Context: an optimization exercise on an open-source flow, tuned for small area, a short achievable clock period and few clock cycles. The choices shown serve that exercise and are no tape-out recipe. Where RTL was checked, it was by simulation tests only, not by an equivalence proof against the original. The series may have gaps, and a smaller design here may also do less where the tests do not look. The RTL of runs 3 to 5, 7, 8 and 11 was laid out without a check of its function. No driver is modelled on the clock port, so clocking that relies on it looks cheaper here than on a real chip.

## flow/design.v in outline (module list and top-level ports)
// module fa: 4 lines
// module addr3_27: 159 lines
// module addr3_29: 175 lines
// module add131: 1047 lines
// module add128: 1030 lines
// module addc0: 183 lines
// module carrycx: 40 lines
// module poly1305: 3106 lines
module poly1305(
  input rst_ni,
  input clk,
  input [127:0] r,
  input [127:0] s,
  input [127:0] m,
  input fb,
  input ld,
  input first,
  output [127:0] p,
  output rdy);
  // ...
==> flow/flow/run.sh <==
#!/bin/bash
# Standard layout (standard.sh), with these changes to how it is made:
#  - the port buffers are sky130_fd_sc_hd__buf_2 cells (every port is still buffered);
#  - extra setup repair passes (repair_timing) after placement and after CTS;
#  - in those passes, delay cells (clkdlybuf4s*, dlygate*, dlymetal*) left as buffers by
#    earlier repair steps are swapped for sky130_fd_sc_hd__buf_2.
# Each tool's full output goes to its own log in this folder.
set -euo pipefail
R=orfs/results/sky130hd/poly1305/base
MARGIN=${REPAIR_MARGIN:-6.5}
export BUFFER_PORTS_ARGS="-buffer_cell sky130_fd_sc_hd__buf_2"
bash standard.sh synth > 1_synth.log 2>&1
bash standard.sh floorplan > 2_floorplan.log 2>&1
bash standard.sh place > 3_place.log 2>&1
STAGE_ODB=$R/3_place.odb STAGE_SDC=$R/3_place.sdc MARGIN=$MARGIN PAD=1 \
  openroad -exit -no_init flow/repair.tcl > 3_extra_repair.log 2>&1
bash standard.sh cts > 4_cts.log 2>&1
STAGE_ODB=$R/4_cts.odb STAGE_SDC=$R/4_cts.sdc MARGIN=$MARGIN PAD=1 PROPAGATED=1 \
  openroad -exit -no_init flow/repair.tcl > 4_extra_repair.log 2>&1
bash standard.sh finish > 5_finish.log 2>&1
==> flow/flow/repair.tcl <==
# Extra setup repair on a placed (or clock-tree) database, then re-legalize.
# env: STAGE_ODB, STAGE_SDC, MARGIN, PAD
read_liberty $::env(FLOW_HOME)/platforms/sky130hd/lib/sky130_fd_sc_hd__tt_025C_1v80.lib
read_db $::env(STAGE_ODB)
read_sdc $::env(STAGE_SDC)
source $::env(FLOW_HOME)/platforms/sky130hd/setRC.tcl
if {[info exists ::env(PROPAGATED)]} { set_propagated_clock [all_clocks] }
set_dont_use [list sky130_fd_sc_hd__probe_p_8 sky130_fd_sc_hd__probec_p_8 sky130_fd_sc_hd__lpflow_* sky130_fd_sc_hd__clkdlybuf4s* sky130_fd_sc_hd__dlygate* sky130_fd_sc_hd__dlymetal*]
# swap delay-cell buffers left by earlier repair steps for plain buffers
set nswap 0
foreach inst [[ord::get_db_block] getInsts] {
  set m [[$inst getMaster] getName]
  if {[string match "sky130_fd_sc_hd__clkdlybuf4s*" $m] || [string match "sky130_fd_sc_hd__dlygate*" $m] || [string match "sky130_fd_sc_hd__dlymetal*" $m]} {
    replace_cell [get_cells [$inst getName]] sky130_fd_sc_hd__buf_2
    incr nswap
  }
}
puts "swapped $nswap delay cells"
estimate_parasitics -placement
report_worst_slack
report_design_area
repair_timing -setup -setup_margin $::env(MARGIN) -verbose
if {[info exists ::env(PROPAGATED)]} { repair_timing -hold -hold_margin 0.05 -verbose }
set_placement_padding -global -left $::env(PAD) -right $::env(PAD)
detailed_placement
check_placement -verbose
estimate_parasitics -placement
report_worst_slack
report_design_area
write_db $::env(STAGE_ODB)
==> flow/standard.sh <==
#!/bin/bash
# synth_recipe.tcl (not shown) runs the flow's synth.tcl, then flattens the netlist and writes it again
# the make line also repeats each setting of config.mk as NAME=value (left out here)
make -C /OpenROAD-flow-scripts/flow DESIGN_CONFIG=/design/flow/config.mk WORK_HOME=/design/flow/orfs CLKGATE_MAP_FILE= SYNTH_SCRIPT=/design/flow/synth_recipe.tcl "${@:-finish}"
==> flow/config.mk <==
export PLATFORM = sky130hd
export DESIGN_NAME = poly1305
export DESIGN_NICKNAME = poly1305
export VERILOG_FILES = /design/flow/design.v
export SDC_FILE = /design/flow/constraint.sdc
export NUM_CORES = 8
export LEC_CHECK = 0
export CAP_MARGIN = 20
export CELL_PAD_IN_SITES_DETAIL_PLACEMENT = 1
export CELL_PAD_IN_SITES_GLOBAL_PLACEMENT = 1
export CORE_MARGIN = 2
export CORE_UTILIZATION = 30
export GPL_ROUTABILITY_DRIVEN = 1
export PLACE_DENSITY = 0.45
export SETUP_SLACK_MARGIN = 5
export SLEW_MARGIN = 30
export SYNTH_HIERARCHICAL = 1
==> flow/constraint.sdc <==
create_clock -name core_clock -period 12.0 [get_ports {clk}]
set_input_delay 2.4000 -clock core_clock [delete_from_list [all_inputs] [get_ports {clk}]]
set_output_delay 2.4000 -clock core_clock [all_outputs]
set_load 0.01 [all_outputs]
Figure 1. Ports around the boundary (run 1).
Scale bar: 200 µm. Pins as bars across the die edge, other pins in gray.
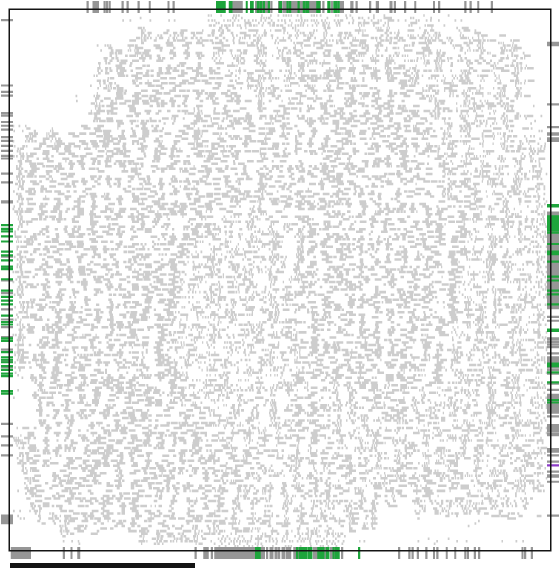
legend:
  green:
    port: s
    pins: 128
    direction: input
    edge: 35 north, 34 east, 30 west, 29 south
  purple:
    port: first
    pins: 1
    direction: input
    edge: east

Figure 2. Routing congestion map (run 1).
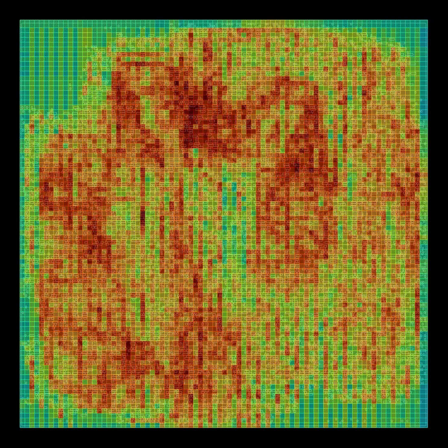
routed length per instance: 39.3 µm
met3 Usage GRT: 0.0794
final core occ: 0.337
met2 Resource Use GR: 0.504
total track usage: 0.321

Figure 3. I/O nets highlighted (run 1).
Scale bar: 200 µm.
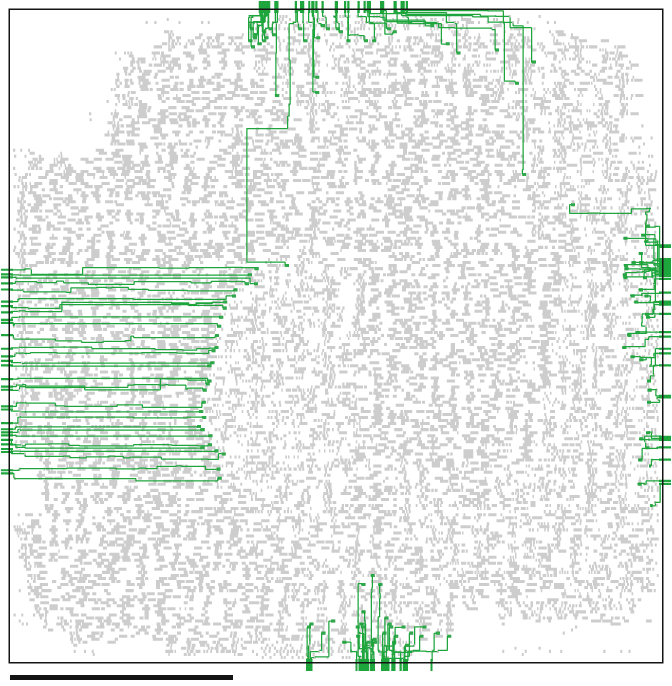
legend:
  green:
    port: s
    bits: 128
    direction: input
    edge: 35 north, 34 east, 30 west, 29 south
    end_cells: 128
    buffers: 128
    wire: 10300 µm

Figure 4. Where the registers sit (run 1).
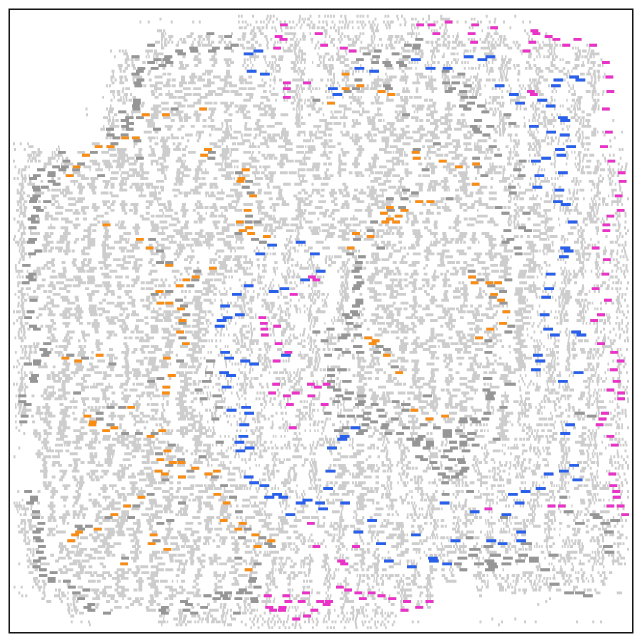
legend:
  orange:
    signal: HsN
    flops: 124
  magenta:
    signal: M
    flops: 128
  blue:
    signal: A
    flops: 132
not colored: 494

==> results.ini, run 1 <==
[clocking]
cts_tree = done
clk_path_buf_depth = 4
post_cts_resized = 0
clkSinkCount = 878
clk_latency_ns = 0.89
cts-hold-fix-buffers = 0
path_clk_slew_ns = 0.06
h-tree-depth = 4
root_buffer = clkbuf_16

[run_status]
status = no timing/DRC/antenna violations

[sta]
tightest_slew_ns = 1.15
setup_viol = 0
final-hold-violation-count = 0
tns_ns = 0
max_freq_ghz = 0.186
slew_violations = 0
relSlewSlack = 0.233
fin_worst_skew_ns = 0.0715
setup_slack_ns = 6.62

[layout]
drive_above_1_share = 0.145
area_delta_synth_final_pct = 11.4
layout_common_cells = fa_1, a222oi_1, nand2_1
largest_register_ffs = 132
final_nets = 12400

[synthesis]
synth_area_um2 = 101000
avgSynthCellArea_um2 = 10.5
ys_warn_count = 7

[job]
max_cap_viol_count = 0

[route]
drt_iter0_drc = 15700
wl_mm = 557
vias_per_cell = 6.25
vias = 88600
drcViolationCount = 0
ant_nets = 0

[placed_design]
io_buffers = 495
place_hpwl_mm = 418
pre_cts_ws_ns = 5.82

[setup_path]
reg2reg_depth = 8
cp_max_fo = 100
end_kind = flip-flop

[grt]
gr-total-overflow = 0
antenna_found_initial = 71
grt_max_degree = 138
grt_pass1_wl_mm = 773
grt_pass1_vias = 94600

[floorplanning]
initial_utilization = 0.302
core_area_um2 = 334000
dieHeight_um = 584
pin_count = 518
chipWidth_um = 584
die_area_um2 = 341000

[worst_hold_path]
worstHoldPathType = reg -> reg
holdPathStages = 0

Testbench counts for the RTL of run 1, summed over its fixed seeds: cycles 5,624.
[run 1: worst max-delay path, stage by stage, from the launching register on]
cell	delay, ns
dfrtp_4	0.86
buf_4	0.69
buf_6	0.60
or2_2	0.26
fa_1	0.58
fa_1	0.52
fa_1	0.43
fa_1	0.53
fa_1	0.51
[run 1: final cells by class]
type,count,area (µm²),share of cell area
repair buffers,703,4180,0.0372
multi-input cells,7595,78300,0.696
flip-flops and latches,878,18600,0.165
inverters,350,1320,0.0117
diodes,27,67.6,0.000601
clock inverters,47,433,0.00385
clock buffers,192,4070,0.0362
well taps,4387,5490,0.0488
[run 1: through the flow]
step / hold WS (ns) / instances / util / cell area [µm²]
after CTS: 0.380 / 14100 / 0.336 / 112000
final: 0.379 / 14200 / 0.337 / 112000
after global routing: 0.389 / 14200 / 0.336 / 112000
after global placement: 0.360 / 13900 / 0.322 / 107000
after floorplan: 0.352 / 9752 / - / 101000
after detailed placement: 0.363 / 13900 / 0.322 / 108000
[run 1: layer usage]
metal | vias to the layer above | GRT usage | part of all wire
li1 | 35900 | - | -
met1 | 46300 | 0.409 | 0.39
met2 | 5303 | 0.504 | 0.45
met3 | 1065 | 0.0794 | 0.099
met4 | 16 | 0.161 | 0.060
met5 | - | 0.00128 | 0.00018
Figure 5. Zoomed window (run 1).
Region (121, 121) to (171, 171) µm. Cells in gray, sequential cells in the stronger gray; small squares are vias.
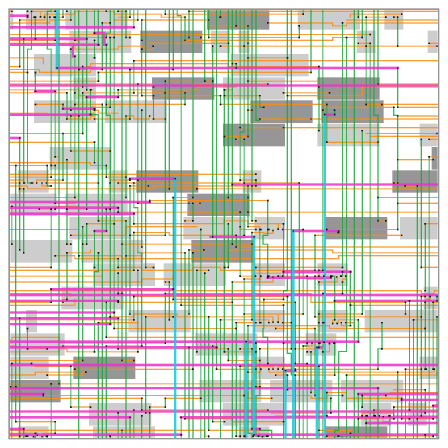

==> run 2, diff against run 1 <==
--- a/flow/flow/run.sh
+++ b/flow/flow/run.sh
@@ -9,3 +9,3 @@
 R=orfs/results/sky130hd/poly1305/base
-MARGIN=${REPAIR_MARGIN:-6.5}
+MARGIN=${REPAIR_MARGIN:-7}
 export BUFFER_PORTS_ARGS="-buffer_cell sky130_fd_sc_hd__buf_2"
--- a/flow/config.mk
+++ b/flow/config.mk
@@ -12,2 +12,3 @@
 export CORE_UTILIZATION = 30
+export CTS_BUF_LIST = sky130_fd_sc_hd__clkbuf_4 sky130_fd_sc_hd__clkbuf_8
 export GPL_ROUTABILITY_DRIVEN = 1
Figure 6. Zoomed window (run 2).
Region (121, 121) to (171, 171) µm. Cells in gray, sequential cells in the stronger gray; small squares are vias.
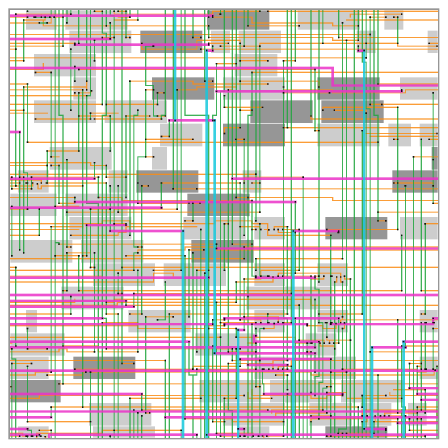
legend:
  orange:
    layer: metal 1
  magenta:
    layer: metal 3
  green:
    layer: metal 2
  cyan:
    layer: metal 4
most frequent: fa_1 (29), dfxtp_1 (15), a222oi_1 (14)
cells with their middle in the window: 77
sequential cells in the window: 15

==> results.ini, run 2 <==
[run_status]
status = no timing/DRC/antenna violations  ; unchanged

[setup_path]
reg2reg_depth = 8  ; unchanged
cp_max_fo = 46  ; was 100

[grt]
grt_pass1_vias = 95400  ; was 94600
grt_max_degree = 138  ; unchanged
grt_pass1_wl_mm = 776  ; was 773 mm

[floorplanning]
chipWidth_um = 584  ; unchanged
pin_count = 518  ; unchanged
die_area_um2 = 341000  ; unchanged

[layout]
fin_area_um2 = 113000  ; was 112000 µm²
drive_above_1_share = 0.163  ; was 0.145
area_delta_synth_final_pct = 11.9  ; was 11.4%
regArea_um2 = 18600  ; about the same
layout_common_cells = fa_1, a222oi_1, nand2_1  ; unchanged
final_nets = 12500  ; was 12400

[sta]
max_freq_ghz = 0.199  ; was 0.186 GHz
tightest_slew_ns = 1.25  ; was 1.15 ns
fin_worst_skew_ns = 0.111  ; was 0.0715 ns
slew_violations = 0  ; unchanged
final-hold-violation-count = 0  ; unchanged

[route]
ant_nets = 0  ; unchanged
wl_mm = 559  ; was 557 mm

[job]
max_cap_viol_count = 0  ; unchanged

[placed_design]
pre_cts_ws_ns = 5.82  ; unchanged
dpl_cell_area_um2 = 108000  ; unchanged
place_hpwl_mm = 418  ; unchanged

[synthesis]
ys_warn_count = 7  ; unchanged
synth_area_um2 = 101000  ; unchanged

[clocking]
cts_tree = done  ; unchanged
post_cts_resized = 0  ; unchanged

Figure 7. Routing congestion map (run 2).
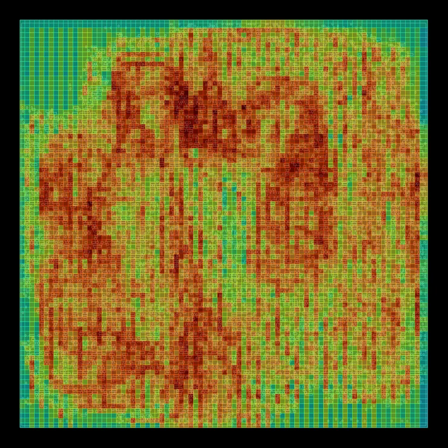
GR Layer Usage met1: 0.410
routed length per instance: 39.1 µm
met3 Usage GRT: 0.0779
busiest grt layer: met2
total track usage: 0.322

## run 2: critical path, stage by stage, from the launching register on
cell and delay [ns]:
dfxtp_1 0.54, clkinv_1 0.71, buf_4 0.60, a222oi_1 0.49, fa_1 0.52, fa_1 0.50, fa_1 0.41, fa_1 0.60
fa_1 0.43
## run 2: per-layer routing
layer / share of wire / routed length [µm]
met5: 0.00022 / 124
met2: 0.45 / 252000
met1: 0.39 / 221000
met3: 0.096 / 53900
met4: 0.059 / 32700
## run 2: per-stage QoR
step	util	hold WS [ns]
final	0.338	0.359
after detailed placement	0.322	0.363
after CTS	0.337	0.348
after global placement	0.322	0.360
after global routing	0.338	0.354
after floorplan	-	0.352
## run 2: cell type report
class                      count  share of cell area
tap                         4387              0.0487
timing repair buffer         728              0.0389
sequential                   878               0.165
clock inverter                66             0.00705
multi-input combinational   7595               0.696
antenna                       21            0.000466
clock buffer                 287              0.0325
inverter                     350              0.0117
Figure 8. Where the registers sit (run 2).
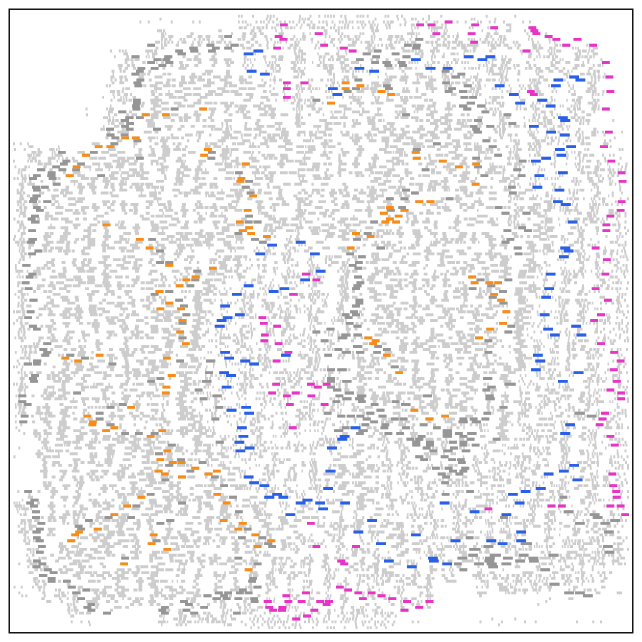

==> run 3, diff against run 2 <==
--- a/flow/design.v
+++ b/flow/design.v
@@ -2689,2 +2689,3 @@
   reg f1, f1b, f2, done;
+  reg it0n;             
   wire load = idle | done;
@@ -2693,3 +2694,3 @@
     if (!rst_ni) begin
-      idle <= 1'b1; it <= '0; f1 <= 1'b0; f1b <= 1'b0; f2 <= 1'b0; done <= 1'b0;
+      idle <= 1'b1; it0n <= 1'b1; it <= '0; f1 <= 1'b0; f1b <= 1'b0; f2 <= 1'b0; done <= 1'b0;
     end else begin
@@ -2697,2 +2698,3 @@
       it <= {it[K-2:0], idle & ld};
+      it0n <= ~(idle & ld);
       f1 <= it[K-1];
@@ -2719,3 +2721,3 @@
   wire [123:0] HsI = HsN | {124{it[0]}};
-  wire [123:0] HcI = HcN | {124{it[0]}};
+  wire [123:0] HcI = HcN | {124{~it0n}};    
   wire clN = ~cl;
--- a/flow/config.mk
+++ b/flow/config.mk
@@ -12,3 +12,2 @@
 export CORE_UTILIZATION = 30
-export CTS_BUF_LIST = sky130_fd_sc_hd__clkbuf_4 sky130_fd_sc_hd__clkbuf_8
 export GPL_ROUTABILITY_DRIVEN = 1
@@ -16,3 +15,3 @@
 export SETUP_SLACK_MARGIN = 5
-export SLEW_MARGIN = 30
+export SLEW_MARGIN = 20
 export SYNTH_HIERARCHICAL = 1
Figure 9. Where the registers sit (run 3).
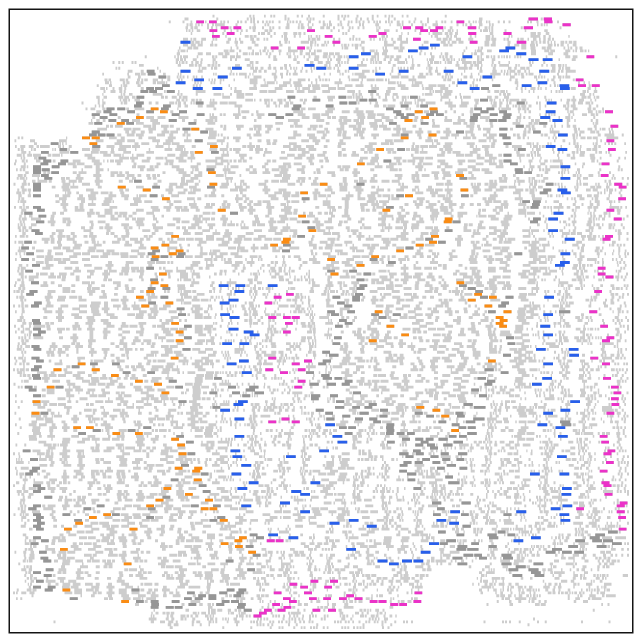
legend:
  magenta:
    signal: M
    flops: 128
  blue:
    signal: A
    flops: 132
  orange:
    signal: HsN
    flops: 124

Figure 10. Routing congestion map (run 3).
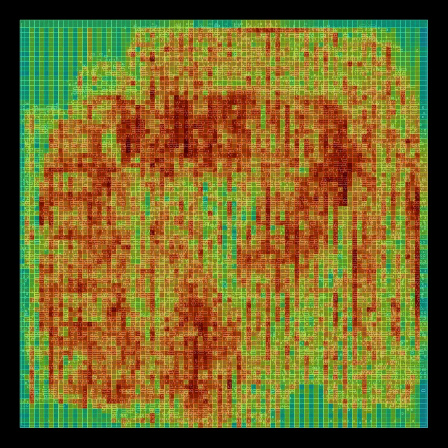
final core occ: 0.338
GR Layer Usage met1: 0.416

==> results.ini, run 3 <==
[run_status]
status = no timing/DRC/antenna violations  ; unchanged

[clocking]
post_cts_resized = 0  ; unchanged
clkSinkCount = 879  ; was 878
path_clk_slew_ns = 0.06  ; about the same
cts_tree = done  ; unchanged
clk_path_buf_depth = 4  ; unchanged
clk_latency_ns = 0.88  ; was 1.07 ns
cts-hold-fix-buffers = 0  ; unchanged
root_buffer = clkbuf_16  ; was clkbuf_8

[synthesis]
ys_warn_count = 7  ; unchanged

[grt]
track_usage = 0.321  ; was 0.322
grt_pass1_vias = 94600  ; was 95400
gr-total-overflow = 0  ; unchanged

[layout]
largest_register_ffs = 132  ; unchanged
final_nets = 12400  ; was 12500

[sta]
tightest_slew_ns = 1.34  ; was 1.25 ns
setup_viol = 0  ; unchanged
max_freq_ghz = 0.197  ; was 0.199 GHz
slew_violations = 0  ; unchanged
tns_ns = 0  ; unchanged

[placed_design]
io_buffers = 495  ; unchanged
pre_cts_ws_ns = 5.37  ; was 5.82 ns

[setup_path]
cp_max_fo = 41  ; was 46
end_kind = flip-flop  ; unchanged

[job]
max_cap_viol_count = 0  ; unchanged

[floorplanning]
core_area_um2 = 334000  ; unchanged
die_area_um2 = 341000  ; about the same

[route]
vias = 88400  ; was 89100

run 3: metrics by stage:
stage	cells
after floorplan	9756
after global placement	13900
after detailed placement	13900
after CTS	14200
after global routing	14200
final	14200
run 3: worst max-delay path, cell delays in order (launching register included):
cell and delay, ns:
dfxtp_1 0.32, clkinv_1 0.68, buf_4 0.62, a222oi_1 0.67, fa_1 0.56, fa_1 0.49, fa_1 0.47, fa_1 0.55
fa_1 0.51
run 3: area by class of cell:
type | count | area [µm²]
sequential | 879 | 18600
inverter | 356 | 1340
tap | 4387 | 5490
multi-input combinational | 7597 | 78300
clock inverter | 54 | 764
clock buffer | 182 | 3880
fill | 36900 | 221000
antenna | 15 | 37.5
timing repair buffer | 755 | 4440
run 3: per-layer routing:
metal | up-vias | wire, µm
li1 | 35900 | -
met1 | 46300 | 223000
met2 | 5219 | 250000
met3 | 1023 | 50900
met4 | 12 | 33600
met5 | - | 77
Figure 11. Zoomed window (run 3).
Region (121, 121) to (171, 171) µm. Cells in gray, sequential cells in the stronger gray; small squares are vias.
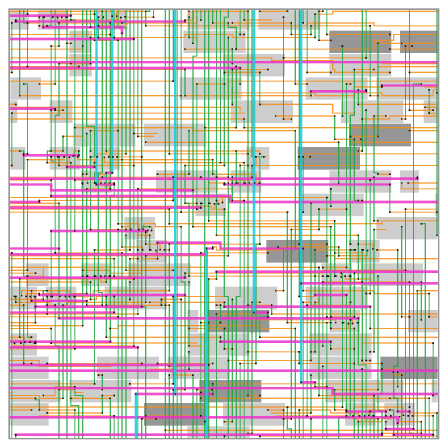

==> run 4, diff against run 3 <==
--- a/flow/config.mk
+++ b/flow/config.mk
@@ -7,2 +7,3 @@
 export LEC_CHECK = 0
+export ABC_AREA = 1
 export CAP_MARGIN = 20
Figure 12. Zoomed window (run 4).
Region (128, 128) to (178, 178) µm. Cells in gray, sequential cells in the stronger gray; small squares are vias.
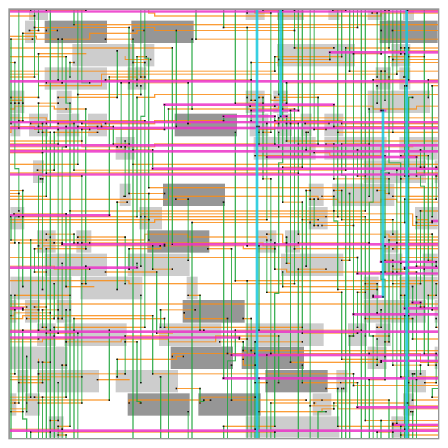
legend:
  orange:
    layer: metal 1
  cyan:
    layer: metal 4
  magenta:
    layer: metal 3
  green:
    layer: metal 2
cells with their middle in the window: 81
sequential cells in the window: 12
most frequent: fa_1 (20), a21oi_1 (17), o22ai_1 (16)

Figure 13. Routing congestion map (run 4).
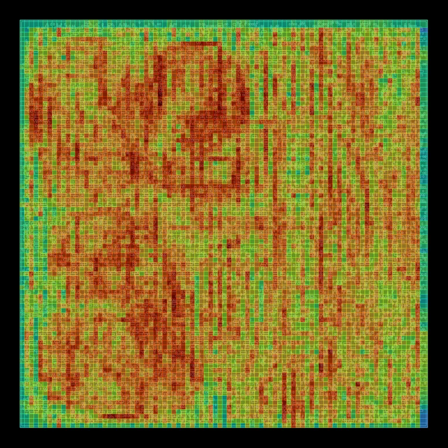
met2 Resource Use GR: 0.530
met3 Usage GRT: 0.0787

==> results.ini, run 4 <==
[run_status]
status = no timing/DRC/antenna violations  ; unchanged

[route]
wl_mm = 648  ; was 557 mm
vias_per_cell = 5.68  ; was 6.22
avgRoutedWirePerCell_um = 35.2  ; was 39.2 µm
drcViolationCount = 0  ; unchanged
vias = 104000  ; was 88400

[layout]
fillerInstances = 43400  ; was 36900
final_nets = 16200  ; was 12400
drive_above_1_share = 0.0999  ; was 0.136
area_delta_synth_final_pct = 10.5  ; was 11.9%
multi_input_area_um2 = 83700  ; was 78300 µm²
layout_common_cells = nand2_1, a21oi_1, fa_1  ; was fa_1, a222oi_1, nand2_1
utilization = 0.332  ; was 0.338
largest_register_ffs = 132  ; unchanged

[placed_design]
io_buffers = 495  ; unchanged
dpl_cell_area_um2 = 117000  ; was 108000 µm²
place_hpwl_mm = 498  ; was 421 mm
pre_cts_ws_ns = 6.20  ; was 5.37 ns

[sta]
setup_viol = 0  ; unchanged
max_freq_ghz = 0.196  ; was 0.197 GHz
tns_ns = 0  ; unchanged
setup_slack_ns = 6.89  ; was 6.94 ns
slew_violations = 0  ; unchanged
relSlewSlack = 0.102  ; was 0.105
fin_worst_skew_ns = 0.103  ; was 0.0808 ns
tightest_slew_ns = 1.33  ; was 1.34 ns
final-hold-violation-count = 0  ; unchanged

[clocking]
clk_path_buf_depth = 4  ; unchanged
cts-hold-fix-buffers = 0  ; unchanged
cts_tree = done  ; unchanged
h-tree-depth = 4  ; unchanged
root_buffer = clkbuf_16  ; unchanged

[setup_path]
cp_max_fo = 122  ; was 41
reg2reg_depth = 9  ; was 8
path_buf_inv = 4  ; was 2
crit_path_top_delay_cell = dfrtp_4  ; was clkinv_1
cp_cell_sequence = nor2_2, nand3_2, buf_4, inv_12, buf_4, buf_4, o21ai_0, o21ai_0, o21ai_0  ; was clkinv_1, buf_4, a222oi_1, fa_1, fa_1, fa_1, fa_1, fa_1
end_kind = flip-flop  ; unchanged
crit_cells = 9  ; was 8

[grt]
antenna_found_initial = 52  ; was 57
gr-total-overflow = 0  ; unchanged
grt_max_degree = 141  ; was 92
grt_pass1_vias = 109000  ; was 94600
grt_pass1_wl_mm = 892  ; was 774 mm

[synthesis]
synth_area_um2 = 111000  ; was 101000 µm²
ys_warn_count = 7  ; unchanged
avgSynthCellArea_um2 = 8.21  ; was 10.5 µm²

[floorplanning]
dieHeight_um = 612  ; was 584 µm
chipWidth_um = 612  ; was 584 µm
initial_utilization = 0.301  ; was 0.302
die_area_um2 = 374000  ; was 341000 µm²
pin_count = 518  ; unchanged
core_area_um2 = 368000  ; was 334000 µm²

[worst_hold_path]
worstHoldPathType = reg -> reg  ; unchanged
holdPathStages = 0  ; unchanged

[job]
max_cap_viol_count = 0  ; unchanged

[run 4: through the flow]
stage | hold WS, ns | instances
after CTS | 0.381 | 18400
final | 0.380 | 18400
after global routing | 0.388 | 18400
after floorplan | 0.349 | 13600
after detailed placement | 0.370 | 18100
after global placement | 0.359 | 18100
[run 4: layout make-up]
class	count	share of cell area
Multi-Input combinational cell	10400	0.684
Sequential cell	879	0.152
Tap cell	4837	0.0494
Inverter	1353	0.0418
Clock buffer	184	0.0333
Timing Repair Buffer	681	0.0319
Clock inverter	65	0.00681
Antenna cell	17	0.000348
Timing Repair inverter	2	0.000102
[run 4: routing by layer]
metal  global-route usage  wire (µm)
met1                0.464     284000
met2                0.530     286000
met3               0.0787      53800
met4                0.105      23400
met5                    0        104
[run 4: worst reg2reg max path: cells and delay by family, from the launching register on]
kind,cells,cell delay (ns)
AOI/OAI and AO/OA,3,1.12
buffers and inverters,4,2.33
DFF,1,0.74
and+or+nand+nor,2,0.82
Figure 14. Ports around the boundary (run 4).
Scale bar: 200 µm. Pins as bars across the die edge, other pins in gray.
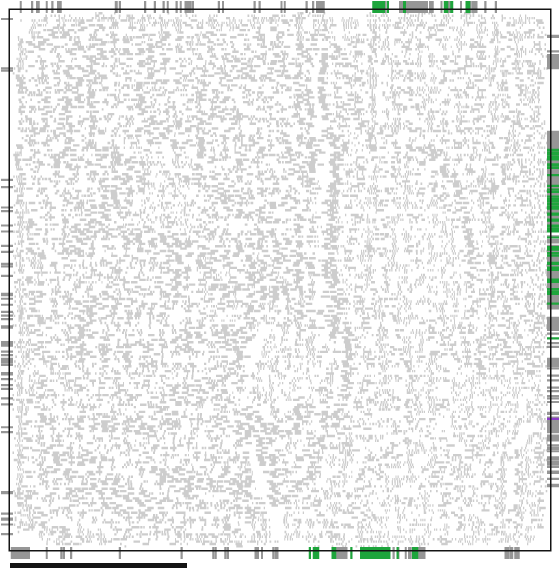

==> run 5, diff against run 4 <==
--- a/flow/config.mk
+++ b/flow/config.mk
@@ -7,3 +7,2 @@
 export LEC_CHECK = 0
-export ABC_AREA = 1
 export CAP_MARGIN = 20
@@ -16,3 +15,3 @@
 export SETUP_SLACK_MARGIN = 5
-export SLEW_MARGIN = 20
+export SLEW_MARGIN = 30
 export SYNTH_HIERARCHICAL = 1
Figure 15. Ports around the boundary (run 5).
Scale bar: 200 µm. Pins as bars across the die edge, other pins in gray.
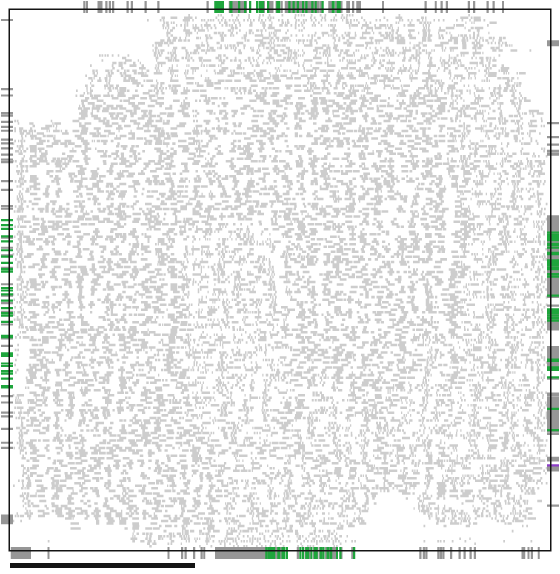
Die Y-Extent: 584 µm
port bufs: 495
die span in x: 584 µm

==> results.ini, run 5 <==
[synthesis]
ys_warn_count = 7  ; unchanged
avgSynthCellArea_um2 = 10.5  ; was 8.21 µm²

[grt]
gr-total-overflow = 0  ; unchanged
use_met3 = 0.0695  ; was 0.0787
met1_usage = 0.414  ; was 0.464
grt_pass1_vias = 94700  ; was 109000
antenna_found_initial = 57  ; was 52
grt_pass1_wl_mm = 774  ; was 892 mm

[worst_hold_path]
holdPathStages = 0  ; unchanged

[sta]
fin_worst_skew_ns = 0.0875  ; was 0.103 ns
tns_ns = 0  ; unchanged
setup_viol = 0  ; unchanged
max_freq_ghz = 0.198  ; was 0.196 GHz
final-hold-violation-count = 0  ; unchanged
slew_violations = 0  ; unchanged
relSlewSlack = 0.217  ; was 0.102

[placed_design]
place_hpwl_mm = 421  ; was 498 mm

[clocking]
clk_path_buf_depth = 4  ; unchanged
root_buffer = clkbuf_16  ; unchanged
h-tree-depth = 4  ; unchanged
path_clk_slew_ns = 0.06  ; about the same
clk_latency_ns = 0.88  ; was 0.93 ns
cts-hold-fix-buffers = 0  ; unchanged
clkSinkCount = 879  ; unchanged

[layout]
utilization = 0.338  ; was 0.332
regArea_um2 = 18600  ; about the same
largest_register_ffs = 132  ; unchanged
area_delta_synth_final_pct = 11.9  ; was 10.5%
multi_input_area_um2 = 78300  ; was 83700 µm²

[route]
vias = 88400  ; was 104000
wl_mm = 557  ; was 648 mm
avgRoutedWirePerCell_um = 39.1  ; was 35.2 µm
drcViolationCount = 0  ; unchanged
vias_per_cell = 6.21  ; was 5.68

[run_status]
status = no timing/DRC/antenna violations  ; unchanged

[setup_path]
crit_cells = 14  ; was 9
max_stage_delay_ns = 0.58  ; was 0.74 ns

[floorplanning]
pin_count = 518  ; unchanged
core_area_um2 = 334000  ; was 368000 µm²
initial_utilization = 0.302  ; was 0.301

Figure 16. Where the registers sit (run 5).
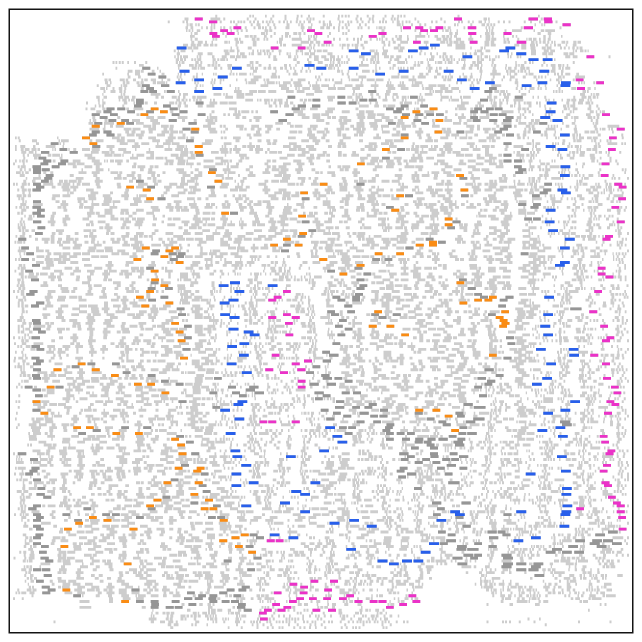
legend:
  blue:
    signal: A
    flops: 132
  magenta:
    signal: M
    flops: 128
  orange:
    signal: HsN
    flops: 124
not colored: 495

[run 5: cell count changes in the layout (fill, tap and decap cells not counted), moves of 247 or more]
cell	previous run	this run
a21oi_1	1852	377
o22ai_1	639	12
a22o_1	528	3
a222oi_1	0	1122
inv_1	1318	322
nor2_1	581	334
nand2_1	2433	743
nand3_1	407	82
[run 5: metrics by stage]
step / std cells / instance area, µm²
after floorplan: 9756 / 101000
after global placement: 13900 / 108000
after detailed placement: 13900 / 108000
after CTS: 14200 / 113000
after global routing: 14200 / 113000
final: 14200 / 113000
[run 5: cell type report]
type / instances / share of cell area
clock buffers: 182 / 0.0345
inverters: 356 / 0.0119
well taps: 4387 / 0.0487
flip-flops and latches: 879 / 0.165
clock inverters: 60 / 0.00555
multi-input cells: 7597 / 0.694
diodes: 15 / 0.000333
repair buffers: 752 / 0.0397
[run 5: layer usage]
layer	routed length, µm	part of all wire
met1	222000	0.40
met2	248000	0.45
met3	51900	0.093
met4	35200	0.063
met5	79	0.00014
Figure 17. Zoomed window (run 5).
Region (121, 121) to (171, 171) µm. Cells in gray, sequential cells in the stronger gray; small squares are vias.
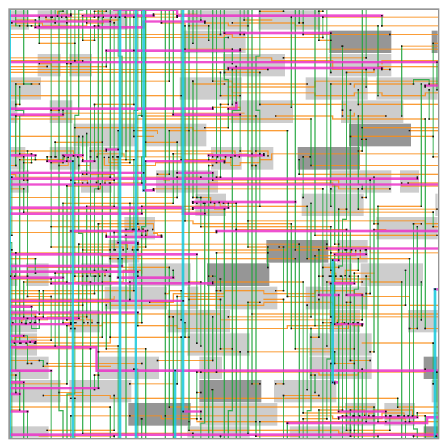

==> run 6, diff against run 5 <==
--- a/flow/design.v
+++ b/flow/design.v
@@ -2689,3 +2689,2 @@
   reg f1, f1b, f2, done;
-  reg it0n;             
   wire load = idle | done;
@@ -2694,3 +2693,3 @@
     if (!rst_ni) begin
-      idle <= 1'b1; it0n <= 1'b1; it <= '0; f1 <= 1'b0; f1b <= 1'b0; f2 <= 1'b0; done <= 1'b0;
+      idle <= 1'b1; it <= '0; f1 <= 1'b0; f1b <= 1'b0; f2 <= 1'b0; done <= 1'b0;
     end else begin
@@ -2698,3 +2697,2 @@
       it <= {it[K-2:0], idle & ld};
-      it0n <= ~(idle & ld);
       f1 <= it[K-1];
@@ -2721,3 +2719,3 @@
   wire [123:0] HsI = HsN | {124{it[0]}};
-  wire [123:0] HcI = HcN | {124{~it0n}};    
+  wire [123:0] HcI = HcN | {124{it[0]}};
   wire clN = ~cl;
==> flow/run.sh (new file) <==
#!/bin/bash
# synth_recipe.tcl (not shown) runs the flow's synth.tcl, then flattens the netlist and writes it again
# the make line also repeats each setting of config.mk as NAME=value (left out here)
make -C /OpenROAD-flow-scripts/flow DESIGN_CONFIG=/design/flow/config.mk WORK_HOME=/design/flow/orfs CLKGATE_MAP_FILE= SYNTH_SCRIPT=/design/flow/synth_recipe.tcl finish
--- a/flow/config.mk
+++ b/flow/config.mk
@@ -7,3 +7,3 @@
 export LEC_CHECK = 0
-export CAP_MARGIN = 20
+export CAP_MARGIN = 50
 export CELL_PAD_IN_SITES_DETAIL_PLACEMENT = 1
@@ -15,3 +15,3 @@
 export SETUP_SLACK_MARGIN = 5
-export SLEW_MARGIN = 30
+export SLEW_MARGIN = 70
 export SYNTH_HIERARCHICAL = 1
removed: flow/flow/run.sh
removed: flow/flow/repair.tcl
removed: flow/standard.sh
Figure 18. Zoomed window (run 6).
Region (121, 121) to (171, 171) µm. Cells in gray, sequential cells in the stronger gray; small squares are vias.
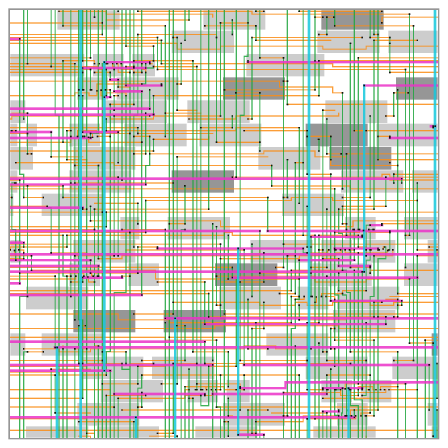

==> results.ini, run 6 <==
[run_status]
status = no timing/DRC/antenna violations  ; unchanged

[grt]
gr-total-overflow = 0  ; unchanged
grt_max_degree = 70  ; was 92
grt_pass1_wl_mm = 781  ; was 774 mm
antenna_found_initial = 49  ; was 57
grt_pass1_vias = 95500  ; was 94700

[layout]
area_delta_synth_final_pct = 19.6  ; was 11.9%
utilization = 0.361  ; was 0.338
layout_common_cells = fa_1, a222oi_1, nand2_1  ; unchanged
drive_above_1_share = 0.148  ; was 0.139

[floorplanning]
pin_count = 518  ; unchanged
core_area_um2 = 334000  ; unchanged
chipWidth_um = 584  ; about the same
dieHeight_um = 584  ; about the same
initial_utilization = 0.302  ; about the same

[clocking]
clkSinkCount = 878  ; was 879
cts-hold-fix-buffers = 0  ; unchanged
root_buffer = clkbuf_16  ; unchanged
clk_latency_ns = 0.87  ; was 0.88 ns
post_cts_resized = 0  ; unchanged

[setup_path]
crit_path_top_delay_cell = a2111o_1  ; unchanged
crit_cells = 18  ; was 14
cp_max_fo = 6  ; unchanged
cpLargestDelayFamily = compound AO/OA/AOI/OAI gates  ; unchanged

[route]
drcViolationCount = 0  ; unchanged
drt_iter0_drc = 15600  ; about the same
vias_per_cell = 6.21  ; about the same

[sta]
setup_viol = 0  ; unchanged
fin_worst_skew_ns = 0.0647  ; was 0.0875 ns
tns_ns = 0  ; unchanged
tightest_slew_ns = 0.524  ; was 1.17 ns

[worst_hold_path]
holdPathStages = 0  ; unchanged

[synthesis]
avgSynthCellArea_um2 = 10.5  ; about the same
ys_warn_count = 7  ; unchanged

[placed_design]
io_buffers = 495  ; unchanged
place_inst = 14100  ; was 13900

[job]
max_cap_viol_count = 0  ; unchanged

Testbench counts for the RTL of run 6, summed over its fixed seeds: cycles 5,624.
Figure 19. Where the registers sit (run 6).
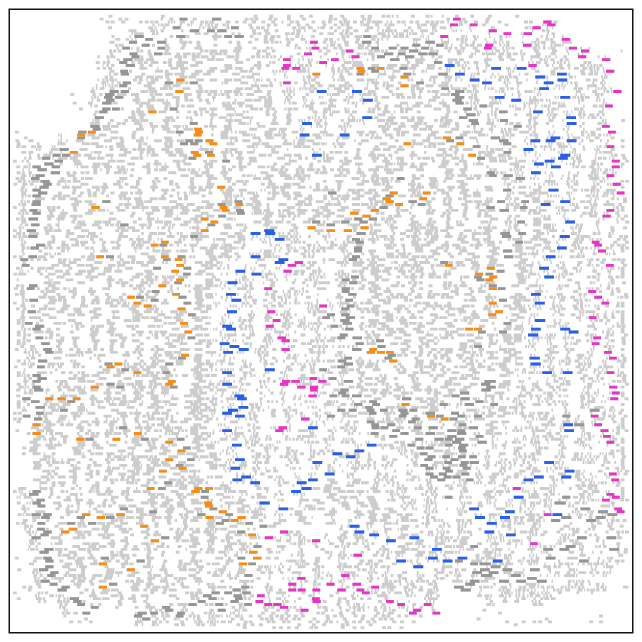
legend:
  blue:
    signal: A
    flops: 132
  magenta:
    signal: M
    flops: 128
  orange:
    signal: HsN
    flops: 124

[run 6: metal layers]
metal / share of wire / global-route usage / vias up
met1: 0.39 / 0.412 / 46900
met4: 0.054 / 0.144 / 12
met2: 0.46 / 0.519 / 5299
met5: 0.00013 / 0.00142 / -
li1: - / - / 36400
met3: 0.098 / 0.0788 / 1059
[run 6: final cells by class]
| type | count | area [µm²] | share of cell area |
|---|---|---|---|
| clock buffers | 171 | 3790 | 0.0314 |
| inverters | 350 | 1330 | 0.0110 |
| clock inverters | 74 | 840 | 0.00696 |
| flip-flops and latches | 878 | 19000 | 0.158 |
| multi-input cells | 7595 | 79600 | 0.659 |
| diodes | 27 | 67.6 | 0.000560 |
| repair buffers | 976 | 10500 | 0.0873 |
| well taps | 4387 | 5490 | 0.0455 |
[run 6: through the flow]
step	instance area, µm²	hold slack [ns]
finish	121000	0.376
CTS	120000	0.379
detailed placement	115000	0.366
global route	121000	0.389
floorplan	101000	0.352
global placement	110000	0.362
[run 6: worst reg2reg max path, stage by stage (launching register included)]
cell and delay, ns:
dfrtp_1 0.45, ha_1 0.33, ha_1 0.39, and4_1 0.29, nand2_1 0.27, nor4_4 0.37, buf_2 0.24, nand2_1 0.13
nor2_4 0.34, o2111ai_1 0.22, buf_4 0.29, a2111o_1 0.60, a21o_1 0.25, a21oi_1 0.25, a21oi_1 0.13, fa_1 0.49
inv_1 0.04, nand2_1 0.05, o21ai_0 0.07
Figure 20. Ports around the boundary (run 6).
Scale bar: 200 µm. Pins as bars across the die edge, other pins in gray.
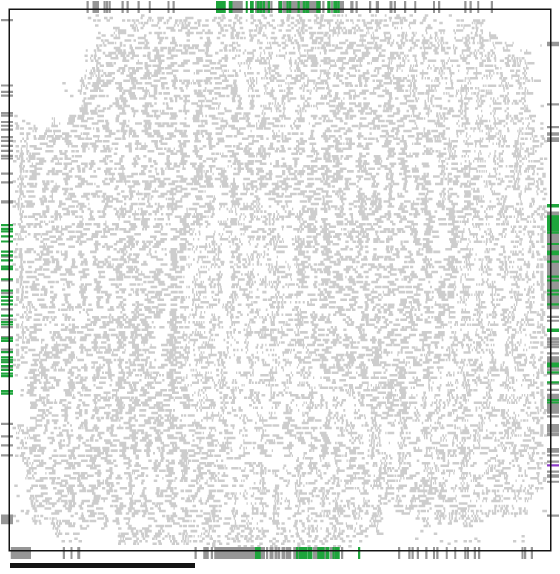

==> run 7, diff against run 6 <==
--- a/flow/design.v
+++ b/flow/design.v
@@ -4,2 +4,369 @@
 endmodule
+module inc5(input [127:0] a, output [127:0] s);
+  wire [3:0] lo = {1'b0, a[2:0]} + 4'd5;
+  assign s[2:0] = lo[2:0];
+  wire c3 = lo[3];
+  wire all0 = &a[6:3];
+  wire all1 = &a[10:7];
+  wire all2 = &a[14:11];
+  wire all3 = &a[18:15];
+  wire all4 = &a[22:19];
+  wire all5 = &a[26:23];
+  wire all6 = &a[30:27];
+  wire all7 = &a[34:31];
+  wire all8 = &a[38:35];
+  wire all9 = &a[42:39];
+  wire all10 = &a[46:43];
+  wire all11 = &a[50:47];
+  wire all12 = &a[54:51];
+  wire all13 = &a[58:55];
+  wire all14 = &a[62:59];
+  wire all15 = &a[66:63];
+  wire all16 = &a[70:67];
+  wire all17 = &a[74:71];
+  wire all18 = &a[78:75];
+  wire all19 = &a[82:79];
+  wire all20 = &a[86:83];
+  wire all21 = &a[90:87];
+  wire all22 = &a[94:91];
+  wire all23 = &a[98:95];
+  wire all24 = &a[102:99];
+  wire all25 = &a[106:103];
+  wire all26 = &a[110:107];
+  wire all27 = &a[114:111];
+  wire all28 = &a[118:115];
+  wire all29 = &a[122:119];
+  wire all30 = &a[126:123];
+  wire all31 = &a[127:127];
+  wire pa0 = all1 & all0;
+  wire pa1 = all3 & all2;
+  wire pa2 = all5 & all4;
+  wire pa3 = all7 & all6;
+  wire pa4 = all9 & all8;
+  wire pa5 = all11 & all10;
+  wire pa6 = all13 & all12;
+  wire pa7 = all15 & all14;
+  wire pa8 = all17 & all16;
+  wire pa9 = all19 & all18;
+  wire pa10 = all21 & all20;
+  wire pa11 = all23 & all22;
+  wire pa12 = all25 & all24;
+  wire pa13 = all27 & all26;
+  wire pa14 = all29 & all28;
+  wire pa15 = all31 & all30;
+  wire pa16 = all2 & pa0;
+  wire pa17 = pa1 & pa0;
+  wire pa18 = all6 & pa2;
+  wire pa19 = pa3 & pa2;
+  wire pa20 = all10 & pa4;
+  wire pa21 = pa5 & pa4;
+  wire pa22 = all14 & pa6;
+  wire pa23 = pa7 & pa6;
+  wire pa24 = all18 & pa8;
+  wire pa25 = pa9 & pa8;
+  wire pa26 = all22 & pa10;
+  wire pa27 = pa11 & pa10;
+  wire pa28 = all26 & pa12;
+  wire pa29 = pa13 & pa12;
+  wire pa30 = all30 & pa14;
+  wire pa31 = pa15 & pa14;
+  wire pa32 = all4 & pa17;
+  wire pa33 = pa2 & pa17;
+  wire pa34 = pa18 & pa17;
+  wire pa35 = pa19 & pa17;
+  wire pa36 = all12 & pa21;
+  wire pa37 = pa6 & pa21;
+  wire pa38 = pa22 & pa21;
+  wire pa39 = pa23 & pa21;
+  wire pa40 = all20 & pa25;
+  wire pa41 = pa10 & pa25;
+  wire pa42 = pa26 & pa25;
+  wire pa43 = pa27 & pa25;
+  wire pa44 = all28 & pa29;
+  wire pa45 = pa14 & pa29;
+  wire pa46 = pa30 & pa29;
+  wire pa47 = pa31 & pa29;
+  wire pa48 = all8 & pa35;
+  wire pa49 = pa4 & pa35;
+  wire pa50 = pa20 & pa35;
+  wire pa51 = pa21 & pa35;
+  wire pa52 = pa36 & pa35;
+  wire pa53 = pa37 & pa35;
+  wire pa54 = pa38 & pa35;
+  wire pa55 = pa39 & pa35;
+  wire pa56 = all24 & pa43;
+  wire pa57 = pa12 & pa43;
+  wire pa58 = pa28 & pa43;
+  wire pa59 = pa29 & pa43;
+  wire pa60 = pa44 & pa43;
+  wire pa61 = pa45 & pa43;
+  wire pa62 = pa46 & pa43;
+  wire pa63 = pa47 & pa43;
+  wire pa64 = all16 & pa55;
+  wire pa65 = pa8 & pa55;
+  wire pa66 = pa24 & pa55;
+  wire pa67 = pa25 & pa55;
+  wire pa68 = pa40 & pa55;
+  wire pa69 = pa41 & pa55;
+  wire pa70 = pa42 & pa55;
+  wire pa71 = pa43 & pa55;
+  wire pa72 = pa56 & pa55;
+  wire pa73 = pa57 & pa55;
+  wire pa74 = pa58 & pa55;
+  wire pa75 = pa59 & pa55;
+  wire pa76 = pa60 & pa55;
+  wire pa77 = pa61 & pa55;
+  wire pa78 = pa62 & pa55;
+  wire pa79 = pa63 & pa55;
+  wire bc0 = c3;
+  assign s[3] = a[3] ^ bc0;
+  wire t4 = a[3];
+  assign s[4] = a[4] ^ (bc0 & t4);
+  wire t5 = a[3] & a[4];
+  assign s[5] = a[5] ^ (bc0 & t5);
+  wire t6 = a[3] & a[4] & a[5];
+  assign s[6] = a[6] ^ (bc0 & t6);
+  wire bc1 = (c3 & all0);
+  assign s[7] = a[7] ^ bc1;
+  wire t8 = a[7];
+  assign s[8] = a[8] ^ (bc1 & t8);
+  wire t9 = a[7] & a[8];
+  assign s[9] = a[9] ^ (bc1 & t9);
+  wire t10 = a[7] & a[8] & a[9];
+  assign s[10] = a[10] ^ (bc1 & t10);
+  wire bc2 = (c3 & pa0);
+  assign s[11] = a[11] ^ bc2;
+  wire t12 = a[11];
+  assign s[12] = a[12] ^ (bc2 & t12);
+  wire t13 = a[11] & a[12];
+  assign s[13] = a[13] ^ (bc2 & t13);
+  wire t14 = a[11] & a[12] & a[13];
+  assign s[14] = a[14] ^ (bc2 & t14);
+  wire bc3 = (c3 & pa16);
+  assign s[15] = a[15] ^ bc3;
+  wire t16 = a[15];
+  assign s[16] = a[16] ^ (bc3 & t16);
+  wire t17 = a[15] & a[16];
+  assign s[17] = a[17] ^ (bc3 & t17);
+  wire t18 = a[15] & a[16] & a[17];
+  assign s[18] = a[18] ^ (bc3 & t18);
+  wire bc4 = (c3 & pa17);
+  assign s[19] = a[19] ^ bc4;
+  wire t20 = a[19];
+  assign s[20] = a[20] ^ (bc4 & t20);
+  wire t21 = a[19] & a[20];
+  assign s[21] = a[21] ^ (bc4 & t21);
+  wire t22 = a[19] & a[20] & a[21];
+  assign s[22] = a[22] ^ (bc4 & t22);
+  wire bc5 = (c3 & pa32);
+  assign s[23] = a[23] ^ bc5;
+  wire t24 = a[23];
+  assign s[24] = a[24] ^ (bc5 & t24);
+  wire t25 = a[23] & a[24];
+  assign s[25] = a[25] ^ (bc5 & t25);
+  wire t26 = a[23] & a[24] & a[25];
+  assign s[26] = a[26] ^ (bc5 & t26);
+  wire bc6 = (c3 & pa33);
+  assign s[27] = a[27] ^ bc6;
+  wire t28 = a[27];
+  assign s[28] = a[28] ^ (bc6 & t28);
+  wire t29 = a[27] & a[28];
+  assign s[29] = a[29] ^ (bc6 & t29);
+  wire t30 = a[27] & a[28] & a[29];
+  assign s[30] = a[30] ^ (bc6 & t30);
+  wire bc7 = (c3 & pa34);
+  assign s[31] = a[31] ^ bc7;
+  wire t32 = a[31];
+  assign s[32] = a[32] ^ (bc7 & t32);
+  wire t33 = a[31] & a[32];
+  assign s[33] = a[33] ^ (bc7 & t33);
+  wire t34 = a[31] & a[32] & a[33];
+  assign s[34] = a[34] ^ (bc7 & t34);
+  wire bc8 = (c3 & pa35);
+  assign s[35] = a[35] ^ bc8;
+  wire t36 = a[35];
+  assign s[36] = a[36] ^ (bc8 & t36);
+  wire t37 = a[35] & a[36];
+  assign s[37] = a[37] ^ (bc8 & t37);
+  wire t38 = a[35] & a[36] & a[37];
+  assign s[38] = a[38] ^ (bc8 & t38);
+  wire bc9 = (c3 & pa48);
+  assign s[39] = a[39] ^ bc9;
+  wire t40 = a[39];
+  assign s[40] = a[40] ^ (bc9 & t40);
+  wire t41 = a[39] & a[40];
+  assign s[41] = a[41] ^ (bc9 & t41);
+  wire t42 = a[39] & a[40] & a[41];
+  assign s[42] = a[42] ^ (bc9 & t42);
+  wire bc10 = (c3 & pa49);
+  assign s[43] = a[43] ^ bc10;
+  wire t44 = a[43];
+  assign s[44] = a[44] ^ (bc10 & t44);
+  wire t45 = a[43] & a[44];
+  assign s[45] = a[45] ^ (bc10 & t45);
+  wire t46 = a[43] & a[44] & a[45];
+  assign s[46] = a[46] ^ (bc10 & t46);
+  wire bc11 = (c3 & pa50);
+  assign s[47] = a[47] ^ bc11;
+  wire t48 = a[47];
+  assign s[48] = a[48] ^ (bc11 & t48);
+  wire t49 = a[47] & a[48];
+  assign s[49] = a[49] ^ (bc11 & t49);
+  wire t50 = a[47] & a[48] & a[49];
+  assign s[50] = a[50] ^ (bc11 & t50);
+  wire bc12 = (c3 & pa51);
+  assign s[51] = a[51] ^ bc12;
+  wire t52 = a[51];
+  assign s[52] = a[52] ^ (bc12 & t52);
+  wire t53 = a[51] & a[52];
+  assign s[53] = a[53] ^ (bc12 & t53);
+  wire t54 = a[51] & a[52] & a[53];
+  assign s[54] = a[54] ^ (bc12 & t54);
+  wire bc13 = (c3 & pa52);
+  assign s[55] = a[55] ^ bc13;
+  wire t56 = a[55];
+  assign s[56] = a[56] ^ (bc13 & t56);
+  wire t57 = a[55] & a[56];
+  assign s[57] = a[57] ^ (bc13 & t57);
+  wire t58 = a[55] & a[56] & a[57];
+  assign s[58] = a[58] ^ (bc13 & t58);
+  wire bc14 = (c3 & pa53);
+  assign s[59] = a[59] ^ bc14;
+  wire t60 = a[59];
+  assign s[60] = a[60] ^ (bc14 & t60);
+  wire t61 = a[59] & a[60];
+  assign s[61] = a[61] ^ (bc14 & t61);
+  wire t62 = a[59] & a[60] & a[61];
+  assign s[62] = a[62] ^ (bc14 & t62);
+  wire bc15 = (c3 & pa54);
+  assign s[63] = a[63] ^ bc15;
+  wire t64 = a[63];
+  assign s[64] = a[64] ^ (bc15 & t64);
+  wire t65 = a[63] & a[64];
+  assign s[65] = a[65] ^ (bc15 & t65);
+  wire t66 = a[63] & a[64] & a[65];
+  assign s[66] = a[66] ^ (bc15 & t66);
+  wire bc16 = (c3 & pa55);
+  assign s[67] = a[67] ^ bc16;
+  wire t68 = a[67];
+  assign s[68] = a[68] ^ (bc16 & t68);
+  wire t69 = a[67] & a[68];
+  assign s[69] = a[69] ^ (bc16 & t69);
+  wire t70 = a[67] & a[68] & a[69];
+  assign s[70] = a[70] ^ (bc16 & t70);
+  wire bc17 = (c3 & pa64);
+  assign s[71] = a[71] ^ bc17;
+  wire t72 = a[71];
+  assign s[72] = a[72] ^ (bc17 & t72);
+  wire t73 = a[71] & a[72];
+  assign s[73] = a[73] ^ (bc17 & t73);
+  wire t74 = a[71] & a[72] & a[73];
+  assign s[74] = a[74] ^ (bc17 & t74);
+  wire bc18 = (c3 & pa65);
+  assign s[75] = a[75] ^ bc18;
+  wire t76 = a[75];
+  assign s[76] = a[76] ^ (bc18 & t76);
+  wire t77 = a[75] & a[76];
+  assign s[77] = a[77] ^ (bc18 & t77);
+  wire t78 = a[75] & a[76] & a[77];
+  assign s[78] = a[78] ^ (bc18 & t78);
+  wire bc19 = (c3 & pa66);
+  assign s[79] = a[79] ^ bc19;
+  wire t80 = a[79];
+  assign s[80] = a[80] ^ (bc19 & t80);
+  wire t81 = a[79] & a[80];
+  assign s[81] = a[81] ^ (bc19 & t81);
+  wire t82 = a[79] & a[80] & a[81];
+  assign s[82] = a[82] ^ (bc19 & t82);
+  wire bc20 = (c3 & pa67);
+  assign s[83] = a[83] ^ bc20;
+  wire t84 = a[83];
+  assign s[84] = a[84] ^ (bc20 & t84);
+  wire t85 = a[83] & a[84];
+  assign s[85] = a[85] ^ (bc20 & t85);
+  wire t86 = a[83] & a[84] & a[85];
+  assign s[86] = a[86] ^ (bc20 & t86);
+  wire bc21 = (c3 & pa68);
+  assign s[87] = a[87] ^ bc21;
+  wire t88 = a[87];
+  assign s[88] = a[88] ^ (bc21 & t88);
+  wire t89 = a[87] & a[88];
+  assign s[89] = a[89] ^ (bc21 & t89);
+  wire t90 = a[87] & a[88] & a[89];
+  assign s[90] = a[90] ^ (bc21 & t90);
+  wire bc22 = (c3 & pa69);
+  assign s[91] = a[91] ^ bc22;
+  wire t92 = a[91];
+  assign s[92] = a[92] ^ (bc22 & t92);
+  wire t93 = a[91] & a[92];
+  assign s[93] = a[93] ^ (bc22 & t93);
+  wire t94 = a[91] & a[92] & a[93];
+  assign s[94] = a[94] ^ (bc22 & t94);
+  wire bc23 = (c3 & pa70);
+  assign s[95] = a[95] ^ bc23;
+  wire t96 = a[95];
+  assign s[96] = a[96] ^ (bc23 & t96);
+  wire t97 = a[95] & a[96];
+  assign s[97] = a[97] ^ (bc23 & t97);
+  wire t98 = a[95] & a[96] & a[97];
+  assign s[98] = a[98] ^ (bc23 & t98);
+  wire bc24 = (c3 & pa71);
+  assign s[99] = a[99] ^ bc24;
+  wire t100 = a[99];
+  assign s[100] = a[100] ^ (bc24 & t100);
+  wire t101 = a[99] & a[100];
+  assign s[101] = a[101] ^ (bc24 & t101);
+  wire t102 = a[99] & a[100] & a[101];
+  assign s[102] = a[102] ^ (bc24 & t102);
+  wire bc25 = (c3 & pa72);
+  assign s[103] = a[103] ^ bc25;
+  wire t104 = a[103];
+  assign s[104] = a[104] ^ (bc25 & t104);
+  wire t105 = a[103] & a[104];
+  assign s[105] = a[105] ^ (bc25 & t105);
+  wire t106 = a[103] & a[104] & a[105];
+  assign s[106] = a[106] ^ (bc25 & t106);
+  wire bc26 = (c3 & pa73);
+  assign s[107] = a[107] ^ bc26;
+  wire t108 = a[107];
+  assign s[108] = a[108] ^ (bc26 & t108);
+  wire t109 = a[107] & a[108];
+  assign s[109] = a[109] ^ (bc26 & t109);
+  wire t110 = a[107] & a[108] & a[109];
+  assign s[110] = a[110] ^ (bc26 & t110);
+  wire bc27 = (c3 & pa74);
+  assign s[111] = a[111] ^ bc27;
+  wire t112 = a[111];
+  assign s[112] = a[112] ^ (bc27 & t112);
+  wire t113 = a[111] & a[112];
+  assign s[113] = a[113] ^ (bc27 & t113);
+  wire t114 = a[111] & a[112] & a[113];
+  assign s[114] = a[114] ^ (bc27 & t114);
+  wire bc28 = (c3 & pa75);
+  assign s[115] = a[115] ^ bc28;
+  wire t116 = a[115];
+  assign s[116] = a[116] ^ (bc28 & t116);
+  wire t117 = a[115] & a[116];
+  assign s[117] = a[117] ^ (bc28 & t117);
+  wire t118 = a[115] & a[116] & a[117];
+  assign s[118] = a[118] ^ (bc28 & t118);
+  wire bc29 = (c3 & pa76);
+  assign s[119] = a[119] ^ bc29;
+  wire t120 = a[119];
+  assign s[120] = a[120] ^ (bc29 & t120);
+  wire t121 = a[119] & a[120];
+  assign s[121] = a[121] ^ (bc29 & t121);
+  wire t122 = a[119] & a[120] & a[121];
+  assign s[122] = a[122] ^ (bc29 & t122);
+  wire bc30 = (c3 & pa77);
+  assign s[123] = a[123] ^ bc30;
+  wire t124 = a[123];
+  assign s[124] = a[124] ^ (bc30 & t124);
+  wire t125 = a[123] & a[124];
+  assign s[125] = a[125] ^ (bc30 & t125);
+  wire t126 = a[123] & a[124] & a[125];
+  assign s[126] = a[126] ^ (bc30 & t126);
+  wire bc31 = (c3 & pa78);
+  assign s[127] = a[127] ^ bc31;
+endmodule
 module addr3_27(input [26:0] a, input [26:0] b, input ci, output [26:0] s, output co);
@@ -2699,4 +3066,4 @@
       f1b <= f1;
-      f2 <= f1b;
-      done <= f2;
+      f2 <= f1b & cX;
+      done <= f2 | (f1b & ~cX);
     end
@@ -5700,7 +6067,17 @@
   wire cX = X[130];
-  wire [127:0] pa = {A[127:3] ^ M[127:3], A[2] ^ M[2] ^ c5r, A[1:0]};
-  wire [127:0] pb = {A[126:3] & M[126:3], (A[2] & M[2]) | (c5r & (A[2] | M[2])), 1'b0, M[1:0]};
-  wire [127:0] pv;
-  wire pvco;
-  add128 u_pv (.a(pa), .b(pb), .ci(c5r), .s(pv), .co(pvco));
+  wire [127:0] sN = {R3[21:0], R};
+  wire [127:0] qsN, qcN;
+  assign qcN[0] = 1'b1;
+  genvar gq;
+  generate for (gq = 0; gq < 128; gq = gq + 1) begin : g_q
+    wire co;
+    fa u (.a(A[gq]), .b(M[gq]), .ci(sN[gq]), .s(qsN[gq]), .co(co));
+    if (gq < 127) assign qcN[gq + 1] = co;
+  end endgenerate
+  wire [127:0] qsum;
+  wire qco;
+  add128 u_q (.a(qsN), .b(qcN), .ci(1'b1), .s(qsum), .co(qco));
+  wire [127:0] q = ~qsum;
+  wire [127:0] q5;
+  inc5 u_q5 (.a(M), .s(q5));
   always @(posedge clk or negedge rst_ni) begin
@@ -5721,10 +6098,13 @@
   always @(posedge clk) begin
-    if (f2) M <= pv;
+    if (f1b) M <= q;
+    else if (f2) M <= q5;
     else if (load) M <= {{(W-1){1'b0}}, fb, m[127:W]};
     else if (iter) M <= M >> W;
-    else if (f1) M <= xcN[127:0];
-    else M <= s;
+    else M <= xcN[127:0];    
     XT <= xcN[130:128];
-    R <= {rc[123], rc[122], rc[121], rc[120], rc[119], rc[118], rc[117], rc[116], rc[115], rc[114], rc[113], rc[112], rc[111], rc[110], rc[109], rc[108], rc[107], rc[106], rc[105], rc[104], rc[103], rc[102], rc[101], rc[100], rc[99], rc[98], rc[91], rc[90], rc[89], rc[88], rc[87], rc[86], rc[85], rc[84], rc[83], rc[82], rc[81], rc[80], rc[79], rc[78], rc[77], rc[76], rc[75], rc[74], rc[73], rc[72], rc[71], rc[70], rc[69], rc[68], rc[67], rc[66], rc[59], rc[58], rc[57], rc[56], rc[55], rc[54], rc[53], rc[52], rc[51], rc[50], rc[49], rc[48], rc[47], rc[46], rc[45], rc[44], rc[43], rc[42], rc[41], rc[40], rc[39], rc[38], rc[37], rc[36], rc[35], rc[34], rc[27], rc[26], rc[25], rc[24], rc[23], rc[22], rc[21], rc[20], rc[19], rc[18], rc[17], rc[16], rc[15], rc[14], rc[13], rc[12], rc[11], rc[10], rc[9], rc[8], rc[7], rc[6], rc[5], rc[4], rc[3], rc[2], rc[1], rc[0]};
-    R3 <= {rc3[125], rc3[124], rc3[123], rc3[122], rc3[121], rc3[120], rc3[119], rc3[118], rc3[117], rc3[116], rc3[115], rc3[114], rc3[113], rc3[112], rc3[111], rc3[110], rc3[109], rc3[108], rc3[107], rc3[106], rc3[105], rc3[104], rc3[103], rc3[102], rc3[101], rc3[100], rc3[99], rc3[98], rc3[93], rc3[92], rc3[91], rc3[90], rc3[89], rc3[88], rc3[87], rc3[86], rc3[85], rc3[84], rc3[83], rc3[82], rc3[81], rc3[80], rc3[79], rc3[78], rc3[77], rc3[76], rc3[75], rc3[74], rc3[73], rc3[72], rc3[71], rc3[70], rc3[69], rc3[68], rc3[67], rc3[66], rc3[61], rc3[60], rc3[59], rc3[58], rc3[57], rc3[56], rc3[55], rc3[54], rc3[53], rc3[52], rc3[51], rc3[50], rc3[49], rc3[48], rc3[47], rc3[46], rc3[45], rc3[44], rc3[43], rc3[42], rc3[41], rc3[40], rc3[39], rc3[38], rc3[37], rc3[36], rc3[35], rc3[34], rc3[29], rc3[28], rc3[27], rc3[26], rc3[25], rc3[24], rc3[23], rc3[22], rc3[21], rc3[20], rc3[19], rc3[18], rc3[17], rc3[16], rc3[15], rc3[14], rc3[13], rc3[12], rc3[11], rc3[10], rc3[9], rc3[8], rc3[7], rc3[6], rc3[5], rc3[4], rc3[3], rc3[2], rc3[1], rc3[0]};
+    if (f1) {R3[21:0], R} <= ~s;
+    else begin
+      R <= {rc[123], rc[122], rc[121], rc[120], rc[119], rc[118], rc[117], rc[116], rc[115], rc[114], rc[113], rc[112], rc[111], rc[110], rc[109], rc[108], rc[107], rc[106], rc[105], rc[104], rc[103], rc[102], rc[101], rc[100], rc[99], rc[98], rc[91], rc[90], rc[89], rc[88], rc[87], rc[86], rc[85], rc[84], rc[83], rc[82], rc[81], rc[80], rc[79], rc[78], rc[77], rc[76], rc[75], rc[74], rc[73], rc[72], rc[71], rc[70], rc[69], rc[68], rc[67], rc[66], rc[59], rc[58], rc[57], rc[56], rc[55], rc[54], rc[53], rc[52], rc[51], rc[50], rc[49], rc[48], rc[47], rc[46], rc[45], rc[44], rc[43], rc[42], rc[41], rc[40], rc[39], rc[38], rc[37], rc[36], rc[35], rc[34], rc[27], rc[26], rc[25], rc[24], rc[23], rc[22], rc[21], rc[20], rc[19], rc[18], rc[17], rc[16], rc[15], rc[14], rc[13], rc[12], rc[11], rc[10], rc[9], rc[8], rc[7], rc[6], rc[5], rc[4], rc[3], rc[2], rc[1], rc[0]};
+      R3 <= {rc3[125], rc3[124], rc3[123], rc3[122], rc3[121], rc3[120], rc3[119], rc3[118], rc3[117], rc3[116], rc3[115], rc3[114], rc3[113], rc3[112], rc3[111], rc3[110], rc3[109], rc3[108], rc3[107], rc3[106], rc3[105], rc3[104], rc3[103], rc3[102], rc3[101], rc3[100], rc3[99], rc3[98], rc3[93], rc3[92], rc3[91], rc3[90], rc3[89], rc3[88], rc3[87], rc3[86], rc3[85], rc3[84], rc3[83], rc3[82], rc3[81], rc3[80], rc3[79], rc3[78], rc3[77], rc3[76], rc3[75], rc3[74], rc3[73], rc3[72], rc3[71], rc3[70], rc3[69], rc3[68], rc3[67], rc3[66], rc3[61], rc3[60], rc3[59], rc3[58], rc3[57], rc3[56], rc3[55], rc3[54], rc3[53], rc3[52], rc3[51], rc3[50], rc3[49], rc3[48], rc3[47], rc3[46], rc3[45], rc3[44], rc3[43], rc3[42], rc3[41], rc3[40], rc3[39], rc3[38], rc3[37], rc3[36], rc3[35], rc3[34], rc3[29], rc3[28], rc3[27], rc3[26], rc3[25], rc3[24], rc3[23], rc3[22], rc3[21], rc3[20], rc3[19], rc3[18], rc3[17], rc3[16], rc3[15], rc3[14], rc3[13], rc3[12], rc3[11], rc3[10], rc3[9], rc3[8], rc3[7], rc3[6], rc3[5], rc3[4], rc3[3], rc3[2], rc3[1], rc3[0]};
+    end
     ca <= chunk[W+1:W];
Figure 21. Ports around the boundary (run 7).
Scale bar: 200 µm. Pins as bars across the die edge, other pins in gray.
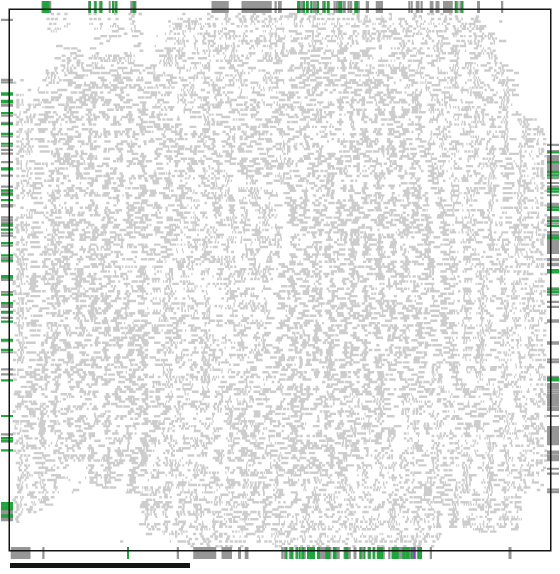
legend:
  green:
    port: s
    pins: 128
    direction: input
    edge: 45 south, 38 west, 26 north, 19 east
  purple:
    port: first
    pins: 1
    direction: input
    edge: south
all pins by edge: 164 south, 143 north, 122 east, 89 west

Figure 22. Where the registers sit (run 7).
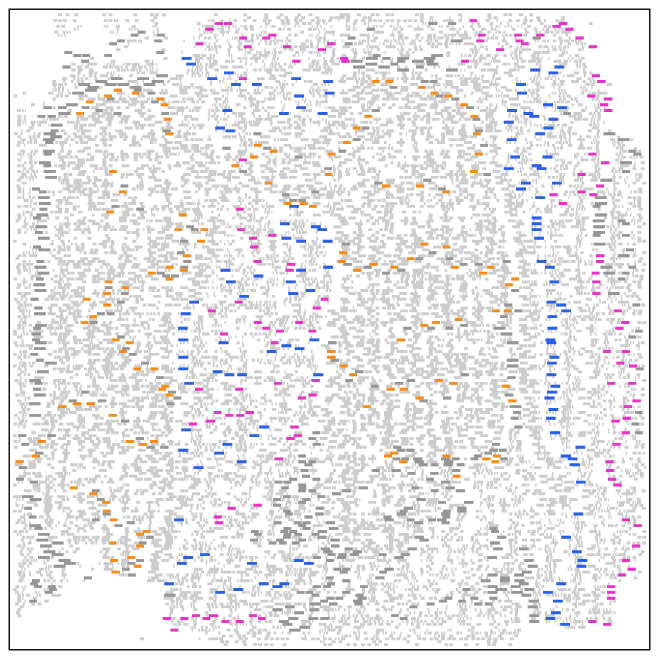
legend:
  blue:
    signal: A
    flops: 132
  magenta:
    signal: M
    flops: 128
    where: all over the die
  orange:
    signal: HsN
    flops: 124
not colored: 494

==> results.ini, run 7 <==
[floorplanning]
pin_count = 518  ; unchanged
chipWidth_um = 599  ; was 584 µm
core_area_um2 = 352000  ; was 334000 µm²
initial_utilization = 0.301  ; was 0.302
dieHeight_um = 599  ; was 584 µm
die_area_um2 = 359000  ; was 341000 µm²

[clocking]
post_cts_resized = 0  ; unchanged
clkSinkCount = 878  ; unchanged
root_buffer = clkbuf_16  ; unchanged
cts_tree = done  ; unchanged
cts-hold-fix-buffers = 0  ; unchanged
path_clk_slew_ns = 0.06  ; about the same
clk_path_buf_depth = 4  ; unchanged

[grt]
grt_pass1_vias = 103000  ; was 95500
gr-total-overflow = 0  ; unchanged
grt_max_degree = 79  ; was 70
antenna_found_initial = 37  ; was 49
grt_pass1_wl_mm = 828  ; was 781 mm

[synthesis]
avgSynthCellArea_um2 = 10.4  ; was 10.5 µm²
synth_area_um2 = 106000  ; was 101000 µm²
ys_warn_count = 7  ; unchanged

[route]
avgRoutedWirePerCell_um = 38.3  ; was 38.9 µm
vias_per_cell = 6.19  ; was 6.21
wl_mm = 598  ; was 562 mm
drcViolationCount = 0  ; unchanged
ant_nets = 0  ; unchanged

[placed_design]
io_buffers = 495  ; unchanged
pre_cts_ws_ns = 6.19  ; was 5.83 ns
place_inst = 15300  ; was 14100
dpl_cell_area_um2 = 123000  ; was 115000 µm²
place_hpwl_mm = 467  ; was 433 mm

[layout]
final_cells = 15600  ; was 14500
area_delta_synth_final_pct = 21.4  ; was 19.6%
drive_above_1_share = 0.156  ; was 0.148
largest_register_ffs = 132  ; unchanged
multi_input_area_um2 = 83500  ; was 79600 µm²
fillerInstances = 38300  ; was 36200
final_nets = 13500  ; was 12700
regArea_um2 = 19700  ; was 19000 µm²

[sta]
fin_worst_skew_ns = 0.0520  ; was 0.0647 ns
max_freq_ghz = 0.172  ; was 0.189 GHz
final-hold-violation-count = 0  ; unchanged
slew_violations = 0  ; unchanged
setup_viol = 0  ; unchanged
relSlewSlack = 0.649  ; was 0.651

[job]
max_cap_viol_count = 0  ; unchanged

[setup_path]
cp_max_fo = 23  ; was 6
reg2reg_depth = 18  ; unchanged

[worst_hold_path]
holdPathStages = 0  ; unchanged

[run_status]
status = no timing/DRC/antenna violations  ; unchanged

## run 7: cell count changes in the layout (fill, tap and decap cells not counted), moves of 59 or more
cell      change
fa_1        +127
mux2i_1     -109
o211ai_1     +90
nand2_1     +139
a21oi_1      +69
buf_4        +85
nand3_1     +115
buf_2       +127
o21ai_0     -173
xor2_1       +59
edfxtp_1     +92
ha_1         -92
## run 7: cell type report
class | instances | area share
repair buffers | 1287 | 0.107
multi-input cells | 8083 | 0.648
clock inverters | 44 | 0.00316
inverters | 369 | 0.0110
flip-flops and latches | 878 | 0.153
clock buffers | 202 | 0.0318
diodes | 17 | 0.000330
well taps | 4730 | 0.0459
## run 7: routing by layer
layer  wire length, µm  global-route usage  share of wire  up-vias
met5                81             0.00134        0.00014        -
met4             36600               0.165          0.061        4
li1                  -                   -              -    39200
met2            267000               0.513           0.45     5916
met3             54000              0.0638          0.090     1225
met1            240000               0.430           0.40    50300
## run 7: critical path: stages (launching register included)
cell       delay [ns]
dfxtp_1          0.31
buf_4            0.37
fa_1             0.50
ha_1             0.40
and4_1           0.36
nand2_1          0.28
nor4_4           0.39
buf_4            0.21
nand2_1          0.11
nor2_4           0.35
o2111ai_4        0.29
buf_6            0.24
a2111o_2         0.61
a21o_1           0.24
a21oi_1          0.23
a21oi_1          0.13
fa_1             0.49
inv_1            0.04
a21oi_1          0.13
## run 7: metrics by stage
stage                     utilization  hold slack [ns]
after floorplan                     -            0.354
after CTS                       0.362            0.381
final                           0.366            0.378
after detailed placement        0.350            0.369
after global placement          0.329            0.363
after global routing            0.366            0.385
Figure 23. I/O nets highlighted (run 7).
Scale bar: 200 µm.
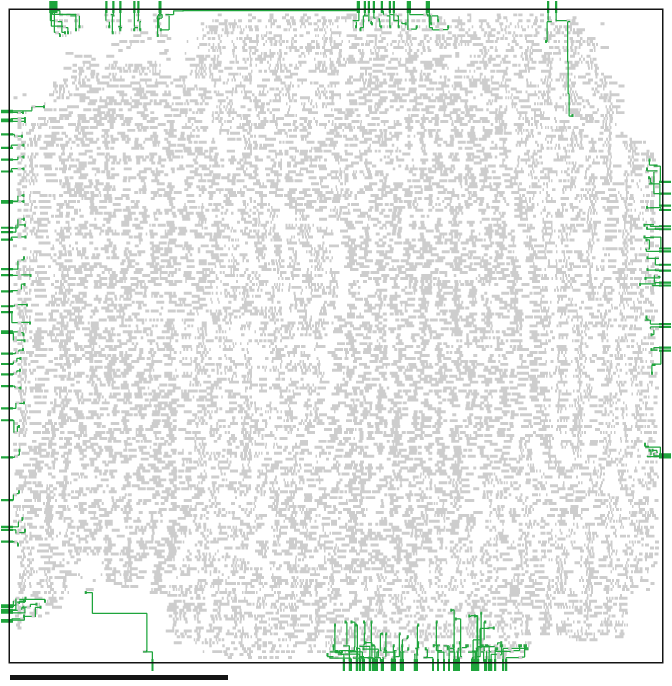

==> run 8, diff against run 7 <==
==> flow/flow/run.sh (new file) <==
#!/bin/bash
# Standard layout (standard.sh), with these changes to how it is made:
#  - the port buffers are sky130_fd_sc_hd__buf_2 cells (every port is still buffered);
#  - extra setup repair passes (repair_timing) after placement and after CTS;
#  - in those passes, delay cells (clkdlybuf4s*, dlygate*, dlymetal*) left as buffers by
#    earlier repair steps are swapped for sky130_fd_sc_hd__buf_2.
# Each tool's full output goes to its own log in this folder.
set -euo pipefail
R=orfs/results/sky130hd/poly1305/base
MARGIN=${REPAIR_MARGIN:-7}
export BUFFER_PORTS_ARGS="-buffer_cell sky130_fd_sc_hd__buf_2"
bash standard.sh synth > 1_synth.log 2>&1
bash standard.sh floorplan > 2_floorplan.log 2>&1
bash standard.sh place > 3_place.log 2>&1
STAGE_ODB=$R/3_place.odb STAGE_SDC=$R/3_place.sdc MARGIN=$MARGIN PAD=1 \
  openroad -exit -no_init flow/repair.tcl > 3_extra_repair.log 2>&1
bash standard.sh cts > 4_cts.log 2>&1
STAGE_ODB=$R/4_cts.odb STAGE_SDC=$R/4_cts.sdc MARGIN=$MARGIN PAD=1 PROPAGATED=1 \
  openroad -exit -no_init flow/repair.tcl > 4_extra_repair.log 2>&1
bash standard.sh finish > 5_finish.log 2>&1
==> flow/flow/repair.tcl (new file) <==
# Extra setup repair on a placed (or clock-tree) database, then re-legalize.
# env: STAGE_ODB, STAGE_SDC, MARGIN, PAD
read_liberty $::env(FLOW_HOME)/platforms/sky130hd/lib/sky130_fd_sc_hd__tt_025C_1v80.lib
read_db $::env(STAGE_ODB)
read_sdc $::env(STAGE_SDC)
source $::env(FLOW_HOME)/platforms/sky130hd/setRC.tcl
if {[info exists ::env(PROPAGATED)]} { set_propagated_clock [all_clocks] }
set_dont_use [list sky130_fd_sc_hd__probe_p_8 sky130_fd_sc_hd__probec_p_8 sky130_fd_sc_hd__lpflow_* sky130_fd_sc_hd__clkdlybuf4s* sky130_fd_sc_hd__dlygate* sky130_fd_sc_hd__dlymetal*]
# swap delay-cell buffers left by earlier repair steps for plain buffers
set nswap 0
foreach inst [[ord::get_db_block] getInsts] {
  set m [[$inst getMaster] getName]
  if {[string match "sky130_fd_sc_hd__clkdlybuf4s*" $m] || [string match "sky130_fd_sc_hd__dlygate*" $m] || [string match "sky130_fd_sc_hd__dlymetal*" $m]} {
    replace_cell [get_cells [$inst getName]] sky130_fd_sc_hd__buf_2
    incr nswap
  }
}
puts "swapped $nswap delay cells"
estimate_parasitics -placement
report_worst_slack
report_design_area
repair_timing -setup -setup_margin $::env(MARGIN) -verbose
if {[info exists ::env(PROPAGATED)]} { repair_timing -hold -hold_margin 0.05 -verbose }
set_placement_padding -global -left $::env(PAD) -right $::env(PAD)
detailed_placement
check_placement -verbose
estimate_parasitics -placement
report_worst_slack
report_design_area
write_db $::env(STAGE_ODB)
==> flow/standard.sh (new file) <==
#!/bin/bash
# synth_recipe.tcl (not shown) runs the flow's synth.tcl, then flattens the netlist and writes it again
# the make line also repeats each setting of config.mk as NAME=value (left out here)
make -C /OpenROAD-flow-scripts/flow DESIGN_CONFIG=/design/flow/config.mk WORK_HOME=/design/flow/orfs CLKGATE_MAP_FILE= SYNTH_SCRIPT=/design/flow/synth_recipe.tcl "${@:-finish}"
--- a/flow/config.mk
+++ b/flow/config.mk
@@ -7,3 +7,3 @@
 export LEC_CHECK = 0
-export CAP_MARGIN = 50
+export CAP_MARGIN = 20
 export CELL_PAD_IN_SITES_DETAIL_PLACEMENT = 1
@@ -15,3 +15,3 @@
 export SETUP_SLACK_MARGIN = 5
-export SLEW_MARGIN = 70
+export SLEW_MARGIN = 30
 export SYNTH_HIERARCHICAL = 1
removed: flow/run.sh
Figure 24. I/O nets highlighted (run 8).
Scale bar: 200 µm.
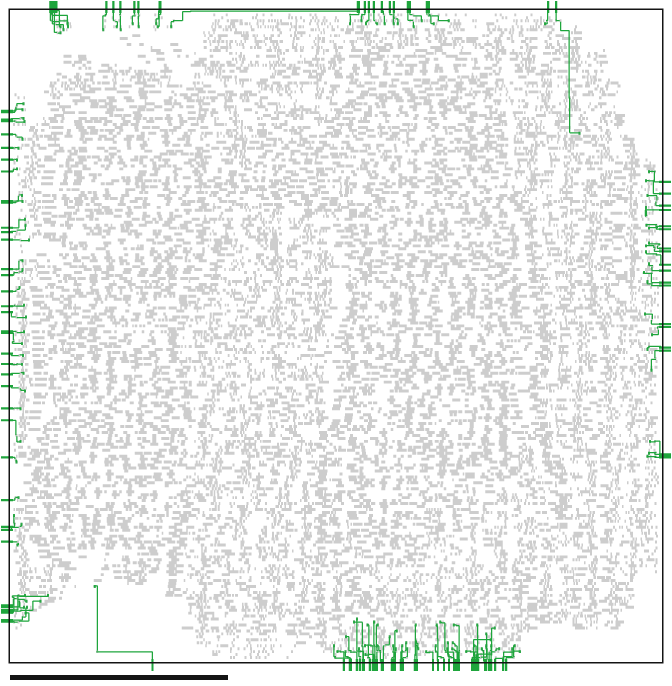
legend:
  green:
    port: s
    bits: 128
    direction: input
    edge: 45 south, 38 west, 26 north, 19 east
    end_cells: 128
    buffers: 128
    wire: 3030 µm

==> results.ini, run 8 <==
[run_status]
status = no timing/DRC/antenna violations  ; unchanged

[clocking]
cts_tree = done  ; unchanged
clk_path_buf_depth = 4  ; unchanged
root_buffer = clkbuf_16  ; unchanged
post_cts_resized = 0  ; unchanged
h-tree-depth = 4  ; unchanged

[sta]
final-hold-violation-count = 0  ; unchanged
max_freq_ghz = 0.193  ; was 0.172 GHz
fin_worst_skew_ns = 0.0558  ; was 0.0520 ns
setup_viol = 0  ; unchanged
slew_violations = 0  ; unchanged
setup_slack_ns = 6.81  ; was 6.17 ns

[synthesis]
ys_warn_count = 7  ; unchanged
avgSynthCellArea_um2 = 10.4  ; unchanged

[floorplanning]
core_area_um2 = 352000  ; unchanged
initial_utilization = 0.301  ; unchanged
chipWidth_um = 599  ; unchanged
pin_count = 518  ; unchanged
dieHeight_um = 599  ; unchanged

[route]
ant_nets = 0  ; unchanged
drcViolationCount = 0  ; unchanged
avgRoutedWirePerCell_um = 39.1  ; was 38.3 µm
vias = 95000  ; was 96600
vias_per_cell = 6.29  ; was 6.19

[grt]
antenna_found_initial = 35  ; was 37
track_usage = 0.323  ; was 0.327
gr-total-overflow = 0  ; unchanged
grt_pass1_vias = 101000  ; was 103000

[worst_hold_path]
holdPathStages = 0  ; unchanged

[setup_path]
cp_max_fo = 40  ; was 23
reg2reg_depth = 8  ; was 18

[layout]
final_nets = 13000  ; was 13500
fillerInstances = 39100  ; was 38300
fin_area_um2 = 119000  ; was 129000 µm²
largest_register_ffs = 132  ; unchanged
final_cells = 15100  ; was 15600

[placed_design]
place_hpwl_mm = 438  ; was 467 mm
pre_cts_ws_ns = 5.04  ; was 6.19 ns

Figure 25. Zoomed window (run 8).
Region (125, 125) to (175, 175) µm. Cells in gray, sequential cells in the stronger gray; small squares are vias.
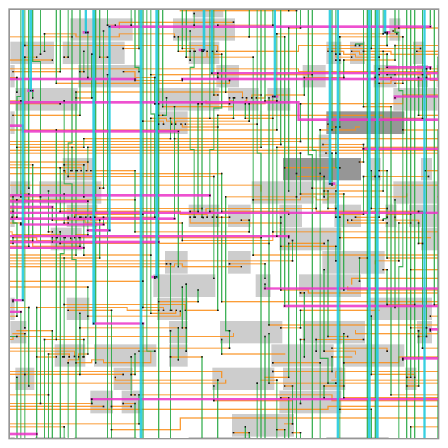
legend:
  magenta:
    layer: metal 3
  cyan:
    layer: metal 4
  green:
    layer: metal 2
  orange:
    layer: metal 1
cells with their middle in the window: 65
sequential cells in the window: 2
most frequent: fa_1 (24), a222oi_1 (9), buf_4 (9)

==> run 8: metal layers <==
| layer | GRT usage | vias up | wire, µm |
|---|---|---|---|
| li1 | - | 38100 | - |
| met1 | 0.422 | 49900 | 235000 |
| met2 | 0.503 | 5823 | 262000 |
| met3 | 0.0688 | 1201 | 56100 |
| met4 | 0.168 | 0 | 36600 |
| met5 | 0 | - | 0 |
==> run 8: per-stage QoR <==
step | util
final | 0.338
after global routing | 0.338
after CTS | 0.337
after detailed placement | 0.322
after global placement | 0.322
after floorplan | -
==> run 8: area by class of cell <==
cell class / instances / share of cell area
diodes: 6 / 0.000126
clock buffers: 182 / 0.0332
clock inverters: 68 / 0.00665
inverters: 369 / 0.0118
multi-input cells: 8083 / 0.693
flip-flops and latches: 878 / 0.164
well taps: 4730 / 0.0497
repair buffers: 789 / 0.0417
==> run 8: critical path: stages, from the launching register on <==
cell	delay [ns]
dfxtp_1	0.35
clkinv_1	0.69
buf_4	0.61
a222oi_1	0.72
fa_1	0.58
fa_1	0.47
fa_1	0.48
fa_1	0.55
fa_1	0.42
Figure 26. Routing congestion map (run 8).
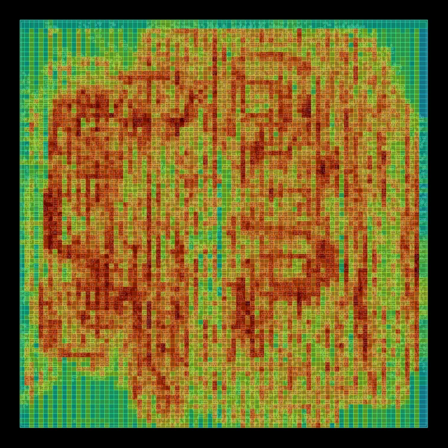

==> run 9, diff against run 8 <==
--- a/flow/design.v
+++ b/flow/design.v
@@ -3056,2 +3056,3 @@
   reg f1, f1b, f2, done;
+  reg it0n;             
   wire load = idle | done;
@@ -3060,3 +3061,3 @@
     if (!rst_ni) begin
-      idle <= 1'b1; it <= '0; f1 <= 1'b0; f1b <= 1'b0; f2 <= 1'b0; done <= 1'b0;
+      idle <= 1'b1; it0n <= 1'b1; it <= '0; f1 <= 1'b0; f1b <= 1'b0; f2 <= 1'b0; done <= 1'b0;
     end else begin
@@ -3064,2 +3065,3 @@
       it <= {it[K-2:0], idle & ld};
+      it0n <= ~(idle & ld);
       f1 <= it[K-1];
@@ -3086,3 +3088,3 @@
   wire [123:0] HsI = HsN | {124{it[0]}};
-  wire [123:0] HcI = HcN | {124{it[0]}};
+  wire [123:0] HcI = HcN | {124{~it0n}};    
   wire clN = ~cl;
Figure 27. Routing congestion map (run 9).
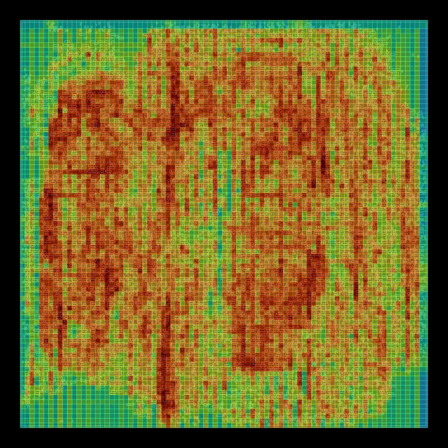
routed length per instance: 39.2 µm
met3 Usage GRT: 0.0740
final core occ: 0.338

Figure 28. Ports around the boundary (run 9).
Scale bar: 200 µm. Pins as bars across the die edge, other pins in gray.
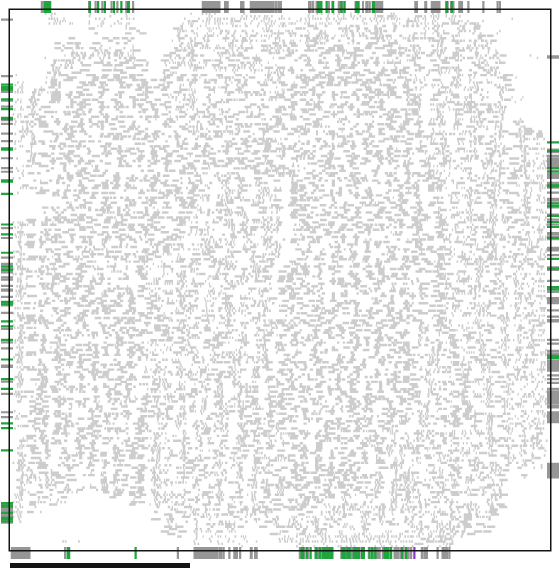
legend:
  green:
    port: s
    pins: 128
    direction: input
    edge: 47 south, 36 west, 26 north, 19 east
  purple:
    port: first
    pins: 1
    direction: input
    edge: south
all pins by edge: 162 south, 149 north, 122 east, 85 west

==> results.ini, run 9 <==
[setup_path]
cp_max_fo = 23  ; was 40
cp_cell_sequence = buf_6, fa_1, ha_1, and4_1, and2_1, nand3_2, or4_1, a21oi_1, nor3_4, buf_8, buf_2, buf_2, o21ai_2, a21oi_1, or4b_1, o2111ai_1, a21oi_1  ; was clkinv_1, buf_4, a222oi_1, fa_1, fa_1, fa_1, fa_1, fa_1
end_kind = flip-flop  ; unchanged
path_buf_inv = 4  ; was 2
cpLargestDelayFamily = simple AND/OR/NAND/NOR gates  ; was adder cells
reg2reg_depth = 17  ; was 8

[grt]
grt_pass1_vias = 102000  ; was 101000
track_usage = 0.325  ; was 0.323
grt_pass1_wl_mm = 822  ; was 817 mm
gr-total-overflow = 0  ; unchanged

[sta]
final-hold-violation-count = 0  ; unchanged
relSlewSlack = 0.246  ; was 0.186
tightest_slew_ns = 1.13  ; was 1.21 ns
setup_viol = 0  ; unchanged
fin_worst_skew_ns = 0.0525  ; was 0.0558 ns

[synthesis]
ys_warn_count = 7  ; unchanged
synth_area_um2 = 106000  ; about the same
avgSynthCellArea_um2 = 10.4  ; about the same

[route]
vias = 94900  ; was 95000
drcViolationCount = 0  ; unchanged
drt_iter0_drc = 17800  ; was 16700
top_layer = met5  ; was met4
wl_met3_mm = 56.3  ; was 56.1 mm
vias_per_cell = 6.27  ; was 6.29
met2WireLength_mm = 266  ; was 262 mm

[clocking]
clk_latency_ns = 0.89  ; was 0.90 ns
clkSinkCount = 879  ; was 878
path_clk_slew_ns = 0.05  ; was 0.06 ns
clk_path_buf_depth = 4  ; unchanged
cts_tree = done  ; unchanged
h-tree-depth = 4  ; unchanged

[run_status]
status = no timing/DRC/antenna violations  ; unchanged

[layout]
final_nets = 13000  ; about the same
fin_area_um2 = 119000  ; about the same
area_delta_synth_final_pct = 12.4  ; was 12.2%
largest_register_ffs = 132  ; unchanged
layout_common_cells = fa_1, a222oi_1, nand2_1  ; unchanged

[floorplanning]
initial_utilization = 0.301  ; about the same
die_area_um2 = 358000  ; was 359000 µm²
chipWidth_um = 598  ; was 599 µm
pin_count = 518  ; unchanged

[worst_hold_path]
worstHoldPathType = reg -> reg  ; unchanged

[job]
max_cap_viol_count = 0  ; unchanged

[placed_design]
io_buffers = 495  ; unchanged
dpl_cell_area_um2 = 113000  ; was 114000 µm²
place_hpwl_mm = 438  ; about the same

Testbench counts for the RTL of run 9, summed over its fixed seeds: cycles 5,124.
[run 9: per-layer routing]
metal / track usage / vias up
met3: 0.0740 / 1251
met4: 0.164 / 6
met1: 0.420 / 49700
li1: - / 38100
met2: 0.510 / 5766
met5: 0.000535 / -
[run 9: cell type report]
type,count,area [µm²]
fill,39000,233000
antenna,11,27.5
clock buffer,187,4020
multi-input combinational,8085,82500
sequential,879,19500
inverter,367,1400
clock inverter,61,662
timing repair buffer,812,5090
tap,4730,5920
[run 9: worst reg2reg max path, stage by stage (launching register included)]
cell,delay (ns)
dfxtp_1,0.32
buf_6,0.32
fa_1,0.57
ha_1,0.39
and4_1,0.29
and2_1,0.23
nand3_2,0.23
or4_1,0.54
a21oi_1,0.24
nor3_4,0.08
buf_8,0.15
buf_2,0.18
buf_2,0.18
o21ai_2,0.24
a21oi_1,0.18
or4b_1,0.49
o2111ai_1,0.13
a21oi_1,0.11
[run 9: through the flow]
stage / setup WS (ns) / util / instances / hold slack [ns]
CTS: 6.77 / 0.338 / 15100 / 0.377
global placement: 5.13 / 0.322 / 14800 / 0.360
floorplan: 6.99 / - / 10300 / 0.354
detailed placement: 5.08 / 0.322 / 14800 / 0.364
global route: 6.78 / 0.338 / 15100 / 0.389
finish: 6.95 / 0.338 / 15100 / 0.374
Figure 29. Zoomed window (run 9).
Region (125, 125) to (175, 175) µm. Cells in gray, sequential cells in the stronger gray; small squares are vias.
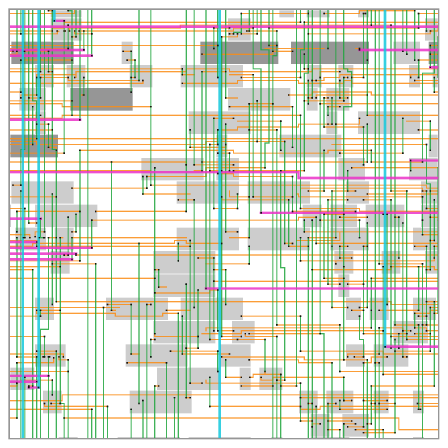

==> run 10, diff against run 9 <==
--- a/flow/flow/run.sh
+++ b/flow/flow/run.sh
@@ -9,3 +9,3 @@
 R=orfs/results/sky130hd/poly1305/base
-MARGIN=${REPAIR_MARGIN:-7}
+MARGIN=${REPAIR_MARGIN:-7.3}
 export BUFFER_PORTS_ARGS="-buffer_cell sky130_fd_sc_hd__buf_2"
Figure 30. Zoomed window (run 10).
Region (125, 125) to (175, 175) µm. Cells in gray, sequential cells in the stronger gray; small squares are vias.
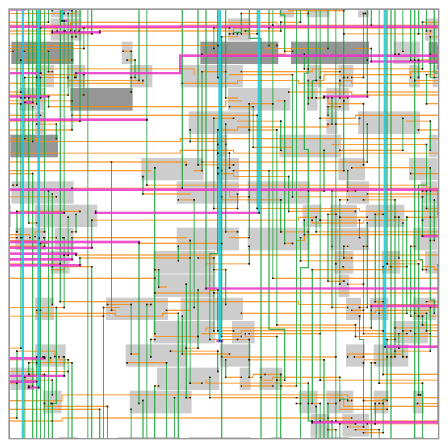
legend:
  cyan:
    layer: metal 4
  green:
    layer: metal 2
  orange:
    layer: metal 1
  magenta:
    layer: metal 3
most frequent: fa_1 (20), or2_2 (9), nand2b_1 (7)
sequential cells in the window: 5
cells with their middle in the window: 77

Figure 31. I/O nets highlighted (run 10).
Scale bar: 200 µm.
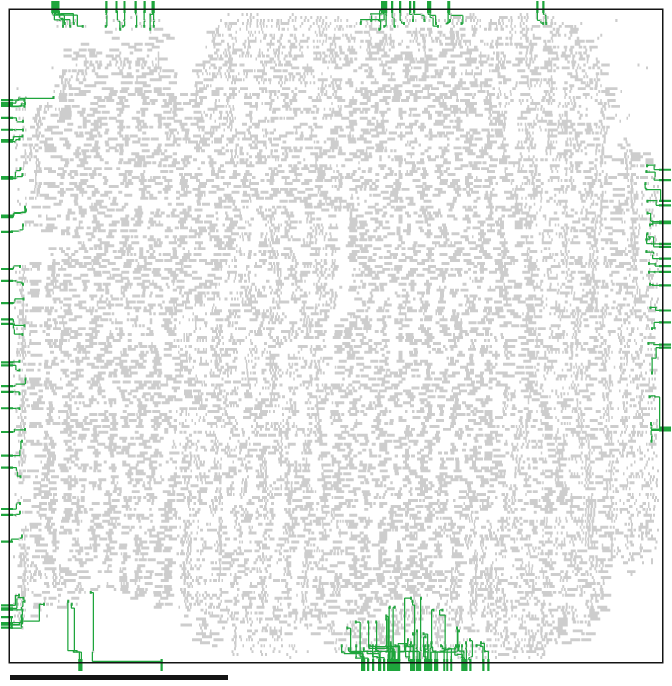
legend:
  green:
    port: s
    bits: 128
    direction: input
    edge: 47 south, 36 west, 26 north, 19 east
    end_cells: 128
    buffers: 128
    wire: 3260 µm

==> results.ini, run 10 <==
[clocking]
cts_tree = done  ; unchanged
cts-hold-fix-buffers = 0  ; unchanged
clk_latency_ns = 0.89  ; about the same
path_clk_slew_ns = 0.05  ; about the same

[sta]
slew_violations = 0  ; unchanged
fin_worst_skew_ns = 0.0492  ; was 0.0525 ns
setup_viol = 0  ; unchanged
relSlewSlack = 0.238  ; was 0.246

[synthesis]
avgSynthCellArea_um2 = 10.4  ; unchanged
synth_area_um2 = 106000  ; unchanged

[setup_path]
cp_common_cell = fa_1  ; was a21oi_1
path_buf_inv = 2  ; was 4
crit_cells = 8  ; was 17
cpLargestDelayFamily = adder cells  ; was simple AND/OR/NAND/NOR gates
cp_max_fo = 42  ; was 23

[run_status]
status = no timing/DRC/antenna violations  ; unchanged

[route]
avgRoutedWirePerCell_um = 39.4  ; was 39.2 µm
drt_iter0_drc = 17700  ; was 17800
ant_nets = 0  ; unchanged
vias = 95600  ; was 94900
drcViolationCount = 0  ; unchanged

[layout]
largest_register_ffs = 132  ; unchanged
drive_above_1_share = 0.153  ; was 0.138
layout_common_cells = fa_1, a222oi_1, nand2_1  ; unchanged
final_nets = 13100  ; was 13000

[floorplanning]
initial_utilization = 0.301  ; unchanged
die_area_um2 = 358000  ; unchanged
core_area_um2 = 352000  ; unchanged

[grt]
grt_pass1_wl_mm = 831  ; was 822 mm
grt_pass1_vias = 103000  ; was 102000
grt_max_degree = 144  ; unchanged

-- run 10: routing by layer --
layer,track usage,vias up,routed length [µm]
met5,0.000535,-,27
li1,-,38300,-
met3,0.0799,1283,58900
met4,0.170,4,36500
met1,0.422,50100,236000
met2,0.514,5925,269000
-- run 10: stage by stage --
step | worst slack, ns | std cells | instance area, µm² | utilization
final | 7.10 | 15200 | 121000 | 0.344
after global routing | 6.82 | 15200 | 121000 | 0.344
after CTS | 6.77 | 15200 | 120000 | 0.341
after detailed placement | 5.08 | 14800 | 113000 | 0.322
after global placement | 5.13 | 14800 | 113000 | 0.322
after floorplan | 6.99 | 10300 | 106000 | -
-- run 10: cell type report --
cell class                 instances  area, µm²
fill                           38900     231000
multi-input combinational       8085      83100
sequential                       879      19600
timing repair buffer             905       6310
tap                             4730       5920
clock buffer                     188       4020
inverter                         367       1410
clock inverter                    61        662
antenna                           11       27.5
Figure 32. Routing congestion map (run 10).
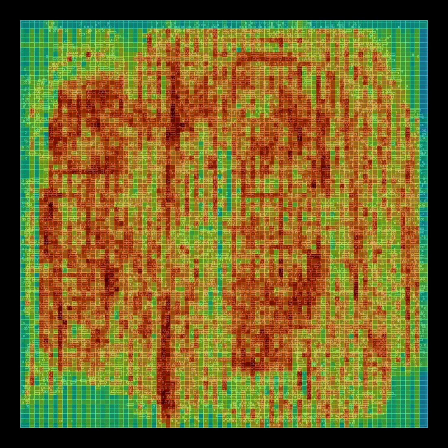

## Run 11: large edit since run 10, in outline
flow/design.v: 6126 -> 6828 lines; modules unchanged: 5
  add131: edited, 1047 -> 1607 lines
  add128: edited, 1030 -> 1559 lines
  poly1305: edited, 3121 -> 3101 lines
  removed: inc5
==> flow/run.sh (new file) <==
#!/bin/bash
# synth_recipe.tcl (not shown) runs the flow's synth.tcl, then flattens the netlist and writes it again
# the make line also repeats each setting of config.mk as NAME=value (left out here)
make -C /OpenROAD-flow-scripts/flow DESIGN_CONFIG=/design/flow/config.mk WORK_HOME=/design/flow/orfs CLKGATE_MAP_FILE= SYNTH_SCRIPT=/design/flow/synth_recipe.tcl finish
--- a/flow/config.mk
+++ b/flow/config.mk
@@ -6,5 +6,5 @@
 export NUM_CORES = 8
 export LEC_CHECK = 0
-export CAP_MARGIN = 20
+export CAP_MARGIN = 50
 export CELL_PAD_IN_SITES_DETAIL_PLACEMENT = 1
 export CELL_PAD_IN_SITES_GLOBAL_PLACEMENT = 1
@@ -14,4 +14,4 @@
 export PLACE_DENSITY = 0.45
 export SETUP_SLACK_MARGIN = 5
-export SLEW_MARGIN = 30
+export SLEW_MARGIN = 70
 export SYNTH_HIERARCHICAL = 1
removed: flow/flow/run.sh
removed: flow/flow/repair.tcl
removed: flow/standard.sh
Figure 33. Routing congestion map (run 11).
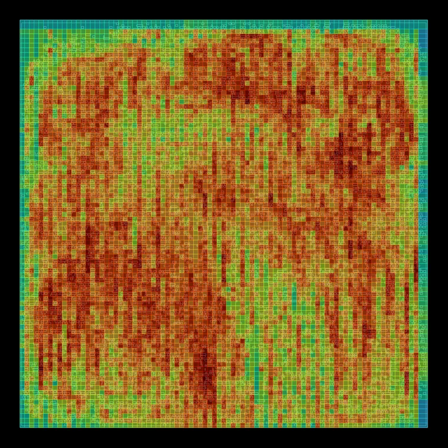
met2 Resource Use GR: 0.580
routed length per instance: 41.7 µm
GR Layer Usage met1: 0.454
final core occ: 0.360

Figure 34. I/O nets highlighted (run 11).
Scale bar: 200 µm.
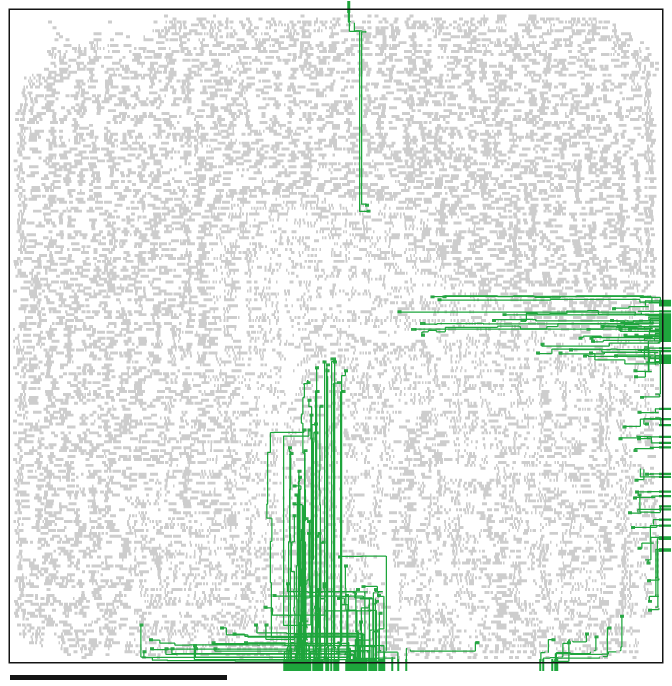
legend:
  green:
    port: s
    bits: 128
    direction: input
    edge: 76 south, 50 east, 2 north
    end_cells: 128
    buffers: 128
    wire: 16800 µm

==> results.ini, run 11 <==
[run_status]
status = no timing/DRC/antenna violations  ; unchanged

[setup_path]
cp_cell_sequence = buf_4, ha_1, ha_1, nand4_1, nor3_2, nand3_1, a211o_1, a211oi_4, buf_2, o211ai_1, a21oi_2, o2111ai_2, a21oi_2, nand3_1, o31a_1, xnor2_1, mux2i_1, nor2_1, a21oi_1, nor2_1  ; was clkinv_1, buf_4, a222oi_1, fa_1, fa_1, fa_1, fa_1, fa_1
critPathArrivalTime_ns = 6.46  ; was 5.63 ns
cp_max_fo = 6  ; was 42
end_kind = flip-flop  ; unchanged
max_stage_delay_ns = 0.50  ; was 0.67 ns
crit_path_top_delay_cell = dfxtp_1  ; was a222oi_1

[sta]
period_minus_slack_ns = 5.70  ; was 4.90 ns
setup_viol = 0  ; unchanged
tightest_slew_ns = 0.531  ; was 1.13 ns
max_freq_ghz = 0.175  ; was 0.204 GHz
tns_ns = 0  ; unchanged
fin_hold_ws_ns = 0.348  ; was 0.374 ns
final-hold-violation-count = 0  ; unchanged
relSlewSlack = 0.645  ; was 0.238
slew_violations = 0  ; unchanged

[placed_design]
place_hpwl_mm = 521  ; was 438 mm
io_buffers = 495  ; unchanged

[layout]
drive_above_1_share = 0.133  ; was 0.153
area_delta_synth_final_pct = 19.1  ; was 14.2%
final_nets = 13800  ; was 13100
largest_register_ffs = 132  ; unchanged
layout_common_cells = fa_1, a222oi_1, a21oi_1  ; was fa_1, a222oi_1, nand2_1

[route]
vias_per_cell = 6.32  ; was 6.28
ant_nets = 0  ; unchanged
vias = 101000  ; was 95600
drt_iter0_drc = 17300  ; was 17700
drcViolationCount = 0  ; unchanged
wl_mm = 666  ; was 600 mm

[job]
max_cap_viol_count = 0  ; unchanged

[floorplanning]
die_area_um2 = 360000  ; was 358000 µm²
pin_count = 518  ; unchanged
initial_utilization = 0.302  ; was 0.301
dieHeight_um = 600  ; was 598 µm

[worst_hold_path]
worstHoldPathType = reg -> reg  ; unchanged
holdPathStages = 0  ; unchanged

[grt]
grt_pass1_vias = 106000  ; was 103000
antenna_found_initial = 69  ; was 26
track_usage = 0.362  ; was 0.329
grt_pass1_wl_mm = 907  ; was 831 mm
grt_max_degree = 85  ; was 144
gr-total-overflow = 0  ; unchanged

[synthesis]
avgSynthCellArea_um2 = 9.83  ; was 10.4 µm²
ys_warn_count = 7  ; unchanged
synth_area_um2 = 107000  ; was 106000 µm²

[clocking]
clk_latency_ns = 0.90  ; was 0.89 ns
clk_path_buf_depth = 4  ; unchanged
cts_tree = done  ; unchanged
post_cts_resized = 0  ; unchanged
clkSinkCount = 878  ; was 879
root_buffer = clkbuf_16  ; unchanged
h-tree-depth = 4  ; unchanged

==> run 11: critical path: cells and delay by family (launching register included) <==
kind	cells	cell delay (ns)
XOR/XNOR	1	0.13
flip-flops	1	0.50
AND/OR/NAND/NOR	6	1.29
buffers and inverters	2	0.49
adder cells (fa/ha/maj)	2	0.69
multiplexers	1	0.14
AO/OA/AOI/OAI	8	2.31
==> run 11: cell type report <==
| cell class | count | area [µm²] |
|---|---|---|
| clock buffer | 179 | 3820 |
| multi-input combinational | 8649 | 84300 |
| sequential | 878 | 19300 |
| fill | 39000 | 226000 |
| timing repair buffer | 1051 | 11300 |
| clock inverter | 64 | 771 |
| inverter | 325 | 1260 |
| antenna | 81 | 203 |
| tap | 4730 | 5920 |
==> run 11: metal layers <==
| layer | track usage | wire length (µm) | vias to the layer above |
|---|---|---|---|
| met5 | 0 | 174 | - |
| met4 | 0.217 | 48400 | 24 |
| met3 | 0.0689 | 56000 | 1289 |
| met2 | 0.580 | 303000 | 5989 |
| met1 | 0.454 | 259000 | 52700 |
| li1 | - | - | 40800 |
==> run 11: metrics by stage <==
step / area, µm² / util / setup slack [ns] / instances
2_1_floorplan: 107000 / - / 7.25 / 10900
3_3_place_gp: 116000 / 0.328 / 5.03 / 15300
3_5_place_dp: 121000 / 0.343 / 6.22 / 15600
4_1_cts: 126000 / 0.356 / 6.17 / 15800
5_1_grt: 127000 / 0.359 / 6.04 / 15900
6_report: 127000 / 0.360 / 6.30 / 16000
Figure 35. Zoomed window (run 11).
Region (125, 125) to (175, 175) µm. Cells in gray, sequential cells in the stronger gray; small squares are vias.
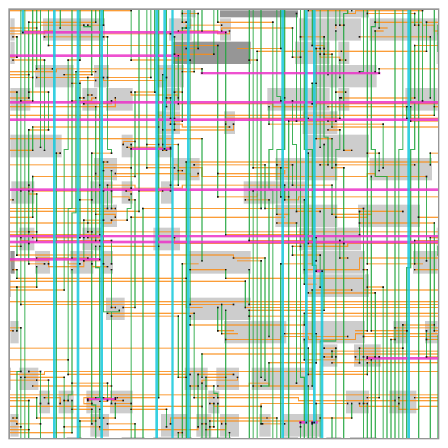

==> run 12: too many edits to list; what changed since run 11 <==
flow/design.v: 6828 -> 2874 lines; modules unchanged: 0
  poly1305: edited, 3101 -> 2874 lines
  removed: fa, addr3_27, addr3_29, add131, add128, addc0, carrycx
==> flow/config.mk (replaced) <==
export PLATFORM = sky130hd
export DESIGN_NAME = poly1305
export DESIGN_NICKNAME = poly1305
export VERILOG_FILES = /design/flow/design.v
export SDC_FILE = /design/flow/constraint.sdc
export NUM_CORES = 8
export LEC_CHECK = 0
export CAP_MARGIN = 20
export CORE_MARGIN = 2
export CORE_UTILIZATION = 30
export PLACE_DENSITY = 0.5
export SETUP_SLACK_MARGIN = 0.3
export SLEW_MARGIN = 20
Figure 36. Zoomed window (run 12).
Region (134, 134) to (184, 184) µm. Cells in gray, sequential cells in the stronger gray; small squares are vias.
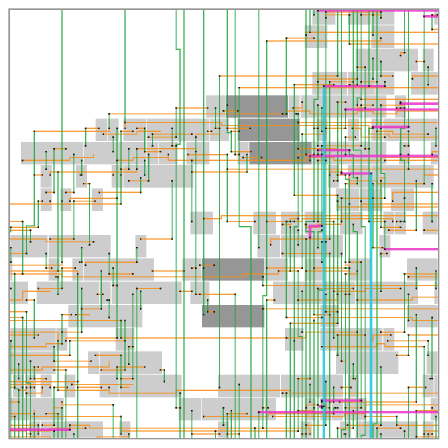
legend:
  cyan:
    layer: metal 4
  green:
    layer: metal 2
  orange:
    layer: metal 1
  magenta:
    layer: metal 3
sequential cells in the window: 5
cells with their middle in the window: 119
most frequent: nand2_1 (26), fa_1 (26), buf_4 (20)

==> results.ini, run 12 <==
[run_status]
status = no timing/DRC/antenna violations  ; unchanged

[route]
avgRoutedWirePerCell_um = 26.6  ; was 41.7 µm
wl_mm = 517  ; was 666 mm
drcViolationCount = 0  ; unchanged
vias = 97900  ; was 101000
ant_nets = 0  ; unchanged
vias_per_cell = 5.03  ; was 6.32

[sta]
period_minus_slack_ns = 11.46  ; was 5.70 ns
tightest_slew_ns = 1.18  ; was 0.531 ns
max_freq_ghz = 0.0873  ; was 0.175 GHz
slew_violations = 0  ; unchanged
final-hold-violation-count = 0  ; unchanged
setup_viol = 0  ; unchanged
relSlewSlack = 0.205  ; was 0.645
setup_slack_ns = 0.543  ; was 6.30 ns
fin_worst_skew_ns = 0.0500  ; was 0.0849 ns

[placed_design]
io_buffers = 495  ; unchanged
pre_cts_ws_ns = -0.251  ; was 6.22 ns

[setup_path]
max_stage_delay_ns = 0.56  ; was 0.50 ns
cp_max_fo = 5  ; was 6
reg2reg_depth = 32  ; was 20
cp_common_cell = fa_2

[clocking]
clkSinkCount = 561  ; was 878
root_buffer = clkbuf_16  ; unchanged
cts-hold-fix-buffers = 0  ; unchanged
cts_tree = done  ; unchanged
h-tree-depth = 3  ; was 4
clk_latency_ns = 0.88  ; was 0.90 ns
clk_path_buf_depth = 4  ; unchanged

[floorplanning]
die_area_um2 = 406000  ; was 360000 µm²
chipWidth_um = 637  ; was 600 µm

[synthesis]
avgSynthCellArea_um2 = 8.73  ; was 9.83 µm²
ys_warn_count = 1  ; was 7

[layout]
drive_above_1_share = 0.0598  ; was 0.133
area_delta_synth_final_pct = 13.9  ; was 19.1%
largest_register_ffs = 132  ; unchanged
final_nets = 17700  ; was 13800
layout_common_cells = inv_1, fa_1, nand2_1  ; was fa_1, a222oi_1, a21oi_1

[worst_hold_path]
holdPathStages = 0  ; unchanged

[job]
max_cap_viol_count = 0  ; unchanged

[grt]
grt_pass1_wl_mm = 741  ; was 907 mm
grt_max_degree = 155  ; was 85
antenna_found_initial = 60  ; was 69

Testbench counts for the RTL of run 12, summed over its fixed seeds: cycles 5,112.
Figure 37. Routing congestion map (run 12).
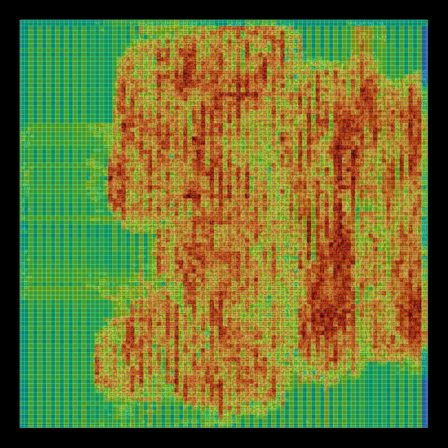
met3 Usage GRT: 0.0579
total track usage: 0.253

==> run 12: cell type report <==
cell class | instances | area, µm²
antenna | 14 | 35.0
clock buffer | 111 | 2400
clock inverter | 48 | 437
fill | 41800 | 262000
inverter | 2902 | 10900
multi-input combinational | 9525 | 92400
sequential | 561 | 14300
tap | 5265 | 6590
timing repair buffer | 1046 | 9940
==> run 12: stage by stage <==
stage	hold slack [ns]	setup TNS (ns)	cell area, µm²	instances
final	0.373	0	137000	19500
after global routing	0.388	0	137000	19500
after CTS	0.375	0	137000	19500
after detailed placement	0.363	-1.10	134000	19300
after global placement	0.360	-1.12	134000	19300
after floorplan	0.354	0	120000	13800
==> run 12: logic make-up (layout without fill, tap and decap cells) <==
logic type                 Yosys count  count (layout)
and+or+nand+nor                   4179            4179
buffers and inverters             3685            4107
adders and majority gates         3183            3183
AOI/OAI and AO/OA                 1762            1762
DFF                                561             561
xor gates and xnor gates           373             373
muxes                               28              28
other                                0              14
==> run 12: timing repair <==
item                                   4_1_cts  5_1_grt
pin swaps                                   24       25
cloned                                       1        0
endpoints found under the hold margin        0        0
gates resized for setup                     53       44
setup endpoints to repair                   16       13
setup buffers                                7        0
==> run 12: routing by layer <==
| layer | wire length, µm | vias up | global-route usage |
|---|---|---|---|
| met5 | 533 | - | 0 |
| met4 | 27500 | 28 | 0.112 |
| met3 | 44700 | 825 | 0.0579 |
| met2 | 228000 | 4020 | 0.394 |
| met1 | 217000 | 50400 | 0.334 |
| li1 | - | 42600 | - |
==> run 12: worst max-delay path, delay by kind of cell (launching register included) <==
| kind | cells | cell delay [ns] |
|---|---|---|
| adders and majority gates | 23 | 9.82 |
| buffers and inverters | 7 | 0.83 |
| DFF | 1 | 0.42 |
| and+or+nand+nor | 2 | 0.24 |

==> screenshots <==
Routing congestion map.
image #1
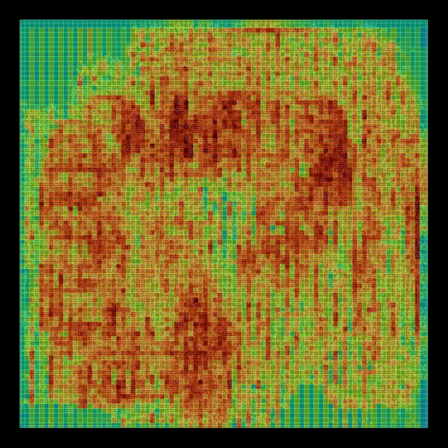
image #2
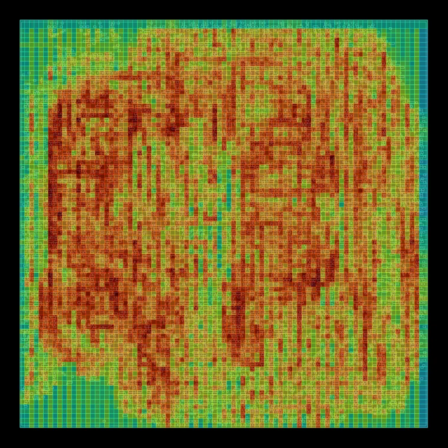
| picture | from |
|---|---|
| image #2 | run 7 |
| image #1 | run 5 |


==> screenshots <==
I/O nets highlighted.
Scale bar: 200 µm.
shot_01.png
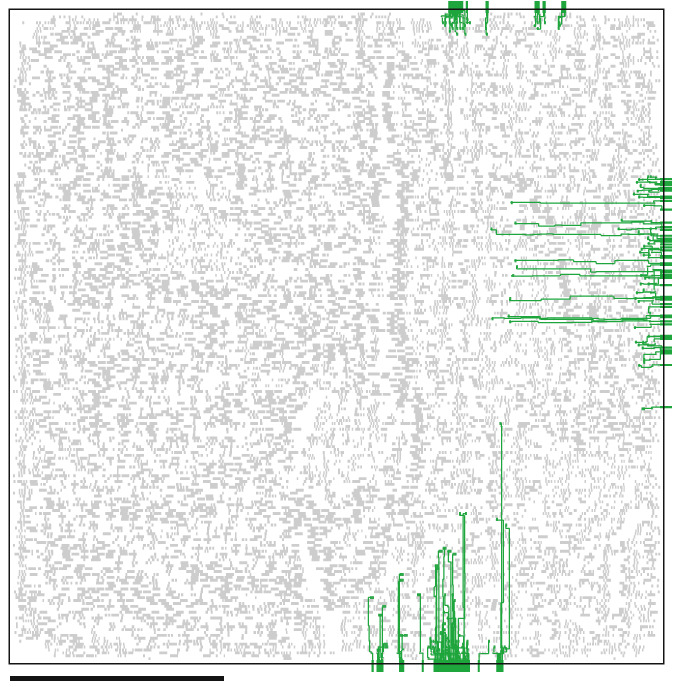
shot_02.png
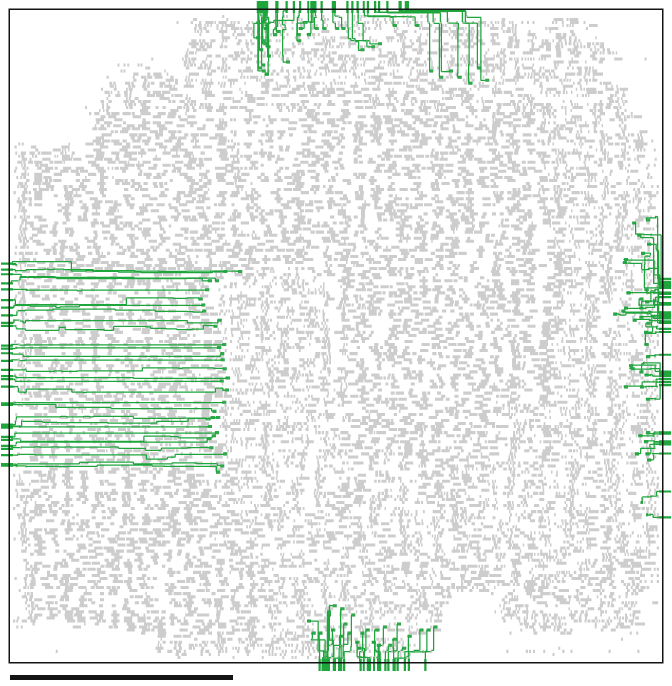
shot_03.png
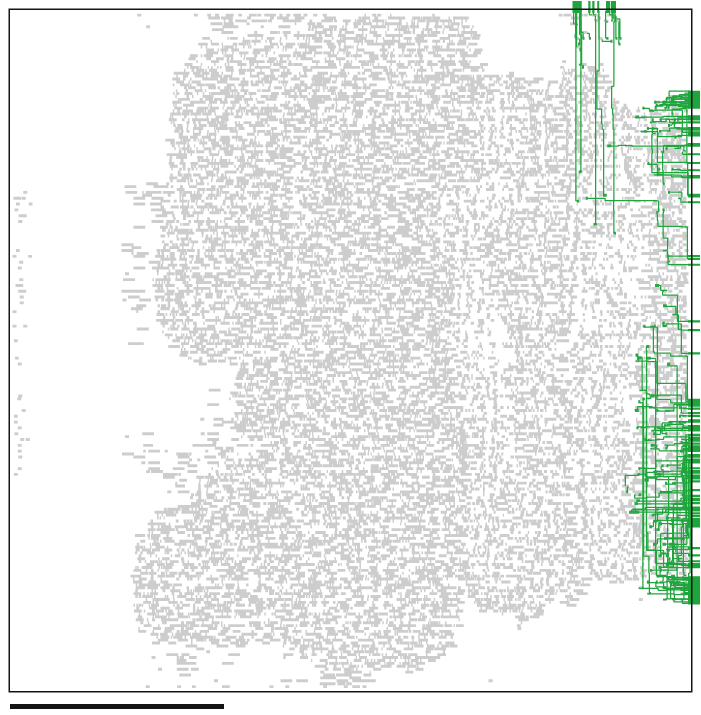
shot_04.png
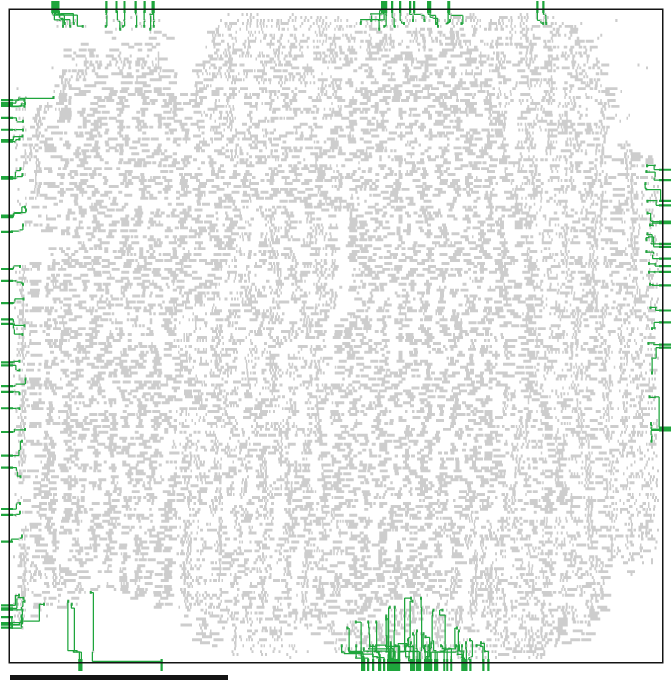
shot_01.png is run 4.
shot_04.png is run 9.
shot_03.png is run 12.
shot_02.png is run 3.

Key to shot_04.png:
legend:
  green:
    port: s
    bits: 128
    direction: input
    edge: 47 south, 36 west, 26 north, 19 east
    end_cells: 128
    buffers: 128
    wire: 3240 µm

## re-timing with driven ports
Ports are ideal in the flow. The routed layouts listed here were re-timed in OpenROAD. Step 1, drivers: a clkbuf_16 drives clk and a buf_2 each remaining input, both assumed. Step 2 times the ports against the registers' clock, not the clock port: input delays grow and output delays shrink by t, the midpoint of the rising clock arrivals with the driver on. a / b / c = ideal ports / drivers / drivers and shift; a / b = the first two.
run | shift t [ns] | setup slack, ns | worst register clock-pin slew, ns
run 1 | 0.949 | 6.615 / 6.615 / 6.449 | 0.07 / 0.07
run 2 | 1.122 | 6.982 / 6.982 / 6.640 | 0.08 / 0.08
run 3 | 0.934 | 6.936 / 6.936 / 6.722 | 0.07 / 0.07
run 4 | 0.986 | 6.885 / 6.885 / 6.885 | 0.07 / 0.07
run 5 | 0.939 | 6.954 / 6.954 / 6.612 | 0.07 / 0.07
run 6 | 0.942 | 6.718 / 6.718 / 5.897 | 0.07 / 0.07
run 7 | 0.981 | 6.171 / 6.171 / 6.058 | 0.07 / 0.07
run 8 | 0.977 | 6.812 / 6.812 / 6.812 | 0.07 / 0.07
run 9 | 0.964 | 6.950 / 6.950 / 6.647 | 0.07 / 0.07
run 10 | 0.970 | 7.100 / 7.100 / 6.602 | 0.07 / 0.07
run 11 | 0.985 | 6.297 / 6.297 / 6.297 | 0.07 / 0.07
run 12 | 0.960 | 0.543 / 0.543 / 0.543 | 0.07 / 0.07
After both steps every run listed still meets setup and hold. For run 6, which loses most, drivers alone change the setup slack by 0.000 ns; drivers and shift together by -0.821 ns.
